Background: an optimization exercise with open tools, aiming at small area. Do not read the settings as production practice.
RTL that was checked went through simulation tests only; none was proved equivalent to the original.
The series may have gaps, and a smaller design here may also do less where the tests do not look.
Function not checked in runs 2 to 4: the RTL went through the layout flow alone.

Run 1, sequential cells coloured by netlist name:
Bar = 200 um. Other cells in grey.
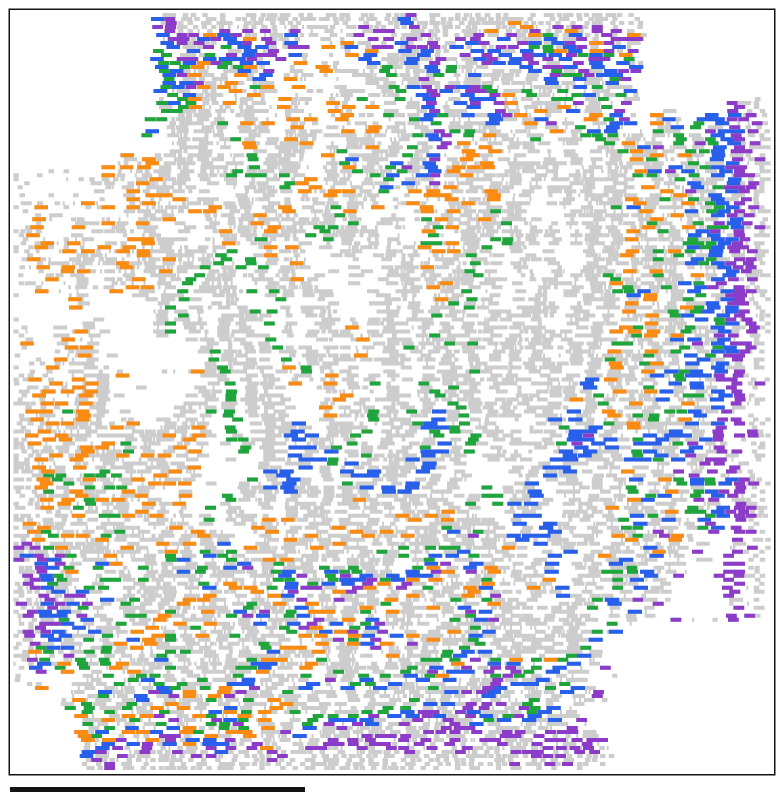
Run 1, wiring heat map:
Bar = 200 um. The die is cut into 26 by 26 equal tiles; dark blue is low, red is high, scaled to the fullest tile. Values are wire area over tile area, all layers added.
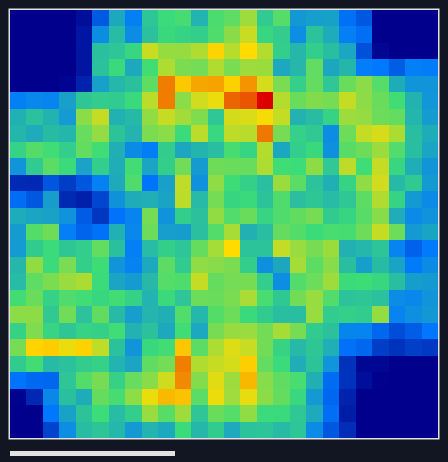
Run 1, layout detail:
Region (379, 379) to (399, 399) um. Cells in grey, sequential cells in the stronger grey; small squares are vias.
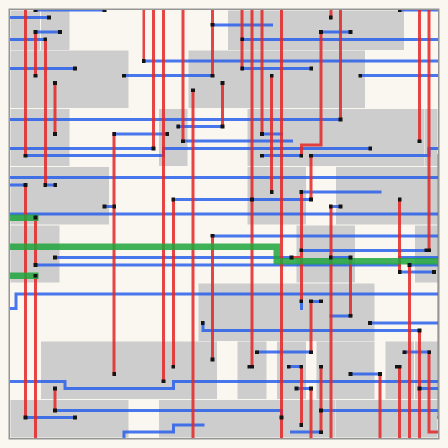
--- flow/design.v: outline only ---
// module fa: 4 lines
// module fft: 4707 lines
module fft #(parameter INT_WIDTH = 16, FRACT_WIDTH = 16, DATA_WIDTH = INT_WIDTH + FRACT_WIDTH)
  (input wire clk,
   input wire rst_n,
   input wire fft_en,
   input wire [DATA_WIDTH - 1 : 0] in0_real,
   input wire [DATA_WIDTH - 1 : 0] in1_real,
   input wire [DATA_WIDTH - 1 : 0] in2_real,
   input wire [DATA_WIDTH - 1 : 0] in3_real,
   input wire [DATA_WIDTH - 1 : 0] in4_real,
   input wire [DATA_WIDTH - 1 : 0] in5_real,
   input wire [DATA_WIDTH - 1 : 0] in6_real,
   input wire [DATA_WIDTH - 1 : 0] in7_real,
   input wire [DATA_WIDTH - 1 : 0] in0_imag,
   input wire [DATA_WIDTH - 1 : 0] in1_imag,
   input wire [DATA_WIDTH - 1 : 0] in2_imag,
   input wire [DATA_WIDTH - 1 : 0] in3_imag,
   input wire [DATA_WIDTH - 1 : 0] in4_imag,
   input wire [DATA_WIDTH - 1 : 0] in5_imag,
   input wire [DATA_WIDTH - 1 : 0] in6_imag,
   input wire [DATA_WIDTH - 1 : 0] in7_imag,
   output wire [DATA_WIDTH - 1 : 0] out0_real,
   output wire [DATA_WIDTH - 1 : 0] out1_real,
   output wire [DATA_WIDTH - 1 : 0] out2_real,
   output wire [DATA_WIDTH - 1 : 0] out3_real,
   output wire [DATA_WIDTH - 1 : 0] out4_real,
   output wire [DATA_WIDTH - 1 : 0] out5_real,
   output wire [DATA_WIDTH - 1 : 0] out6_real,
   output wire [DATA_WIDTH - 1 : 0] out7_real,
   output wire [DATA_WIDTH - 1 : 0] out0_imag,
   output wire [DATA_WIDTH - 1 : 0] out1_imag,
   output wire [DATA_WIDTH - 1 : 0] out2_imag,
   output wire [DATA_WIDTH - 1 : 0] out3_imag,
   output wire [DATA_WIDTH - 1 : 0] out4_imag,
   output wire [DATA_WIDTH - 1 : 0] out5_imag,
   output wire [DATA_WIDTH - 1 : 0] out6_imag,
   output wire [DATA_WIDTH - 1 : 0] out7_imag);
  // ...
==> flow/run.sh <==
#!/bin/bash
# synth_recipe.tcl (not shown) runs the flow's synth.tcl, then flattens the netlist and writes it again
# the make line also repeats each setting of config.mk as NAME=value (left out here)
make -C /OpenROAD-flow-scripts/flow DESIGN_CONFIG=/design/flow/config.mk WORK_HOME=/design/flow/orfs CLKGATE_MAP_FILE= SYNTH_SCRIPT=/design/flow/synth_recipe.tcl finish
==> flow/config.mk <==
export PLATFORM = sky130hd
export DESIGN_NAME = fft
export DESIGN_NICKNAME = fft
export VERILOG_FILES = /design/flow/design.v
export SDC_FILE = /design/flow/constraint.sdc
export NUM_CORES = 4
export LEC_CHECK = 0
export CAP_MARGIN = 20
export CORE_MARGIN = 2
export CORE_UTILIZATION = 40
export SLEW_MARGIN = 20
export SYNTH_HIERARCHICAL = 1
==> flow/constraint.sdc <==
create_clock -name core_clock -period 12.5 [get_ports {clk}]
set_input_delay 2.5000 -clock core_clock [delete_from_list [all_inputs] [get_ports {clk}]]
set_output_delay 2.5000 -clock core_clock [all_outputs]
set_load 0.01 [all_outputs]
==> results by group, run 1 <==
STA
  – Slew Limit Fails: 0
  – Min Tclk post-route: 13.00 ns
  – Final setup margin: -0.4993 ns
  – Slew margin rel.: 0.2872
  – Final setup viols: 34
  – WHS: 0.2507 ns
  – Hold Vio Cnt, Final: 0
  – Final setup skew: 0.09226 ns
  – Period utilization: 1.040
  – Slew @ Worst Pin: 1.069 ns
  – Max Freq: 76.93 MHz

Die
  – Core ar.: 264400 um2
  – Die W: 518.8 um
  – Die area: 269200 um2
  – Chip height: 518.8 um
  – Starting density of the core: 0.4010
  – Row count: 189
  – I/O pin cnt: 1027

Synth
  – Register bit count reported by yosys: 2094
  – Asr flop ratio synth: 0.4986
  – Share of the synthesized area in the top cell type: 0.4222
  – Syn avg cell area: 15.69 um2
  – Post-synth cell types: 26
  – Post-synthesis sequential area ratio: 0.4474
  – Post-synth EDFFs: 0
  – Synth area leader: fa_1
  – Dominant synthesized flop cell: dfxtp_1
  – Synthesized instance count: 6757
  – Yosys warns: 7
  – Synth Net Count: 9578
  – Post-Syn Area: 106000 um2

Worst setup path
  – Crit path kind: reg2reg
  – Cell count of the worst reg-to-reg path: 34
  – Crit-path max FO: 2
  – CP Data Arrival Time: 13.84 ns
  – Reg2Reg Setup Slack: -0.50 ns
  – CP most frequent cell: fa_2
  – CP Launch Type: flop
  – Critical Path RT: 13.34 ns
  – CP endpoint kind: flop
  – Slowest cell on crit path: fa_2
  – Crit-path max cell delay: 0.57 ns

Route
  – WL/cell: 28.06 um
  – Routed vias: 54460
  – Remaining DRCs: 0
  – Routed wire length: 334200 um
  – Via/cell ratio: 4.572
  – Initial detailed-routing violation count: 3397

Placement
  – DP HPWL: 286400 um
  – Gp weighted congestion: 0.9459
  – Placed cell count: 11370
  – # port buffers: 1026

Finish
  – Post-Layout Cell Count: 11910
  – Max reg flops: 544
  – # nets final: 10970
  – Share of cells above drive strength 1: 0.3494

Global routing
  – Total grt overflow: 0
  – Number of antenna violations at the first check in global routing: 98
  – Gr usage total: 0.2523
  – Largest net degree at the start of global routing: 163
  – Vias in the first global route: 63030

Clock network
  – Clock-pin slew on the worst setup and hold paths: 0.07 ns
  – Worst-Skew Late Latency: 0.91 ns
  – H-Tree Level Count: 4
  – CTS Buf Count: 220
  – CTS tree: done
  – Hold-fix buffers at CTS: 0
  – # clock sinks: 2094
  – Setup Buffers After CTS: 76
  – Post-CTS Resized: 978
  – Root buf cell: clkbuf_16

Hold path
  – Worst hold path type: reg2reg
  – Hold Path Depth: 0

Outcome
  – Status: finished with violations
  – Checks failing in the layout checks: negative setup slack

Job
  – Max_cap viols: 0
About 'sequential cells coloured by netlist name':
r2: shown in blue, flops 532, where widely spread. r1: shown in green, flops 544, where widely spread. r0: shown in orange, flops 512, where widely spread. r3: shown in purple, flops 506, where widely spread.

About 'wiring heat map':
The emptiest ninth of the die: lower right. 38% of the tiles are over half the peak. The mean over all tiles is 0.20. The densest ninth of the die: top centre.

About 'layout detail':
M3: shown in green. M2: shown in red. M1: shown in blue.
Sequential cells in the window: 0. 21 logic cells have their middle in the window. Most frequent: fa_2 (11), inv_1 (6), buf_4 (3).

==> run 1: cell type report <==
type / instances / area [um2]
Fill cell: 22080 / 129600
Tap cell: 3533 / 4420
Multi-Input combinational cell: 3104 / 54810
Timing Repair Buffer: 1660 / 15860
Antenna cell: 34 / 85.08
Sequential cell: 2094 / 47440
Clock buffer: 298 / 6261
Inverter: 1066 / 4001
Clock inverter: 123 / 1854
==> run 1: layout by cell type, fill, tap and decap left out, types with 37 or more instances in the layout <==
cell type / netlist / routed
clkdlybuf4s50_1: 0 / 1024
mux2_1: 94 / 94
dfrtp_1: 811 / 811
fa_2: 0 / 1436
nand2_1: 248 / 248
dfstp_2: 233 / 233
dfxtp_1: 1050 / 1046
buf_4: 409 / 522
buf_12: 0 / 46
inv_2: 0 / 42
clkbuf_1: 19 / 43
buf_6: 11 / 66
ha_1: 70 / 55
mux2_2: 170 / 170
fa_1: 2236 / 800
inv_1: 1066 / 1024
o21ai_0: 248 / 248
clkinv_2: 0 / 37
clkbuf_16: 0 / 230
==> run 1: metrics by stage <==
stage               setup TNS (ns)    util  area (um2)  setup slack [ns]
global route                -16.90  0.5095      134700           -0.6819
detailed placement         -143.12  0.4647      122900            -1.696
global placement           -127.73  0.4647      122900            -1.504
floorplan                  -0.1583       -      107000          -0.06847
finish                      -7.074  0.5096      134700           -0.4993
CTS                         -13.06  0.5068      134000           -0.5736
==> run 1: worst max-delay path, delay by kind of cell, from the launching register on <==
family	cells	cell delay, ns
fa+ha+maj	31	12.19
flops	1	0.39
buf+inv	3	0.34
==> run 1: cell usage after synthesis (3+ instances only) <==
cell,number
a211oi_1,4
nand4_1,8
inv_1,1066
nor4_1,3
fa_1,2236
mux2_2,170
a21o_1,4
buf_4,409
o21ai_0,248
ha_1,70
nand2_1,248
mux2_1,94
nand4b_1,6
clkbuf_1,19
dfxtp_1,1050
buf_6,11
dfstp_2,233
dfrtp_1,811
buf_2,54
==> run 1: logic make-up after synthesis <==
group | synth area share
AND/OR/NAND/NOR | 0.01028
flip-flops | 0.4474
adder cells (fa/ha/maj) | 0.4305
AO/OA/AOI/OAI | 0.01267
multiplexers | 0.02804
buffers and inverters | 0.07109
==> run 1: per-layer routing <==
layer	up-vias	wire, um	track usage
li1	22450	-	-
met3	456	18250	0.05021
met4	60	10370	0.07701
met5	-	383	0
met2	1444	156600	0.3925
met1	30050	148600	0.3592
--- run 2: outline of the changes from run 1 ---
flow/design.v: 4711 -> 4711 lines; modules unchanged: 1
  fft: edited, 4707 -> 4707 lines
--- a/flow/config.mk
+++ b/flow/config.mk
@@ -6,7 +6,9 @@
 export NUM_CORES = 4
 export LEC_CHECK = 0
-export CAP_MARGIN = 20
+export CAP_MARGIN = 0
 export CORE_MARGIN = 2
-export CORE_UTILIZATION = 40
-export SLEW_MARGIN = 20
+export CORE_UTILIZATION = 60
+export CTS_BUF_LIST = sky130_fd_sc_hd__clkbuf_8
+export PLACE_DENSITY = 0.75
+export SLEW_MARGIN = 0
 export SYNTH_HIERARCHICAL = 1
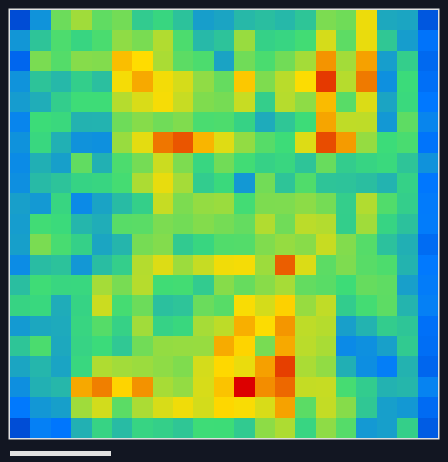
Run 2: wiring heat map
Bar = 100 um. The die is cut into 21 by 21 equal tiles; dark blue is low, red is high, scaled to the fullest tile. Values are wire area over tile area, all layers added.
The densest ninth of the die: bottom centre. The fullest tile reaches 0.56. The mean over all tiles is 0.29.

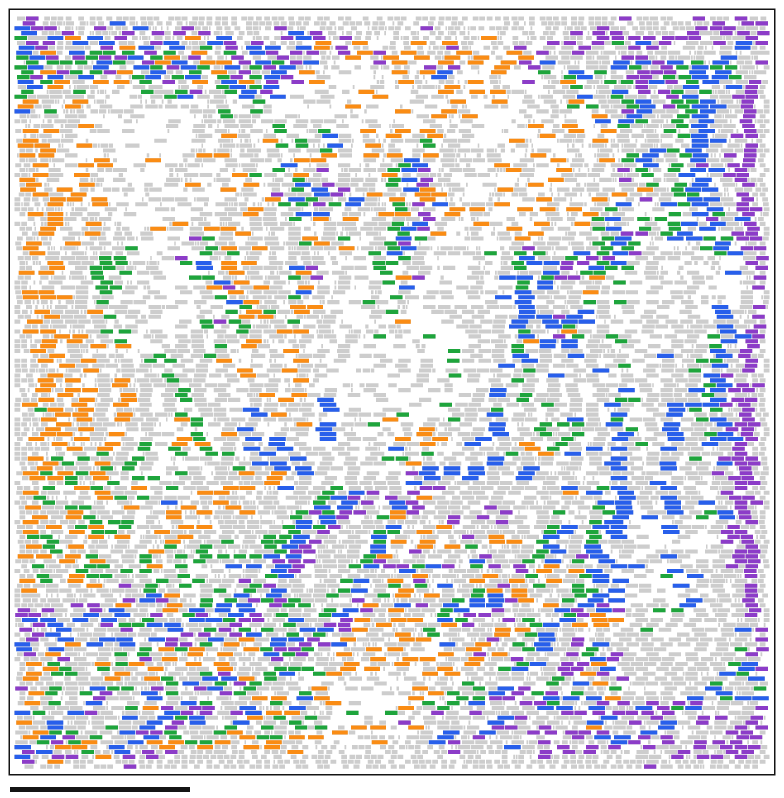
Run 2: sequential cells coloured by netlist name
Bar = 100 um. Other cells in grey.
r1: shown in green, flops 544, where widely spread. r3: shown in purple, flops 516, where widely spread. r0: shown in orange, flops 512, where widely spread. r2: shown in blue, flops 524, where widely spread.

==> results by group, run 2 <==
STA
  – Hold Vio Cnt, Final: 0 (unchanged)
  – Final setup margin: 0.2252 ns (+0.7245 ns)
  – Slew margin rel.: 0.2567 (-0.03056)
  – Max Freq: 81.47 MHz (+5.9%)
  – Period utilization: 0.9820 (-0.05796)
  – Min Tclk post-route: 12.27 ns (-0.7245 ns)
  – Slew Limit Fails: 0 (unchanged)
  – Final setup viols: 0 (-100%)
  – Final setup skew: 0.09445 ns (+0.002186 ns)
  – Slew @ Worst Pin: 1.106 ns (+0.03664 ns)
  – TNS Setup: 0 ns (+7.074 ns)

Synth
  – Yosys warns: 7 (unchanged)
  – Post-synth cell types: 25 (-3.8%)
  – Dominant synthesized flop cell: dfxtp_1
  – Share of the synthesized area in the top cell type: 0.4210 (-0.001212)
  – Syn avg cell area: 15.79 um2 (+0.65%)
  – Post-Syn Area: 106300 um2 (+0.29%)
  – Count leader, synth: fa_1
  – Asr flop ratio synth: 0.4943 (-0.004293)
  – Post-synthesis sequential area ratio: 0.4470 (-0.0004845)
  – Area contributors post-synth: fa_1 42%, dfxtp_1 20%, dfrtp_1 17%
  – Synth area leader: fa_1
  – Synthesized instance count: 6733 (-0.36%)
  – Synth Net Count: 9554 (-0.25%)
  – Synth cell count leaders: 2236 x fa_1, 1066 x inv_1, 1060 x dfxtp_1
  – Post-synth EDFFs: 0 (unchanged)
  – Register bit count reported by yosys: 2096 (+0.096%)

Clock network
  – H-Tree Level Count: 5 (+1)
  – CTS Buf Count: 353 (+60%)
  – # clock sinks: 2096 (+0.096%)
  – Worst-Skew Late Latency: 1.09 ns (+0.18 ns)
  – Clock-pin slew on the worst setup and hold paths: 0.06 ns (about the same)
  – CTS tree: done
  – Setup Buffers After CTS: 0 (-100%)
  – Root buf cell: clkbuf_8
  – Clock Path Buffers: 4

Die
  – I/O pin cnt: 1027 (unchanged)
  – Die W: 425.0 um (-18%)
  – Chip height: 425.0 um (-18%)
  – Starting density of the core: 0.6037 (+0.2027)
  – Die area: 180600 um2 (-33%)
  – Core ar.: 176100 um2 (-33%)
  – Row count: 154 (-19%)

Placement
  – DP HPWL: 271900 um (-5.0%)
  – Gp weighted congestion: 1.020 (+7.9%)
  – # port buffers: 1026 (unchanged)
  – DP Worst Slack: -0.4919 ns (+1.204 ns)
  – Placed cell area: 116900 um2 (-4.8%)

Route
  – Detailed-router iteration count before antenna repair: 6
  – Routed vias: 54680 (+0.40%)
  – Via/cell ratio: 5.249 (+15%)
  – Remaining DRCs: 0 (unchanged)
  – Antenna-violating nets left: 0
  – Routed wire length: 317700 um (-4.9%)
  – Initial detailed-routing violation count: 4324 (+27%)
  – WL/cell: 30.50 um (+8.7%)

Finish
  – Fillers: 11740 (-47%)
  – Share of cells above drive strength 1: 0.1690 (-0.1804)
  – Final instance area: 124700 um2 (-7.4%)
  – Post-layout util: 0.7083 (+0.1987)
  – Max reg flops: 544 (unchanged)
  – # nets final: 10570 (-3.6%)
  – Most frequent cells in the layout: 2083 x fa_1, 1184 x inv_1, 1060 x dfxtp_1
  – P&R area growth vs syn: 17.33%
  – Commonest non-fill, non-tap cell in the layout: fa_1

Global routing
  – Number of antenna violations at the first check in global routing: 100 (+2.0%)
  – Gr usage total: 0.3655 (+0.1131)
  – Total grt overflow: 0 (unchanged)
  – Vias in the first global route: 62130 (-1.4%)
  – Global-route wire length before repair: 447300 um
  – Largest net degree at the start of global routing: 181 (+11%)

Hold path
  – Hold Path Depth: 0 (unchanged)
  – Worst hold path type: reg2reg

Worst setup path
  – Crit path kind: reg2reg
  – Crit-path max FO: 2 (unchanged)
  – Reg2Reg Setup Slack: 0.23 ns (+0.72 ns)
  – CP endpoint kind: flop
  – Critical Path RT: 13.45 ns (+0.11 ns)
  – Cell count of the worst reg-to-reg path: 29 (-15%)
  – Slowest cell on crit path: fa_1
  – CP Data Arrival Time: 13.22 ns (-0.62 ns)
  – CP Launch Type: flop
  – Crit-path max cell delay: 0.71 ns (+0.14 ns)
  – CP most frequent cell: fa_1

Job
  – Max_cap viols: 0 (unchanged)

Outcome
  – Status: finished clean
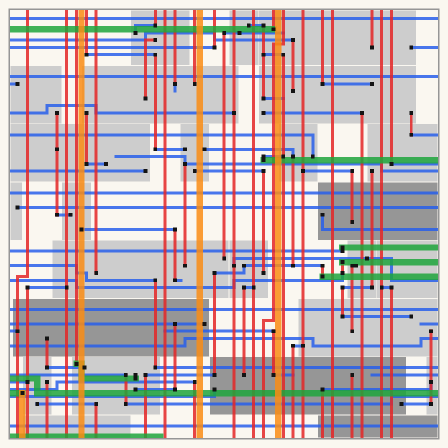
Run 2: layout detail
Region (309, 309) to (329, 329) um. Cells in grey, sequential cells in the stronger grey; small squares are vias.
M4: shown in orange. M2: shown in red. M1: shown in blue. M3: shown in green.
18 logic cells have their middle in the window. Most frequent: fa_1 (5), inv_1 (3), dfrtp_1 (3). Sequential cells in the window: 3.

==> run 2: changes by cell type in the layout (fill, tap and decap cells not counted), moves of 42 or more <==
cell and delta:
clkbuf_8 +405, clkbuf_1 -43, buf_4 -408, dfrtp_1 -76, dfstp_2 +66, mux2_1 -62, fa_1 +1283, mux2_2 +86
inv_1 +160, clkbuf_16 -230, fa_2 -1283, inv_2 -42, o21ai_0 -43, buf_6 -66
==> run 2: logic make-up (layout without fill, tap and decap cells) <==
logic type,after synthesis,in the layout,synth area share
muxes,288,288,0.03050
adders and majority gates,2306,2306,0.4292
AOI/OAI and AO/OA,238,238,0.01151
buffers and inverters,1557,2853,0.07241
and+or+nand+nor,248,248,0.009391
other,0,47,0
DFF,2096,2096,0.4470
==> run 2: per-stage QoR <==
step                instances  hold WS [ns]
detailed placement       9732        0.2861
global route            10410        0.2792
CTS                     10370        0.2753
floorplan                6733        0.2839
global placement         9732        0.2840
finish                  10420        0.2827
==> run 2: repair_timing <==
action / 4_1_cts / 5_1_grt
pin swaps: 8 / 11
setup endpoints to repair: 49 / 43
endpoints found under the hold margin: 0 / 0
hold buffers: 0 / 0
resized for setup: 62 / 91
==> run 2: layout make-up <==
class,count,area (um2),area share
Multi-Input combinational cell,3080,51500,0.4128
Sequential cell,2096,47530,0.3810
Timing Repair Buffer,1150,11340,0.09087
Clock buffer,430,5918,0.04744
Inverter,1066,4001,0.03208
Tap cell,2340,2928,0.02347
Clock inverter,207,1416,0.01135
Antenna cell,47,117.6,0.0009428
==> run 2: worst max-delay path: cells and delay by family, from the launching register on <==
kind / cells / cell delay (ns)
flops: 1 / 0.38
buf+inv: 2 / 0.31
fa+ha+maj: 27 / 11.51
==> run 2: per-layer routing <==
layer,vias to the layer above,wire (um),global-route usage
li1,21700,-,-
met1,30050,126900,0.5091
met2,2277,147000,0.5417
met3,637,25650,0.09264
met4,8,18100,0.1879
met5,-,53,0
## Run 3: what changed since run 2
==> flow/flow/run.sh (new file) <==
#!/bin/bash
# The standard layout (standard.sh: the standard synthesis, then ORFS to finish), with one
# change: the buffers that buffer_ports puts on every input and output port are the smallest
# buffer cell, sky130_fd_sc_hd__buf_1, instead of the one OpenROAD picks (clkdlybuf4s50_1).
# Each step's full output goes to a log file in this folder.
set -euo pipefail
export BUFFER_PORTS_ARGS="-buffer_cell sky130_fd_sc_hd__buf_1"
bash standard.sh synth > synth.log 2>&1
bash standard.sh finish > layout.log 2>&1
==> flow/standard.sh (new file) <==
#!/bin/bash
# synth_recipe.tcl (not shown) runs the flow's synth.tcl, then flattens the netlist and writes it again
# the make line also repeats each setting of config.mk as NAME=value (left out here)
make -C /OpenROAD-flow-scripts/flow DESIGN_CONFIG=/design/flow/config.mk WORK_HOME=/design/flow/orfs CLKGATE_MAP_FILE= SYNTH_SCRIPT=/design/flow/synth_recipe.tcl "${@:-finish}"
removed: flow/run.sh
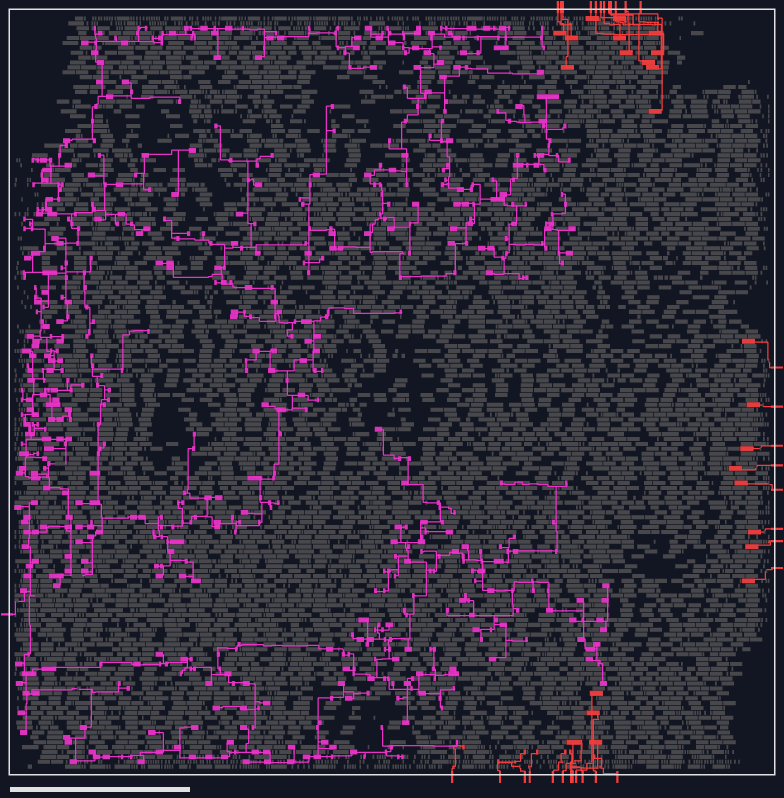
Run 3: wires at chosen ports, followed through buffers
Bar = 100 um.
out7_real: shown in red, bits 32, direction output, edge 12 top, 12 bottom, 8 right, end cells 32, buffers 32, wire 903 um. fft_en: shown in magenta, bits 1, direction input, edge left, end cells 736, buffers 7, wire 6760 um.

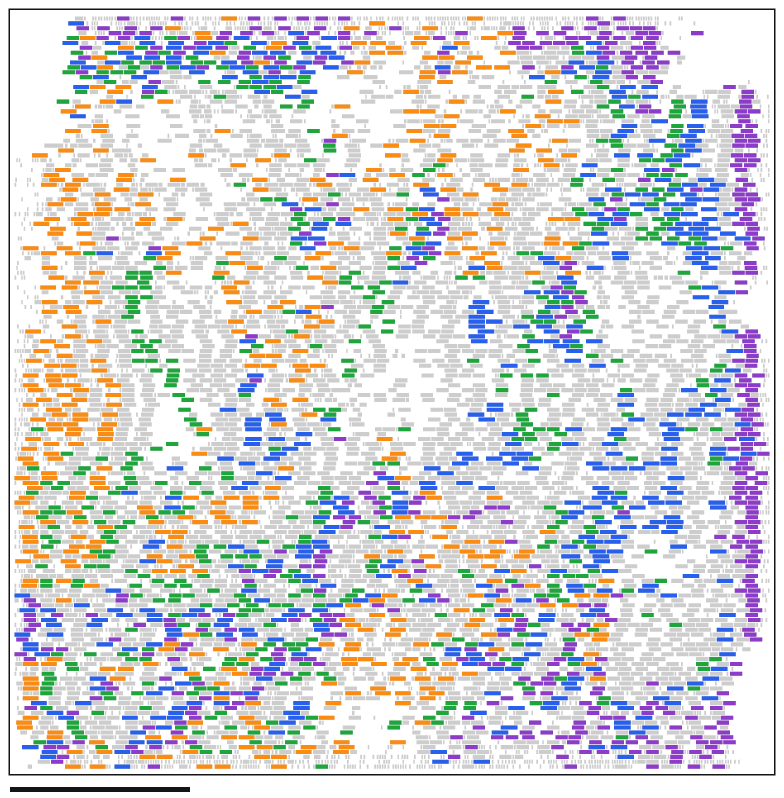
Run 3: sequential cells coloured by netlist name
Bar = 100 um. Other cells in grey.
r0: shown in orange, flops 512. r2: shown in blue, flops 524, where widely spread. r1: shown in green, flops 544, where widely spread. r3: shown in purple, flops 516, where widely spread.

==> results by group, run 3 <==
Route
  – Remaining DRCs: 0 (unchanged)
  – Routed wire length: 309200 um (-2.7%)
  – Detailed-router iteration count before antenna repair: 7 (+1)
  – Routed vias: 54260 (-0.77%)
  – Antenna-violating nets left: 0 (unchanged)
  – Initial detailed-routing violation count: 4255 (-1.6%)
  – WL/cell: 29.83 um (-2.2%)
  – Via/cell ratio: 5.233 (-0.30%)

Synth
  – Share of the synthesized area in the top cell type: 0.4210 (unchanged)
  – Post-synthesis sequential area ratio: 0.4470 (unchanged)
  – Synth cell count leaders: 2236 x fa_1, 1066 x inv_1, 1060 x dfxtp_1
  – Count leader, synth: fa_1
  – Synth Net Count: 9554 (unchanged)
  – Register bit count reported by yosys: 2096 (unchanged)
  – Post-synth cell types: 25 (unchanged)
  – Syn avg cell area: 15.79 um2 (unchanged)
  – Yosys warns: 7 (unchanged)
  – Synthesized instance count: 6733 (unchanged)
  – Post-synth EDFFs: 0 (unchanged)
  – Synth area leader: fa_1
  – Asr flop ratio synth: 0.4943 (unchanged)
  – Dominant synthesized flop cell: dfxtp_1
  – Area contributors post-synth: fa_1 42%, dfxtp_1 20%, dfrtp_1 17%
  – Post-Syn Area: 106300 um2 (unchanged)

Worst setup path
  – Buf+Inv Stages, Crit Path: 1 (-1)
  – CP endpoint kind: flop
  – CP most frequent cell: fa_1
  – CP Data Arrival Time: 13.24 ns (+0.02 ns)
  – Crit-path max cell delay: 0.61 ns (-0.10 ns)
  – CP top delay family: adder cells
  – Critical path depth: 28 (-3.4%)
  – Reg2Reg Setup Slack: 0.18 ns (-0.04 ns)
  – Critical Path RT: 13.43 ns (-0.02 ns)
  – Crit-path max FO: 2 (unchanged)
  – Slowest cell on crit path: fa_1
  – CP Launch Type: flop
  – Cell count of the worst reg-to-reg path: 28 (-3.4%)
  – Crit path kind: reg2reg

Outcome
  – Status: finished clean

Finish
  – Commonest non-fill, non-tap cell in the layout: fa_1
  – Most frequent cells in the layout: 2105 x fa_1, 1166 x inv_1, 1060 x dfxtp_1
  – Post-layout util: 0.6702 (-0.03812)
  – Post-Layout Cell Count: 10370 (-0.47%)
  – P&R area growth vs syn: 11.01%
  – Max reg flops: 544 (unchanged)
  – Fillers: 12300 (+4.8%)
  – # nets final: 10540 (-0.27%)
  – Share of cells above drive strength 1: 0.1643 (-0.004702)

STA
  – Period utilization: 0.9855 (+0.003502)
  – Slew margin rel.: 0.2174 (-0.03931)
  – Slew Limit Fails: 0 (unchanged)
  – Hold Vio Cnt, Final: 0 (unchanged)
  – Final setup skew: 0.1039 ns (+0.009419 ns)
  – Max Freq: 81.18 MHz (-0.36%)
  – Min Tclk post-route: 12.32 ns (+0.04378 ns)
  – Slew @ Worst Pin: 1.163 ns (+0.05745 ns)
  – Final setup viols: 0 (unchanged)

Global routing
  – Global-route wire length before repair: 434300 um (-2.9%)
  – Largest net degree at the start of global routing: 205 (+13%)
  – Number of antenna violations at the first check in global routing: 56 (-44%)
  – Total grt overflow: 0 (unchanged)
  – Gr usage total: 0.3542 (-0.01124)
  – Vias in the first global route: 62170 (+0.071%)

Placement
  – Placed cell count: 9710 (-0.23%)
  – DP HPWL: 264800 um (-2.6%)
  – Gp weighted congestion: 1.017 (-0.32%)
  – # port buffers: 1026 (unchanged)

Die
  – I/O pin cnt: 1027 (unchanged)
  – Starting density of the core: 0.6037 (unchanged)
  – Chip height: 425.0 um (unchanged)
  – Die area: 180600 um2 (unchanged)
  – Core ar.: 176100 um2 (unchanged)
  – Row count: 154 (unchanged)
  – Die W: 425.0 um (unchanged)

Clock network
  – Clock Path Buffers: 4 (unchanged)
  – CTS tree: done
  – Clock-pin slew on the worst setup and hold paths: 0.07 ns (about the same)
  – # clock sinks: 2096 (unchanged)
  – Hold-fix buffers at CTS: 0 (unchanged)
  – Worst-Skew Late Latency: 1.09 ns (about the same)

Job
  – Max_cap viols: 0 (unchanged)

Hold path
  – Hold Path Depth: 0 (unchanged)
  – Worst hold path type: reg2reg
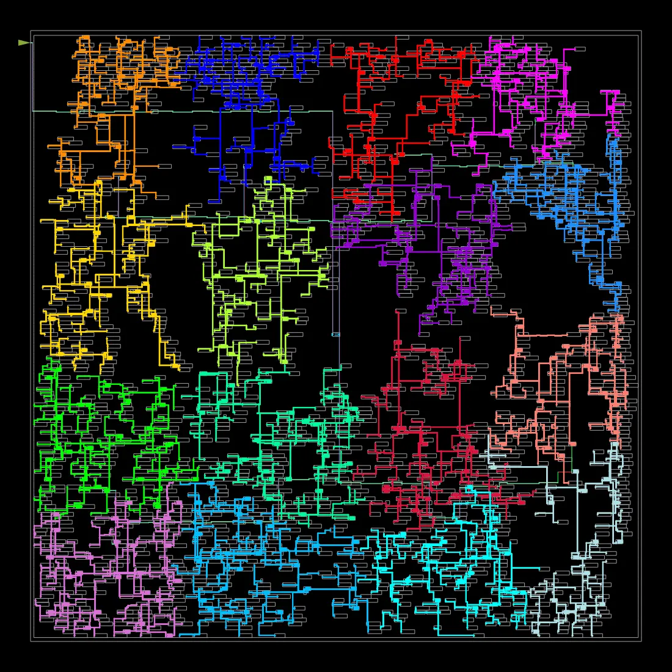
Run 3: CTS result over the die
root buf cell: clkbuf_8
CTS Buf Count: 345
FFs & Latches: 2096
H-Tree Level Count: 5

==> run 3: cell types whose count changed in the layout (fill, tap and decap cells not counted), moves of 3 or more <==
cell,change
diode_2,-11
inv_1,-18
clkinvlp_4,-8
buf_1,+1024
clkbuf_8,-4
fa_1,+22
bufinv_16,+3
fa_2,-22
buf_4,-20
clkdlybuf4s50_1,-1024
clkinv_2,+7
==> run 3: worst register-to-register path, delay by kind of cell, from the launching register on <==
kind       cells  cell delay (ns)
flops          1             0.54
buf+inv        1             0.05
fa+ha+maj     27            11.63
==> run 3: cell families (layout without fill, tap and decap cells) <==
logic type               Yosys count  count (layout)  synth area share
buffers and inverters           1557            2815           0.07241
other                              0              36                 0
flip-flops                      2096            2096            0.4470
AND/OR/NAND/NOR                  248             248          0.009391
AO/OA/AOI/OAI                    238             238           0.01151
adder cells (fa/ha/maj)         2306            2306            0.4292
multiplexers                     288             288           0.03050
==> run 3: area by class of cell <==
cell class,instances,area (um2),share of cell area
Inverter,1066,4001,0.03390
Multi-Input combinational cell,3080,51430,0.4357
Tap cell,2340,2928,0.02481
Clock inverter,194,1445,0.01224
Timing Repair Buffer,1129,4745,0.04020
Sequential cell,2096,47530,0.4027
Antenna cell,36,90.09,0.0007632
Clock buffer,426,5863,0.04967
==> run 3: metal layers <==
metal	global-route usage	up-vias	routed length (um)
li1	-	21640	-
met1	0.4762	29710	119600
met2	0.5328	2271	143400
met3	0.09586	635	26150
met4	0.1946	8	20050
met5	0	-	59
==> run 3: metrics by stage <==
step                area (um2)  setup TNS, ns  worst slack [ns]  hold WS, ns
detailed placement      110300         -7.695           -0.3406       0.2861
global placement        110300         -4.180           -0.3242       0.2847
CTS                     117700              0         0.0001394       0.2846
global route            118000       -0.04499          -0.04499       0.2869
floorplan               106300              0            0.4660       0.2839
finish                  118000              0            0.1814       0.2819
==> run 3: what timing repair did <==
| item | in CTS | in global routing |
|---|---|---|
| endpoints found under the setup margin | 40 | 46 |
| cloned | 0 | 0 |
| pin swaps | 8 | 12 |
| buffers inserted | 0 | 1 |
| gates resized for setup | 52 | 79 |
## Run 4: files that changed since run 3, shown whole
removed: flow/flow/run.sh
removed: flow/standard.sh
==> flow/design.v <==
module multiply #(parameter INT_WIDTH = 8,                
                  FRACT_WIDTH = 8,                        
                  DATA_WIDTH = INT_WIDTH + FRACT_WIDTH)
                 (input wire [DATA_WIDTH-1 : 0] operand1,
                  input wire [DATA_WIDTH-1 : 0] operand2,
                  output reg [DATA_WIDTH-1 : 0] result);
    reg [DATA_WIDTH-1 : 0] operand1_pos, operand2_pos;
    reg [2*DATA_WIDTH-1 : 0] mul_pos, mul;
    always@(*)
    begin
        operand1_pos = operand1[DATA_WIDTH - 1] ? -operand1 : operand1;
        operand2_pos = operand2[DATA_WIDTH - 1] ? -operand2 : operand2;
        mul_pos      = operand1_pos * operand2_pos;
        mul          = operand1[DATA_WIDTH - 1] ^ operand2[DATA_WIDTH - 1] ? -mul_pos : mul_pos;
        result       = mul >> FRACT_WIDTH;
    end
endmodule
module butterfly #(parameter INT_WIDTH = 8,                     
                   FRACT_WIDTH = 8,                             
                   DATA_WIDTH = INT_WIDTH + FRACT_WIDTH)
                  (input wire [DATA_WIDTH - 1 : 0] in0_real,
                   input wire [DATA_WIDTH - 1 : 0] in0_imag,
                   input wire [DATA_WIDTH - 1 : 0] in1_real,
                   input wire [DATA_WIDTH - 1 : 0] in1_imag,
                   input wire [DATA_WIDTH - 1 : 0] w_r,
                   input wire [DATA_WIDTH - 1 : 0] w_i,
                   output reg [DATA_WIDTH - 1 : 0] out0_real,
                   output reg [DATA_WIDTH - 1 : 0] out0_imag,
                   output reg [DATA_WIDTH - 1 : 0] out1_real,
                   output reg [DATA_WIDTH - 1 : 0] out1_imag);
    wire [DATA_WIDTH - 1 : 0] prod0, prod1, prod2, prod3;
    always@(*)
    begin
        out0_real = in0_real + prod0 - prod1;
        out0_imag = in0_imag + prod2 + prod3;
        out1_real = in0_real + prod1 - prod0;
        out1_imag = in0_imag - prod2 - prod3;
    end
    multiply #(.INT_WIDTH(INT_WIDTH), .FRACT_WIDTH(FRACT_WIDTH)) U0_multiply (
    .operand1(in1_real),
    .operand2(w_r),
    .result(prod0)
    );
    multiply #(.INT_WIDTH(INT_WIDTH), .FRACT_WIDTH(FRACT_WIDTH)) U1_multiply (
    .operand1(in1_imag),
    .operand2(w_i),
    .result(prod1)
    );
    multiply #(.INT_WIDTH(INT_WIDTH), .FRACT_WIDTH(FRACT_WIDTH)) U2_multiply (
    .operand1(in1_real),
    .operand2(w_i),
    .result(prod2)
    );
    multiply #(.INT_WIDTH(INT_WIDTH), .FRACT_WIDTH(FRACT_WIDTH)) U3_multiply (
    .operand1(in1_imag),
    .operand2(w_r),
    .result(prod3)
    );
endmodule
module fft #(parameter INT_WIDTH = 16,                     
             FRACT_WIDTH = 16,                             
             DATA_WIDTH = INT_WIDTH + FRACT_WIDTH)
            (input wire clk,
             input wire rst_n,
             input wire fft_en,
             input wire [DATA_WIDTH - 1 : 0] in0_real,
             input wire [DATA_WIDTH - 1 : 0] in0_imag,
             input wire [DATA_WIDTH - 1 : 0] in1_real,
             input wire [DATA_WIDTH - 1 : 0] in1_imag,
             input wire [DATA_WIDTH - 1 : 0] in2_real,
             input wire [DATA_WIDTH - 1 : 0] in2_imag,
             input wire [DATA_WIDTH - 1 : 0] in3_real,
             input wire [DATA_WIDTH - 1 : 0] in3_imag,
             input wire [DATA_WIDTH - 1 : 0] in4_real,
             input wire [DATA_WIDTH - 1 : 0] in4_imag,
             input wire [DATA_WIDTH - 1 : 0] in5_real,
             input wire [DATA_WIDTH - 1 : 0] in5_imag,
             input wire [DATA_WIDTH - 1 : 0] in6_real,
             input wire [DATA_WIDTH - 1 : 0] in6_imag,
             input wire [DATA_WIDTH - 1 : 0] in7_real,
             input wire [DATA_WIDTH - 1 : 0] in7_imag,
             output wire [DATA_WIDTH - 1 : 0] out0_real,
             output wire [DATA_WIDTH - 1 : 0] out0_imag,
             output wire [DATA_WIDTH - 1 : 0] out1_real,
             output wire [DATA_WIDTH - 1 : 0] out1_imag,
             output wire [DATA_WIDTH - 1 : 0] out2_real,
             output wire [DATA_WIDTH - 1 : 0] out2_imag,
             output wire [DATA_WIDTH - 1 : 0] out3_real,
             output wire [DATA_WIDTH - 1 : 0] out3_imag,
             output wire [DATA_WIDTH - 1 : 0] out4_real,
             output wire [DATA_WIDTH - 1 : 0] out4_imag,
             output wire [DATA_WIDTH - 1 : 0] out5_real,
             output wire [DATA_WIDTH - 1 : 0] out5_imag,
             output wire [DATA_WIDTH - 1 : 0] out6_real,
             output wire [DATA_WIDTH - 1 : 0] out6_imag,
             output wire [DATA_WIDTH - 1 : 0] out7_real,
             output wire [DATA_WIDTH - 1 : 0] out7_imag);
    localparam W_0_R = 'b00000000000000010000000000000000;
    localparam W_1_R = 'b00000000000000001011010100000100;
    localparam W_2_R = 'b00000000000000000000000000000000;
    localparam W_3_R = 'b11111111111111110100101011111011;
    localparam W_4_R = 'b11111111111111110000000000000000;
    localparam W_5_R = 'b11111111111111110100101011111011;
    localparam W_6_R = 'b11111111111111111111111111111111;
    localparam W_7_R = 'b00000000000000001011010100000100;
    localparam W_0_I = 'b00000000000000000000000000000000;
    localparam W_1_I = 'b11111111111111110100101011111011;
    localparam W_2_I = 'b11111111111111110000000000000000;
    localparam W_3_I = 'b11111111111111110100101011111011;
    localparam W_4_I = 'b11111111111111111111111111111111;
    localparam W_5_I = 'b00000000000000001011010100000100;
    localparam W_6_I = 'b00000000000000010000000000000000;
    localparam W_7_I = 'b00000000000000001011010100000100;
    localparam NFFT      = 8;
    localparam NFFT_BITS = 3;
    localparam NUM_OF_BUTTERFLIES = NFFT/2 * NFFT_BITS;
    reg [DATA_WIDTH - 1 : 0] in_real_r [NFFT-1 : 0];
    reg [DATA_WIDTH - 1 : 0] in_imag_r [NFFT-1 : 0];
    wire [DATA_WIDTH - 1 : 0] but_out0_real [NUM_OF_BUTTERFLIES-1 : 0];
    wire [DATA_WIDTH - 1 : 0] but_out0_imag [NUM_OF_BUTTERFLIES-1 : 0];
    wire [DATA_WIDTH - 1 : 0] but_out1_real [NUM_OF_BUTTERFLIES-1 : 0];
    wire [DATA_WIDTH - 1 : 0] but_out1_imag [NUM_OF_BUTTERFLIES-1 : 0];
    reg [DATA_WIDTH - 1 : 0] but_out0_real_r [NUM_OF_BUTTERFLIES-1 : 0];
    reg [DATA_WIDTH - 1 : 0] but_out0_imag_r [NUM_OF_BUTTERFLIES-1 : 0];
    reg [DATA_WIDTH - 1 : 0] but_out1_real_r [NUM_OF_BUTTERFLIES-1 : 0];
    reg [DATA_WIDTH - 1 : 0] but_out1_imag_r [NUM_OF_BUTTERFLIES-1 : 0];
    integer i;
    always@(posedge clk or negedge rst_n)
    begin
        if (!rst_n)
        begin
            for(i = 0; i < NUM_OF_BUTTERFLIES; i = i + 1)
            begin
                but_out0_real_r[i] <= 'd0;
                but_out0_imag_r[i] <= 'd0;
                but_out1_real_r[i] <= 'd0;
                but_out1_imag_r[i] <= 'd0;
            end
        end
        else
        begin
            for(i = 0; i < NUM_OF_BUTTERFLIES; i = i + 1)
            begin
                but_out0_real_r[i] <= but_out0_real[i];
                but_out0_imag_r[i] <= but_out0_imag[i];
                but_out1_real_r[i] <= but_out1_real[i];
                but_out1_imag_r[i] <= but_out1_imag[i];
            end
        end
    end
    always@(posedge clk or negedge rst_n)
    begin
        if (!rst_n)
        begin
            for(i = 0; i < NFFT; i = i + 1)
            begin
                in_real_r[i] <= 'd0;
                in_imag_r[i] <= 'd0;
            end
        end
        else
        begin
            if (fft_en)
            begin
                in_real_r[0] <= in0_real;
                in_real_r[1] <= in1_real;
                in_real_r[2] <= in2_real;
                in_real_r[3] <= in3_real;
                in_real_r[4] <= in4_real;
                in_real_r[5] <= in5_real;
                in_real_r[6] <= in6_real;
                in_real_r[7] <= in7_real;
                in_imag_r[0] <= in0_imag;
                in_imag_r[1] <= in1_imag;
                in_imag_r[2] <= in2_imag;
                in_imag_r[3] <= in3_imag;
                in_imag_r[4] <= in4_imag;
                in_imag_r[5] <= in5_imag;
                in_imag_r[6] <= in6_imag;
                in_imag_r[7] <= in7_imag;
            end
        end
    end
    assign out0_real = but_out0_real_r[8];
    assign out1_real = but_out0_real_r[9];
    assign out2_real = but_out0_real_r[10];
    assign out3_real = but_out0_real_r[11];
    assign out4_real = but_out1_real_r[8];
    assign out5_real = but_out1_real_r[9];
    assign out6_real = but_out1_real_r[10];
    assign out7_real = but_out1_real_r[11];
    assign out0_imag = but_out0_imag_r[8];
    assign out1_imag = but_out0_imag_r[9];
    assign out2_imag = but_out0_imag_r[10];
    assign out3_imag = but_out0_imag_r[11];
    assign out4_imag = but_out1_imag_r[8];
    assign out5_imag = but_out1_imag_r[9];
    assign out6_imag = but_out1_imag_r[10];
    assign out7_imag = but_out1_imag_r[11];
    butterfly #(.INT_WIDTH(INT_WIDTH), .FRACT_WIDTH(FRACT_WIDTH)) U0_butterfly
    (
    .in0_real(in_real_r[0]),
    .in0_imag(in_imag_r[0]),
    .in1_real(in_real_r[4]),
    .in1_imag(in_imag_r[4]),
    .w_r(W_0_R),
    .w_i(W_0_I),
    .out0_real(but_out0_real[0]),
    .out0_imag(but_out0_imag[0]),
    .out1_real(but_out1_real[0]),
    .out1_imag(but_out1_imag[0])
    );
    butterfly #(.INT_WIDTH(INT_WIDTH), .FRACT_WIDTH(FRACT_WIDTH)) U1_butterfly
    (
    .in0_real(in_real_r[2]),
    .in0_imag(in_imag_r[2]),
    .in1_real(in_real_r[6]),
    .in1_imag(in_imag_r[6]),
    .w_r(W_0_R),
    .w_i(W_0_I),
    .out0_real(but_out0_real[1]),
    .out0_imag(but_out0_imag[1]),
    .out1_real(but_out1_real[1]),
    .out1_imag(but_out1_imag[1])
    );
    butterfly #(.INT_WIDTH(INT_WIDTH), .FRACT_WIDTH(FRACT_WIDTH)) U2_butterfly
    (
    .in0_real(in_real_r[1]),
    .in0_imag(in_imag_r[1]),
    .in1_real(in_real_r[5]),
    .in1_imag(in_imag_r[5]),
    .w_r(W_0_R),
    .w_i(W_0_I),
    .out0_real(but_out0_real[2]),
    .out0_imag(but_out0_imag[2]),
    .out1_real(but_out1_real[2]),
    .out1_imag(but_out1_imag[2])
    );
    butterfly #(.INT_WIDTH(INT_WIDTH), .FRACT_WIDTH(FRACT_WIDTH)) U3_butterfly
    (
    .in0_real(in_real_r[3]),
    .in0_imag(in_imag_r[3]),
    .in1_real(in_real_r[7]),
    .in1_imag(in_imag_r[7]),
    .w_r(W_0_R),
    .w_i(W_0_I),
    .out0_real(but_out0_real[3]),
    .out0_imag(but_out0_imag[3]),
    .out1_real(but_out1_real[3]),
    .out1_imag(but_out1_imag[3])
    );
    butterfly #(.INT_WIDTH(INT_WIDTH), .FRACT_WIDTH(FRACT_WIDTH)) U4_butterfly
    (
    .in0_real(but_out0_real_r[0]),
    .in0_imag(but_out0_imag_r[0]),
    .in1_real(but_out0_real_r[1]),
    .in1_imag(but_out0_imag_r[1]),
    .w_r(W_0_R),
    .w_i(W_0_I),
    .out0_real(but_out0_real[4]),
    .out0_imag(but_out0_imag[4]),
    .out1_real(but_out1_real[4]),
    .out1_imag(but_out1_imag[4])
    );
    butterfly #(.INT_WIDTH(INT_WIDTH), .FRACT_WIDTH(FRACT_WIDTH)) U5_butterfly
    (
    .in0_real(but_out1_real_r[0]),
    .in0_imag(but_out1_imag_r[0]),
    .in1_real(but_out1_real_r[1]),
    .in1_imag(but_out1_imag_r[1]),
    .w_r(W_2_R),
    .w_i(W_2_I),
    .out0_real(but_out0_real[5]),
    .out0_imag(but_out0_imag[5]),
    .out1_real(but_out1_real[5]),
    .out1_imag(but_out1_imag[5])
    );
    butterfly #(.INT_WIDTH(INT_WIDTH), .FRACT_WIDTH(FRACT_WIDTH)) U6_butterfly
    (
    .in0_real(but_out0_real_r[2]),
    .in0_imag(but_out0_imag_r[2]),
    .in1_real(but_out0_real_r[3]),
    .in1_imag(but_out0_imag_r[3]),
    .w_r(W_0_R),
    .w_i(W_0_I),
    .out0_real(but_out0_real[6]),
    .out0_imag(but_out0_imag[6]),
    .out1_real(but_out1_real[6]),
    .out1_imag(but_out1_imag[6])
    );
    butterfly #(.INT_WIDTH(INT_WIDTH), .FRACT_WIDTH(FRACT_WIDTH)) U7_butterfly
    (
    .in0_real(but_out1_real_r[2]),
    .in0_imag(but_out1_imag_r[2]),
    .in1_real(but_out1_real_r[3]),
    .in1_imag(but_out1_imag_r[3]),
    .w_r(W_2_R),
    .w_i(W_2_I),
    .out0_real(but_out0_real[7]),
    .out0_imag(but_out0_imag[7]),
    .out1_real(but_out1_real[7]),
    .out1_imag(but_out1_imag[7])
    );
    butterfly #(.INT_WIDTH(INT_WIDTH), .FRACT_WIDTH(FRACT_WIDTH)) U8_butterfly
    (
    .in0_real(but_out0_real_r[4]),
    .in0_imag(but_out0_imag_r[4]),
    .in1_real(but_out0_real_r[6]),
    .in1_imag(but_out0_imag_r[6]),
    .w_r(W_0_R),
    .w_i(W_0_I),
    .out0_real(but_out0_real[8]),
    .out0_imag(but_out0_imag[8]),
    .out1_real(but_out1_real[8]),
    .out1_imag(but_out1_imag[8])
    );
    butterfly #(.INT_WIDTH(INT_WIDTH), .FRACT_WIDTH(FRACT_WIDTH)) U9_butterfly
    (
    .in0_real(but_out0_real_r[5]),
    .in0_imag(but_out0_imag_r[5]),
    .in1_real(but_out0_real_r[7]),
    .in1_imag(but_out0_imag_r[7]),
    .w_r(W_1_R),
    .w_i(W_1_I),
    .out0_real(but_out0_real[9]),
    .out0_imag(but_out0_imag[9]),
    .out1_real(but_out1_real[9]),
    .out1_imag(but_out1_imag[9])
    );
    butterfly #(.INT_WIDTH(INT_WIDTH), .FRACT_WIDTH(FRACT_WIDTH)) U10_butterfly
    (
    .in0_real(but_out1_real_r[4]),
    .in0_imag(but_out1_imag_r[4]),
    .in1_real(but_out1_real_r[6]),
    .in1_imag(but_out1_imag_r[6]),
    .w_r(W_2_R),
    .w_i(W_2_I),
    .out0_real(but_out0_real[10]),
    .out0_imag(but_out0_imag[10]),
    .out1_real(but_out1_real[10]),
    .out1_imag(but_out1_imag[10])
    );
    butterfly #(.INT_WIDTH(INT_WIDTH), .FRACT_WIDTH(FRACT_WIDTH)) U11_butterfly
    (
    .in0_real(but_out1_real_r[5]),
    .in0_imag(but_out1_imag_r[5]),
    .in1_real(but_out1_real_r[7]),
    .in1_imag(but_out1_imag_r[7]),
    .w_r(W_3_R),
    .w_i(W_3_I),
    .out0_real(but_out0_real[11]),
    .out0_imag(but_out0_imag[11]),
    .out1_real(but_out1_real[11]),
    .out1_imag(but_out1_imag[11])
    );
endmodule
==> flow/run.sh <==
#!/bin/bash
# synth_recipe.tcl (not shown) runs the flow's synth.tcl, then flattens the netlist and writes it again
# the make line also repeats each setting of config.mk as NAME=value (left out here)
make -C /OpenROAD-flow-scripts/flow DESIGN_CONFIG=/design/flow/config.mk WORK_HOME=/design/flow/orfs CLKGATE_MAP_FILE= SYNTH_SCRIPT=/design/flow/synth_recipe.tcl finish
==> flow/config.mk <==
export PLATFORM = sky130hd
export DESIGN_NAME = fft
export DESIGN_NICKNAME = fft
export VERILOG_FILES = /design/flow/design.v
export SDC_FILE = /design/flow/constraint.sdc
export NUM_CORES = 4
export LEC_CHECK = 0
export CAP_MARGIN = 20
export CORE_MARGIN = 2
export CORE_UTILIZATION = 40
export SLEW_MARGIN = 20
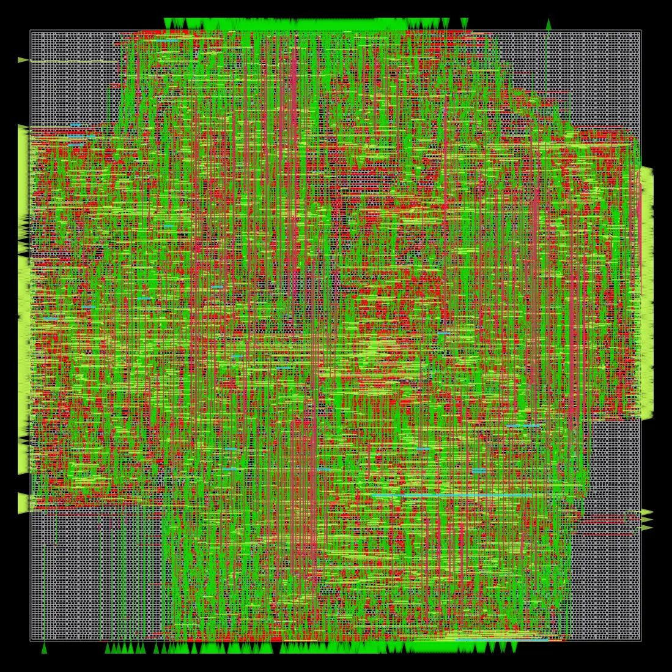
Run 4: the routed nets
WL/cell: 24.92 um
Metal-1 WL: 348000 um

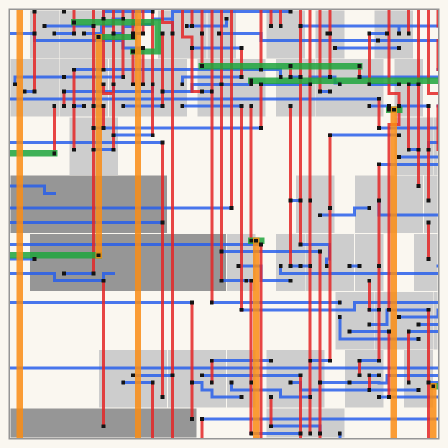
Run 4: layout detail
Region (529, 529) to (549, 549) um. Cells in grey, sequential cells in the stronger grey; small squares are vias.
M4: shown in orange. M2: shown in red. M3: shown in green. M1: shown in blue.
Most frequent: nor2_1 (4), xnor2_1 (4). Sequential cells in the window: 3. 35 logic cells have their middle in the window.

==> results by group, run 4 <==
Route
  – Routed vias: 171300 (+220%)
  – Routed wire length: 781800 um (+150%)
  – Antenna-violating nets left: 0 (unchanged)
  – Via/cell ratio: 5.462 (+4.4%)
  – Initial detailed-routing violation count: 15420 (+260%)
  – Detailed-router iteration count before antenna repair: 8 (+1)
  – Remaining DRCs: 0 (unchanged)

Synth
  – Synth area leader: dfrtp_1
  – Synthesized instance count: 23320 (+250%)
  – Asr flop ratio synth: 1.000 (+0.5057)
  – Dominant synthesized flop cell: dfrtp_1
  – Synth cell count leaders: 2985 x inv_1, 2409 x ha_1, 2026 x dfrtp_1
  – Post-synth EDFFs: 0 (unchanged)
  – Area contributors post-synth: dfrtp_1 25%, ha_1 15%, fa_1 8.5%
  – Count leader, synth: inv_1
  – Synth Net Count: 27110 (+180%)
  – Post-synth cell types: 103 (+310%)
  – Post-synthesis sequential area ratio: 0.2484 (-0.1985)
  – Share of the synthesized area in the top cell type: 0.2484 (-0.1726)
  – Post-Syn Area: 204100 um2 (+92%)
  – Yosys warns: 15 (+8)
  – Register bit count reported by yosys: 2026 (-3.3%)
  – Syn avg cell area: 8.753 um2 (-45%)

Finish
  – Share of cells above drive strength 1: 0.05722 (-0.1071)
  – # nets final: 27870 (+160%)
  – Commonest non-fill, non-tap cell in the layout: inv_1
  – Most frequent cells in the layout: 2984 x inv_1, 2408 x ha_1, 2020 x dfrtp_1
  – Post-layout util: 0.4553 (-0.2149)
  – P&R area growth vs syn: 13.50%

Clock network
  – CTS tree: done
  – CTS Buf Count: 234 (-32%)
  – H-Tree Level Count: 4 (-1)
  – Hold-fix buffers at CTS: 0 (unchanged)
  – Clock-pin slew on the worst setup and hold paths: 0.06 ns (about the same)
  – Worst-Skew Late Latency: 1.02 ns (-0.07 ns)
  – # clock sinks: 2026 (-3.3%)
  – Root buf cell: clkbuf_16
  – Clock Path Buffers: 4 (unchanged)

Die
  – Die W: 718.3 um (+69%)
  – Core ar.: 508800 um2 (+190%)
  – Row count: 262 (+70%)
  – Die area: 515900 um2 (+190%)
  – I/O pin cnt: 1027 (unchanged)
  – Starting density of the core: 0.4011 (-0.2026)
  – Chip height: 718.3 um (+69%)

Global routing
  – Gr usage total: 0.2918 (-0.06239)
  – Total grt overflow: 0 (unchanged)
  – Global-route wire length before repair: 1118000 um (+160%)
  – Number of antenna violations at the first check in global routing: 171 (+210%)
  – Vias in the first global route: 162100 (+160%)
  – Largest net degree at the start of global routing: 154 (-25%)

STA
  – Slew @ Worst Pin: 1.384 ns (+0.2212 ns)
  – Slew Limit Fails: 0 (unchanged)
  – Slew margin rel.: 0.07044 (-0.1469)
  – Final setup viols: 0 (unchanged)
  – Period utilization: 0.9636 (-0.02193)
  – Final setup margin: 0.4555 ns (+0.2741 ns)
  – Final setup skew: 0.1244 ns (+0.02051 ns)
  – Hold Vio Cnt, Final: 0 (unchanged)
  – Min Tclk post-route: 12.04 ns (-0.2741 ns)
  – TNS Setup: 0 ns (unchanged)
  – Max Freq: 83.03 MHz (+2.3%)

Worst setup path
  – Critical Path RT: 13.37 ns (-0.06 ns)
  – Buf+Inv Stages, Crit Path: 8 (+7)
  – Crit-path max cell delay: 0.63 ns (+0.02 ns)
  – Crit-path max FO: 8 (+6)
  – CP most frequent cell: inv_1
  – CP top delay family: adder cells
  – CP Data Arrival Time: 12.92 ns (-0.32 ns)
  – CP endpoint kind: flop
  – Slowest cell on crit path: or4b_1
  – Critical path depth: 45 (+61%)
  – Cell count of the worst reg-to-reg path: 45 (+61%)
  – Crit path kind: reg2reg
  – CP Launch Type: flop
  – Reg2Reg Setup Slack: 0.46 ns (+0.27 ns)

Hold path
  – Hold Path Depth: 1 (+1)
  – Worst hold path type: reg2reg

Placement
  – # port buffers: 1026 (unchanged)
  – DP HPWL: 668200 um (+150%)
  – DP Worst Slack: -0.2740 ns (+0.06664 ns)
  – Gp weighted congestion: 1.060 (+4.2%)

Outcome
  – Status: finished clean

Job
  – Max_cap viols: 0 (unchanged)
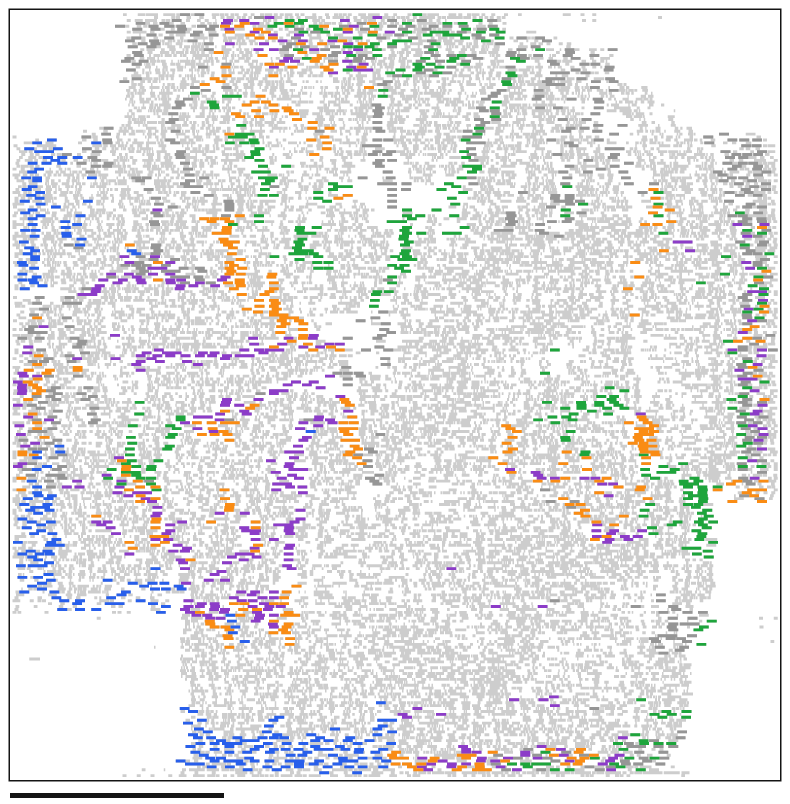
Run 4: sequential cells coloured by netlist name
Bar = 200 um. Other sequential cells in the stronger grey, the rest of the logic in the fainter grey.
but_out1_real_r: shown in orange, flops 374, where widely spread. but_out0_real_r: shown in purple, flops 382. in_real_r: shown in blue, flops 256. but_out1_imag_r: shown in green, flops 376, where widely spread.
Another 638 sequential cells are not coloured.

-- run 4: changes by cell type in the layout (fill, tap and decap cells not counted), sizes merged, moves of 753 or more --
cell	change
nor2	+1814
xor2	+1095
ha	+2339
xnor2	+1871
o21ai	+753
dfxtp	-1060
nand2	+1014
buf	-865
a21oi	+1563
dfrtp	+1291
inv	+1844
fa	-1371
clkdlybuf4s50	+1024
-- run 4: cell families after synthesis --
kind of cell,synth area share
xor gates and xnor gates,0.1277
and+or+nand+nor,0.1408
AOI/OAI and AO/OA,0.1524
buffers and inverters,0.06911
adders and majority gates,0.2325
muxes,0.02908
DFF,0.2484
-- run 4: timing repair --
action,in CTS,in global routing
resized for setup,2,46
endpoints found under the hold margin,0,0
setup buffers,0,3
setup endpoints to repair,4,42
pin swaps,0,2
-- run 4: area by class of cell --
cell class                 count  area [um2]
fill                       49570      277100
multi-input combinational  17540      139800
sequential                  2026       50710
timing repair buffer        1286       12400
inverter                    2994       11240
tap                         6732        8423
clock buffer                 291        6300
clock inverter               136        1852
antenna                      366       915.9
-- run 4: routing by layer --
layer,share of wire,GRT usage,up-vias
met5,0.00073,0.001479,-
met4,0.059,0.1530,48
met3,0.064,0.04339,941
met2,0.43,0.4418,5645
met1,0.45,0.4029,84160
li1,-,-,80550
-- run 4: worst reg2reg max path: cells and delay by family (launching register included) --
| family | cells | cell delay [ns] |
|---|---|---|
| compound gates | 12 | 2.96 |
| xor+xnor | 3 | 0.71 |
| fa+ha+maj | 9 | 3.89 |
| buf+inv | 8 | 0.73 |
| flops | 1 | 0.48 |
| simple gates | 13 | 3.16 |
-- run 4: through the flow --
stage          cell area (um2)  instances  hold WS (ns)
2_1_floorplan           204100      23320        0.4849
5_1_grt                 231500      31340        0.5575
3_5_place_dp            222200      30580        0.5274
3_3_place_gp            222200      30570        0.5185
6_report                231600      31370        0.5375
4_1_cts                 230400      31000        0.5399
## Run 5: large edit since run 4, in outline
flow/design.v: 356 -> 4711 lines; modules unchanged: 0
  fa: new, 4 lines
  fft: edited, 297 -> 4707 lines
  removed: multiply, butterfly
==> module fa as of run 5 <==
module fa (input wire a, input wire b, input wire c, output wire s, output wire co);
    assign s  = a ^ b ^ c;
    assign co = (a & b) | (c & (a ^ b));
endmodule
--- a/flow/config.mk
+++ b/flow/config.mk
@@ -6,6 +6,8 @@
 export NUM_CORES = 4
 export LEC_CHECK = 0
-export CAP_MARGIN = 20
+export CAP_MARGIN = 0
 export CORE_MARGIN = 2
-export CORE_UTILIZATION = 40
-export SLEW_MARGIN = 20
+export CORE_UTILIZATION = 60
+export PLACE_DENSITY = 0.75
+export SLEW_MARGIN = 0
+export SYNTH_HIERARCHICAL = 1
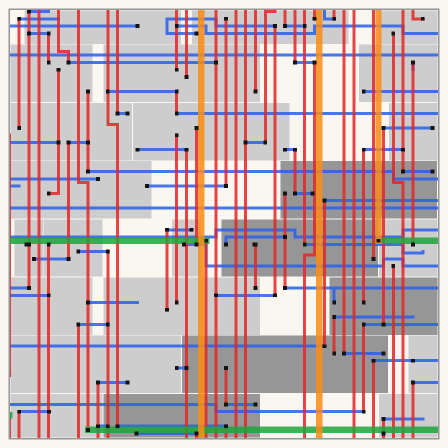
Run 5: layout detail
Region (308, 308) to (328, 328) um. Cells in grey, sequential cells in the stronger grey; small squares are vias.
M3: shown in green. M4: shown in orange. M2: shown in red. M1: shown in blue.
Sequential cells in the window: 5. 22 logic cells have their middle in the window. Most frequent: fa_1 (9), dfxtp_1 (3).

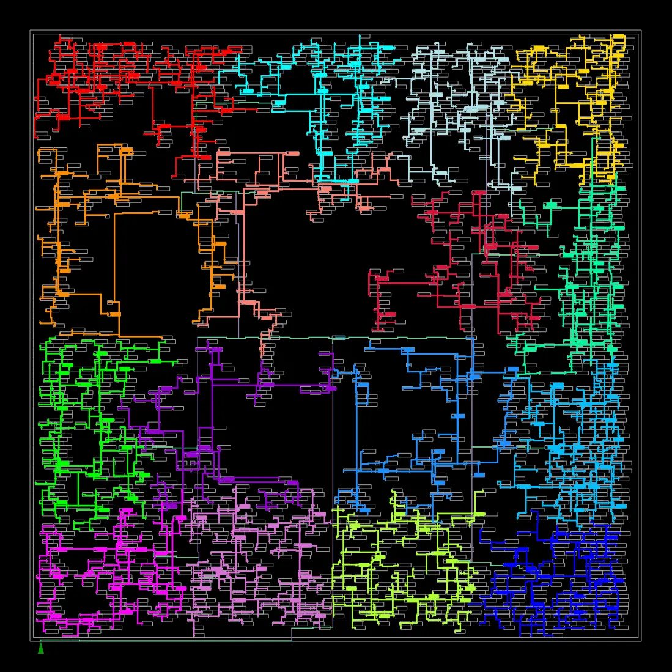
Run 5: CTS result over the die
H-Tree Level Count: 4
root buf cell: clkbuf_16
CTS Buf Count: 205
# clock sinks: 2100

==> results by group, run 5 <==
Worst setup path
  – Reg2Reg Setup Slack: 0.12 ns (-0.34 ns)
  – CP most frequent cell: fa_1
  – CP endpoint kind: flop
  – Crit-path max FO: 2 (-6)
  – Crit-path max cell delay: 0.67 ns (+0.04 ns)
  – Crit path kind: reg2reg
  – Slowest cell on crit path: fa_2
  – CP Data Arrival Time: 13.13 ns (+0.21 ns)
  – Critical Path RT: 13.25 ns (-0.12 ns)
  – CP Launch Type: flop
  – Cell count of the worst reg-to-reg path: 30 (-33%)

Global routing
  – Number of antenna violations at the first check in global routing: 46 (-73%)
  – Vias in the first global route: 63170 (-61%)
  – Largest net degree at the start of global routing: 175 (+14%)
  – Global-route wire length before repair: 437900 um (-61%)
  – Gr usage total: 0.3532 (+0.06133)
  – Total grt overflow: 0 (unchanged)

Finish
  – # nets final: 10860 (-61%)
  – P&R area growth vs syn: 21.66%
  – Most frequent cells in the layout: 1502 x fa_1, 1082 x dfxtp_1, 1064 x inv_1
  – Post-Layout Cell Count: 10580 (-66%)
  – Share of cells above drive strength 1: 0.2461 (+0.1889)
  – Commonest non-fill, non-tap cell in the layout: fa_1
  – Max reg flops: 576
  – Fillers: 11070 (-78%)
  – Final instance area: 129000 um2 (-44%)
  – Post-layout util: 0.7335 (+0.2782)

Clock network
  – Worst-Skew Late Latency: 0.88 ns (-0.14 ns)
  – CTS tree: done
  – Hold-fix buffers at CTS: 0 (unchanged)
  – Clock Path Buffers: 3 (-1)
  – Clock-pin slew on the worst setup and hold paths: 0.07 ns (about the same)

Die
  – I/O pin cnt: 1027 (unchanged)
  – Core ar.: 175900 um2 (-65%)
  – Die area: 180100 um2 (-65%)
  – Chip height: 424.4 um (-41%)
  – Die W: 424.4 um (-41%)
  – Starting density of the core: 0.6029 (+0.2017)
  – Row count: 154 (-41%)

Synth
  – Post-synthesis sequential area ratio: 0.4456 (+0.1972)
  – Synth Area in Compound Gates: 0.01188 (-0.1405)
  – Synth cell count leaders: 2236 x fa_1, 1082 x dfxtp_1, 1067 x inv_1
  – Synth Net Count: 9568 (-65%)
  – Simple-Gate Fraction of Synth Area: 0.009674 (-0.1312)
  – Dominant synthesized flop cell: dfxtp_1
  – Share of the synthesized area in the top cell type: 0.4221 (+0.1736)
  – Asr flop ratio synth: 0.4848 (-0.5152)
  – Count leader, synth: fa_1
  – Post-Syn Area: 106100 um2 (-48%)
  – Mux contribution to synthesized area: 0.02973 (+0.0006511)
  – Syn avg cell area: 15.72 um2 (+80%)
  – Post-synth cell types: 28 (-73%)
  – Synth area leader: fa_1
  – Yosys warns: 7 (-8)
  – Post-synth EDFFs: 0 (unchanged)
  – Largest family of logic cells by synthesized area: adder cells
  – Post-synthesis xor/xnor area fraction: 0 (-0.1277)
  – Area contributors post-synth: fa_1 42%, dfrtp_1 22%, dfxtp_1 20%
  – Synthesized instance count: 6747 (-71%)
  – Synth Area in Adders: 0.4303 (+0.1978)
  – Register bit count reported by yosys: 2100 (+3.7%)

Outcome
  – Status: finished clean

STA
  – Final setup margin: 0.1155 ns (-0.3400 ns)
  – Final setup viols: 0 (unchanged)
  – Max Freq: 80.75 MHz (-2.7%)
  – Slew margin rel.: 0.3313 (+0.2609)
  – Hold Vio Cnt, Final: 0 (unchanged)
  – Slew @ Worst Pin: 1.003 ns (-0.3814 ns)
  – Final setup skew: 0.04310 ns (-0.08128 ns)
  – Slew Limit Fails: 0 (unchanged)
  – WHS: 0.2792 ns (-0.2583 ns)
  – Min Tclk post-route: 12.38 ns (+0.3400 ns)
  – Unrepaired setup endpoints after global routing: yes
  – Period utilization: 0.9908 (+0.02720)
  – TNS Setup: 0 ns (unchanged)

Route
  – Detailed-router iteration count before antenna repair: 7 (-1)
  – WL/cell: 28.91 um (+16%)
  – Initial detailed-routing violation count: 3853 (-75%)
  – Remaining DRCs: 0 (unchanged)
  – Routed wire length: 305900 um (-61%)
  – Routed vias: 54620 (-68%)
  – Antenna-violating nets left: 0 (unchanged)
  – Via/cell ratio: 5.162 (-5.5%)

Placement
  – DP Worst Slack: -1.319 ns (-1.045 ns)
  – Placed cell count: 10140 (-67%)
  – Gp weighted congestion: 0.9762 (-7.9%)
  – DP HPWL: 258800 um (-61%)
  – # port buffers: 1026 (unchanged)
  – Placed cell area: 119700 um2 (-46%)

Hold path
  – Worst hold path type: reg2reg
  – Hold Path Depth: 0 (-1)

Job
  – Max_cap viols: 0 (unchanged)
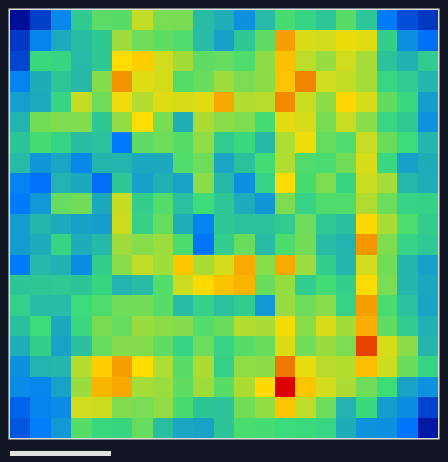
Run 5: wiring heat map
Bar = 100 um. The die is cut into 21 by 21 equal tiles; dark blue is low, red is high, scaled to the fullest tile. Values are wire area over tile area, all layers added.
The fullest tile reaches 0.54. 53% of the tiles are over half the peak. The mean over all tiles is 0.28. The emptiest ninth of the die: middle left.

run 5: cell types whose count changed after synthesis, moves of 633 or more:
cell | before | now
nor2_1 | 1816 | 2
ha_1 | 2409 | 70
clkbuf_1 | 709 | 23
o21ai_0 | 868 | 235
fa_1 | 865 | 2236
a21oi_1 | 1562 | 1
xor2_1 | 1095 | 0
inv_1 | 2985 | 1067
xnor2_1 | 1870 | 0
dfxtp_1 | 0 | 1082
dfrtp_1 | 2026 | 915
nand2_1 | 1238 | 232
run 5: metal layers:
layer | global-route usage | routed length [um] | up-vias
met5 | 0 | 71 | -
met4 | 0.1463 | 14150 | 10
met3 | 0.07539 | 21240 | 537
met2 | 0.5541 | 147900 | 1990
met1 | 0.4887 | 122600 | 29880
li1 | - | - | 22200
run 5: logic make-up after synthesis:
family                     Yosys count
buffers and inverters             1560
AOI/OAI and AO/OA                  246
adders and majority gates         2306
and+or+nand+nor                    255
DFF                               2100
muxes                              280
run 5: critical path, delay by kind of cell (launching register included):
kind / cells / cell delay (ns)
adders and majority gates: 28 / 11.66
DFF: 1 / 0.38
buffers and inverters: 2 / 0.23
run 5: timing repair:
item / 4_1_cts / 5_1_grt
resized for setup: 480 / 217
setup endpoints to repair: 204 / 94
pin swaps: 128 / 119
buffers inserted: 9 / 18
run 5: area by class of cell:
| cell class | instances | area [um2] | share of cell area |
|---|---|---|---|
| Antenna cell | 20 | 50.05 | 0.0003879 |
| Clock buffer | 284 | 5853 | 0.04536 |
| Clock inverter | 108 | 1461 | 0.01133 |
| Inverter | 1068 | 4016 | 0.03113 |
| Multi-Input combinational cell | 3087 | 52930 | 0.4102 |
| Sequential cell | 2100 | 47260 | 0.3663 |
| Tap cell | 2340 | 2928 | 0.02269 |
| Timing Repair Buffer | 1574 | 14530 | 0.1126 |

## Gallery

CTS result over the die.
shot_01.png
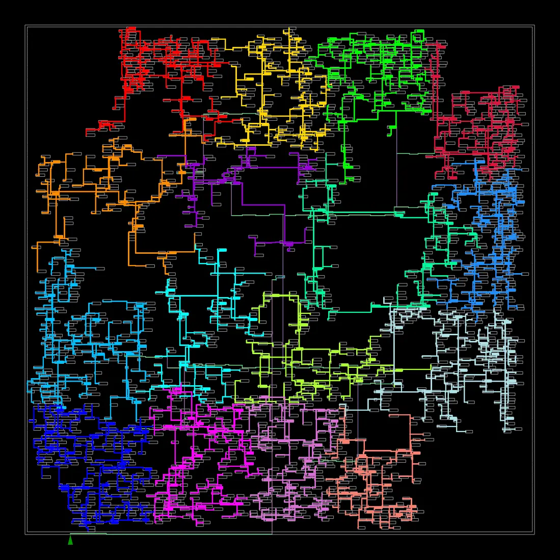
shot_02.png
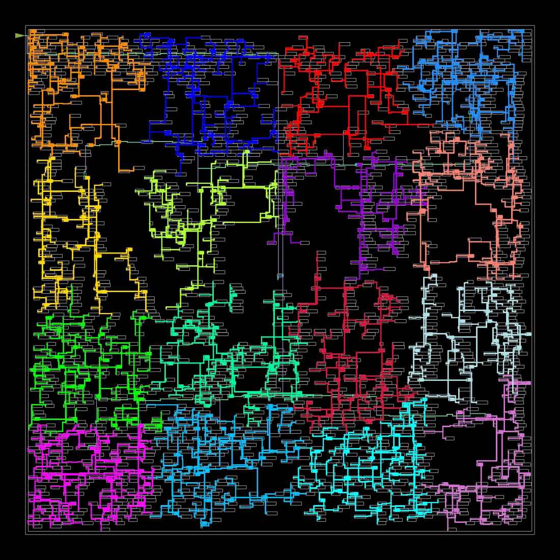
shot_03.png
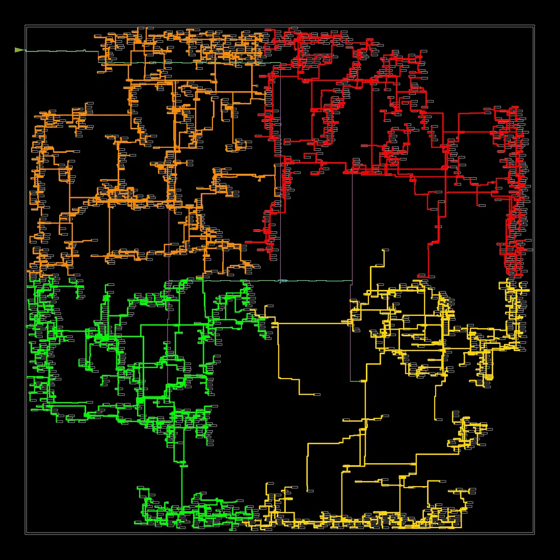
| picture | from |
|---|---|
| shot_03.png | run 4 |
| shot_01.png | run 1 |
| shot_02.png | run 2 |

afterwards: timing with drivers on the ports:
The results above use ideal ports. As a check the final layouts listed here were re-extracted and re-timed, cells and wires unchanged. Step 1, drivers: a clkbuf_16 drives clk and a buf_2 each remaining input, both assumed. Step 2 times the ports against the registers' clock, not the clock port: input delays grow and output delays shrink by t, the midpoint of the rising clock arrivals with the driver on. Three values: ideal, step 1, step 2; two values: the first two.
run	t, ns	setup WS [ns]	worst setup path at the end	clock arrival spread, ns	cell pins on the clock port's net
run 1	0.958	-0.499 / -0.499 / -0.499	register to register	0.093 / 0.093	1
run 2	1.132	0.225 / 0.225 / 0.225	register to register	0.095 / 0.095	1
run 3	1.125	0.181 / 0.181 / 0.181	register to register	0.105 / 0.105	1
run 4	1.101	0.455 / 0.455 / 0.455	register to register	0.137 / 0.137	1
run 5	0.949	0.115 / 0.115 / 0.115	register to register	0.044 / 0.044	1
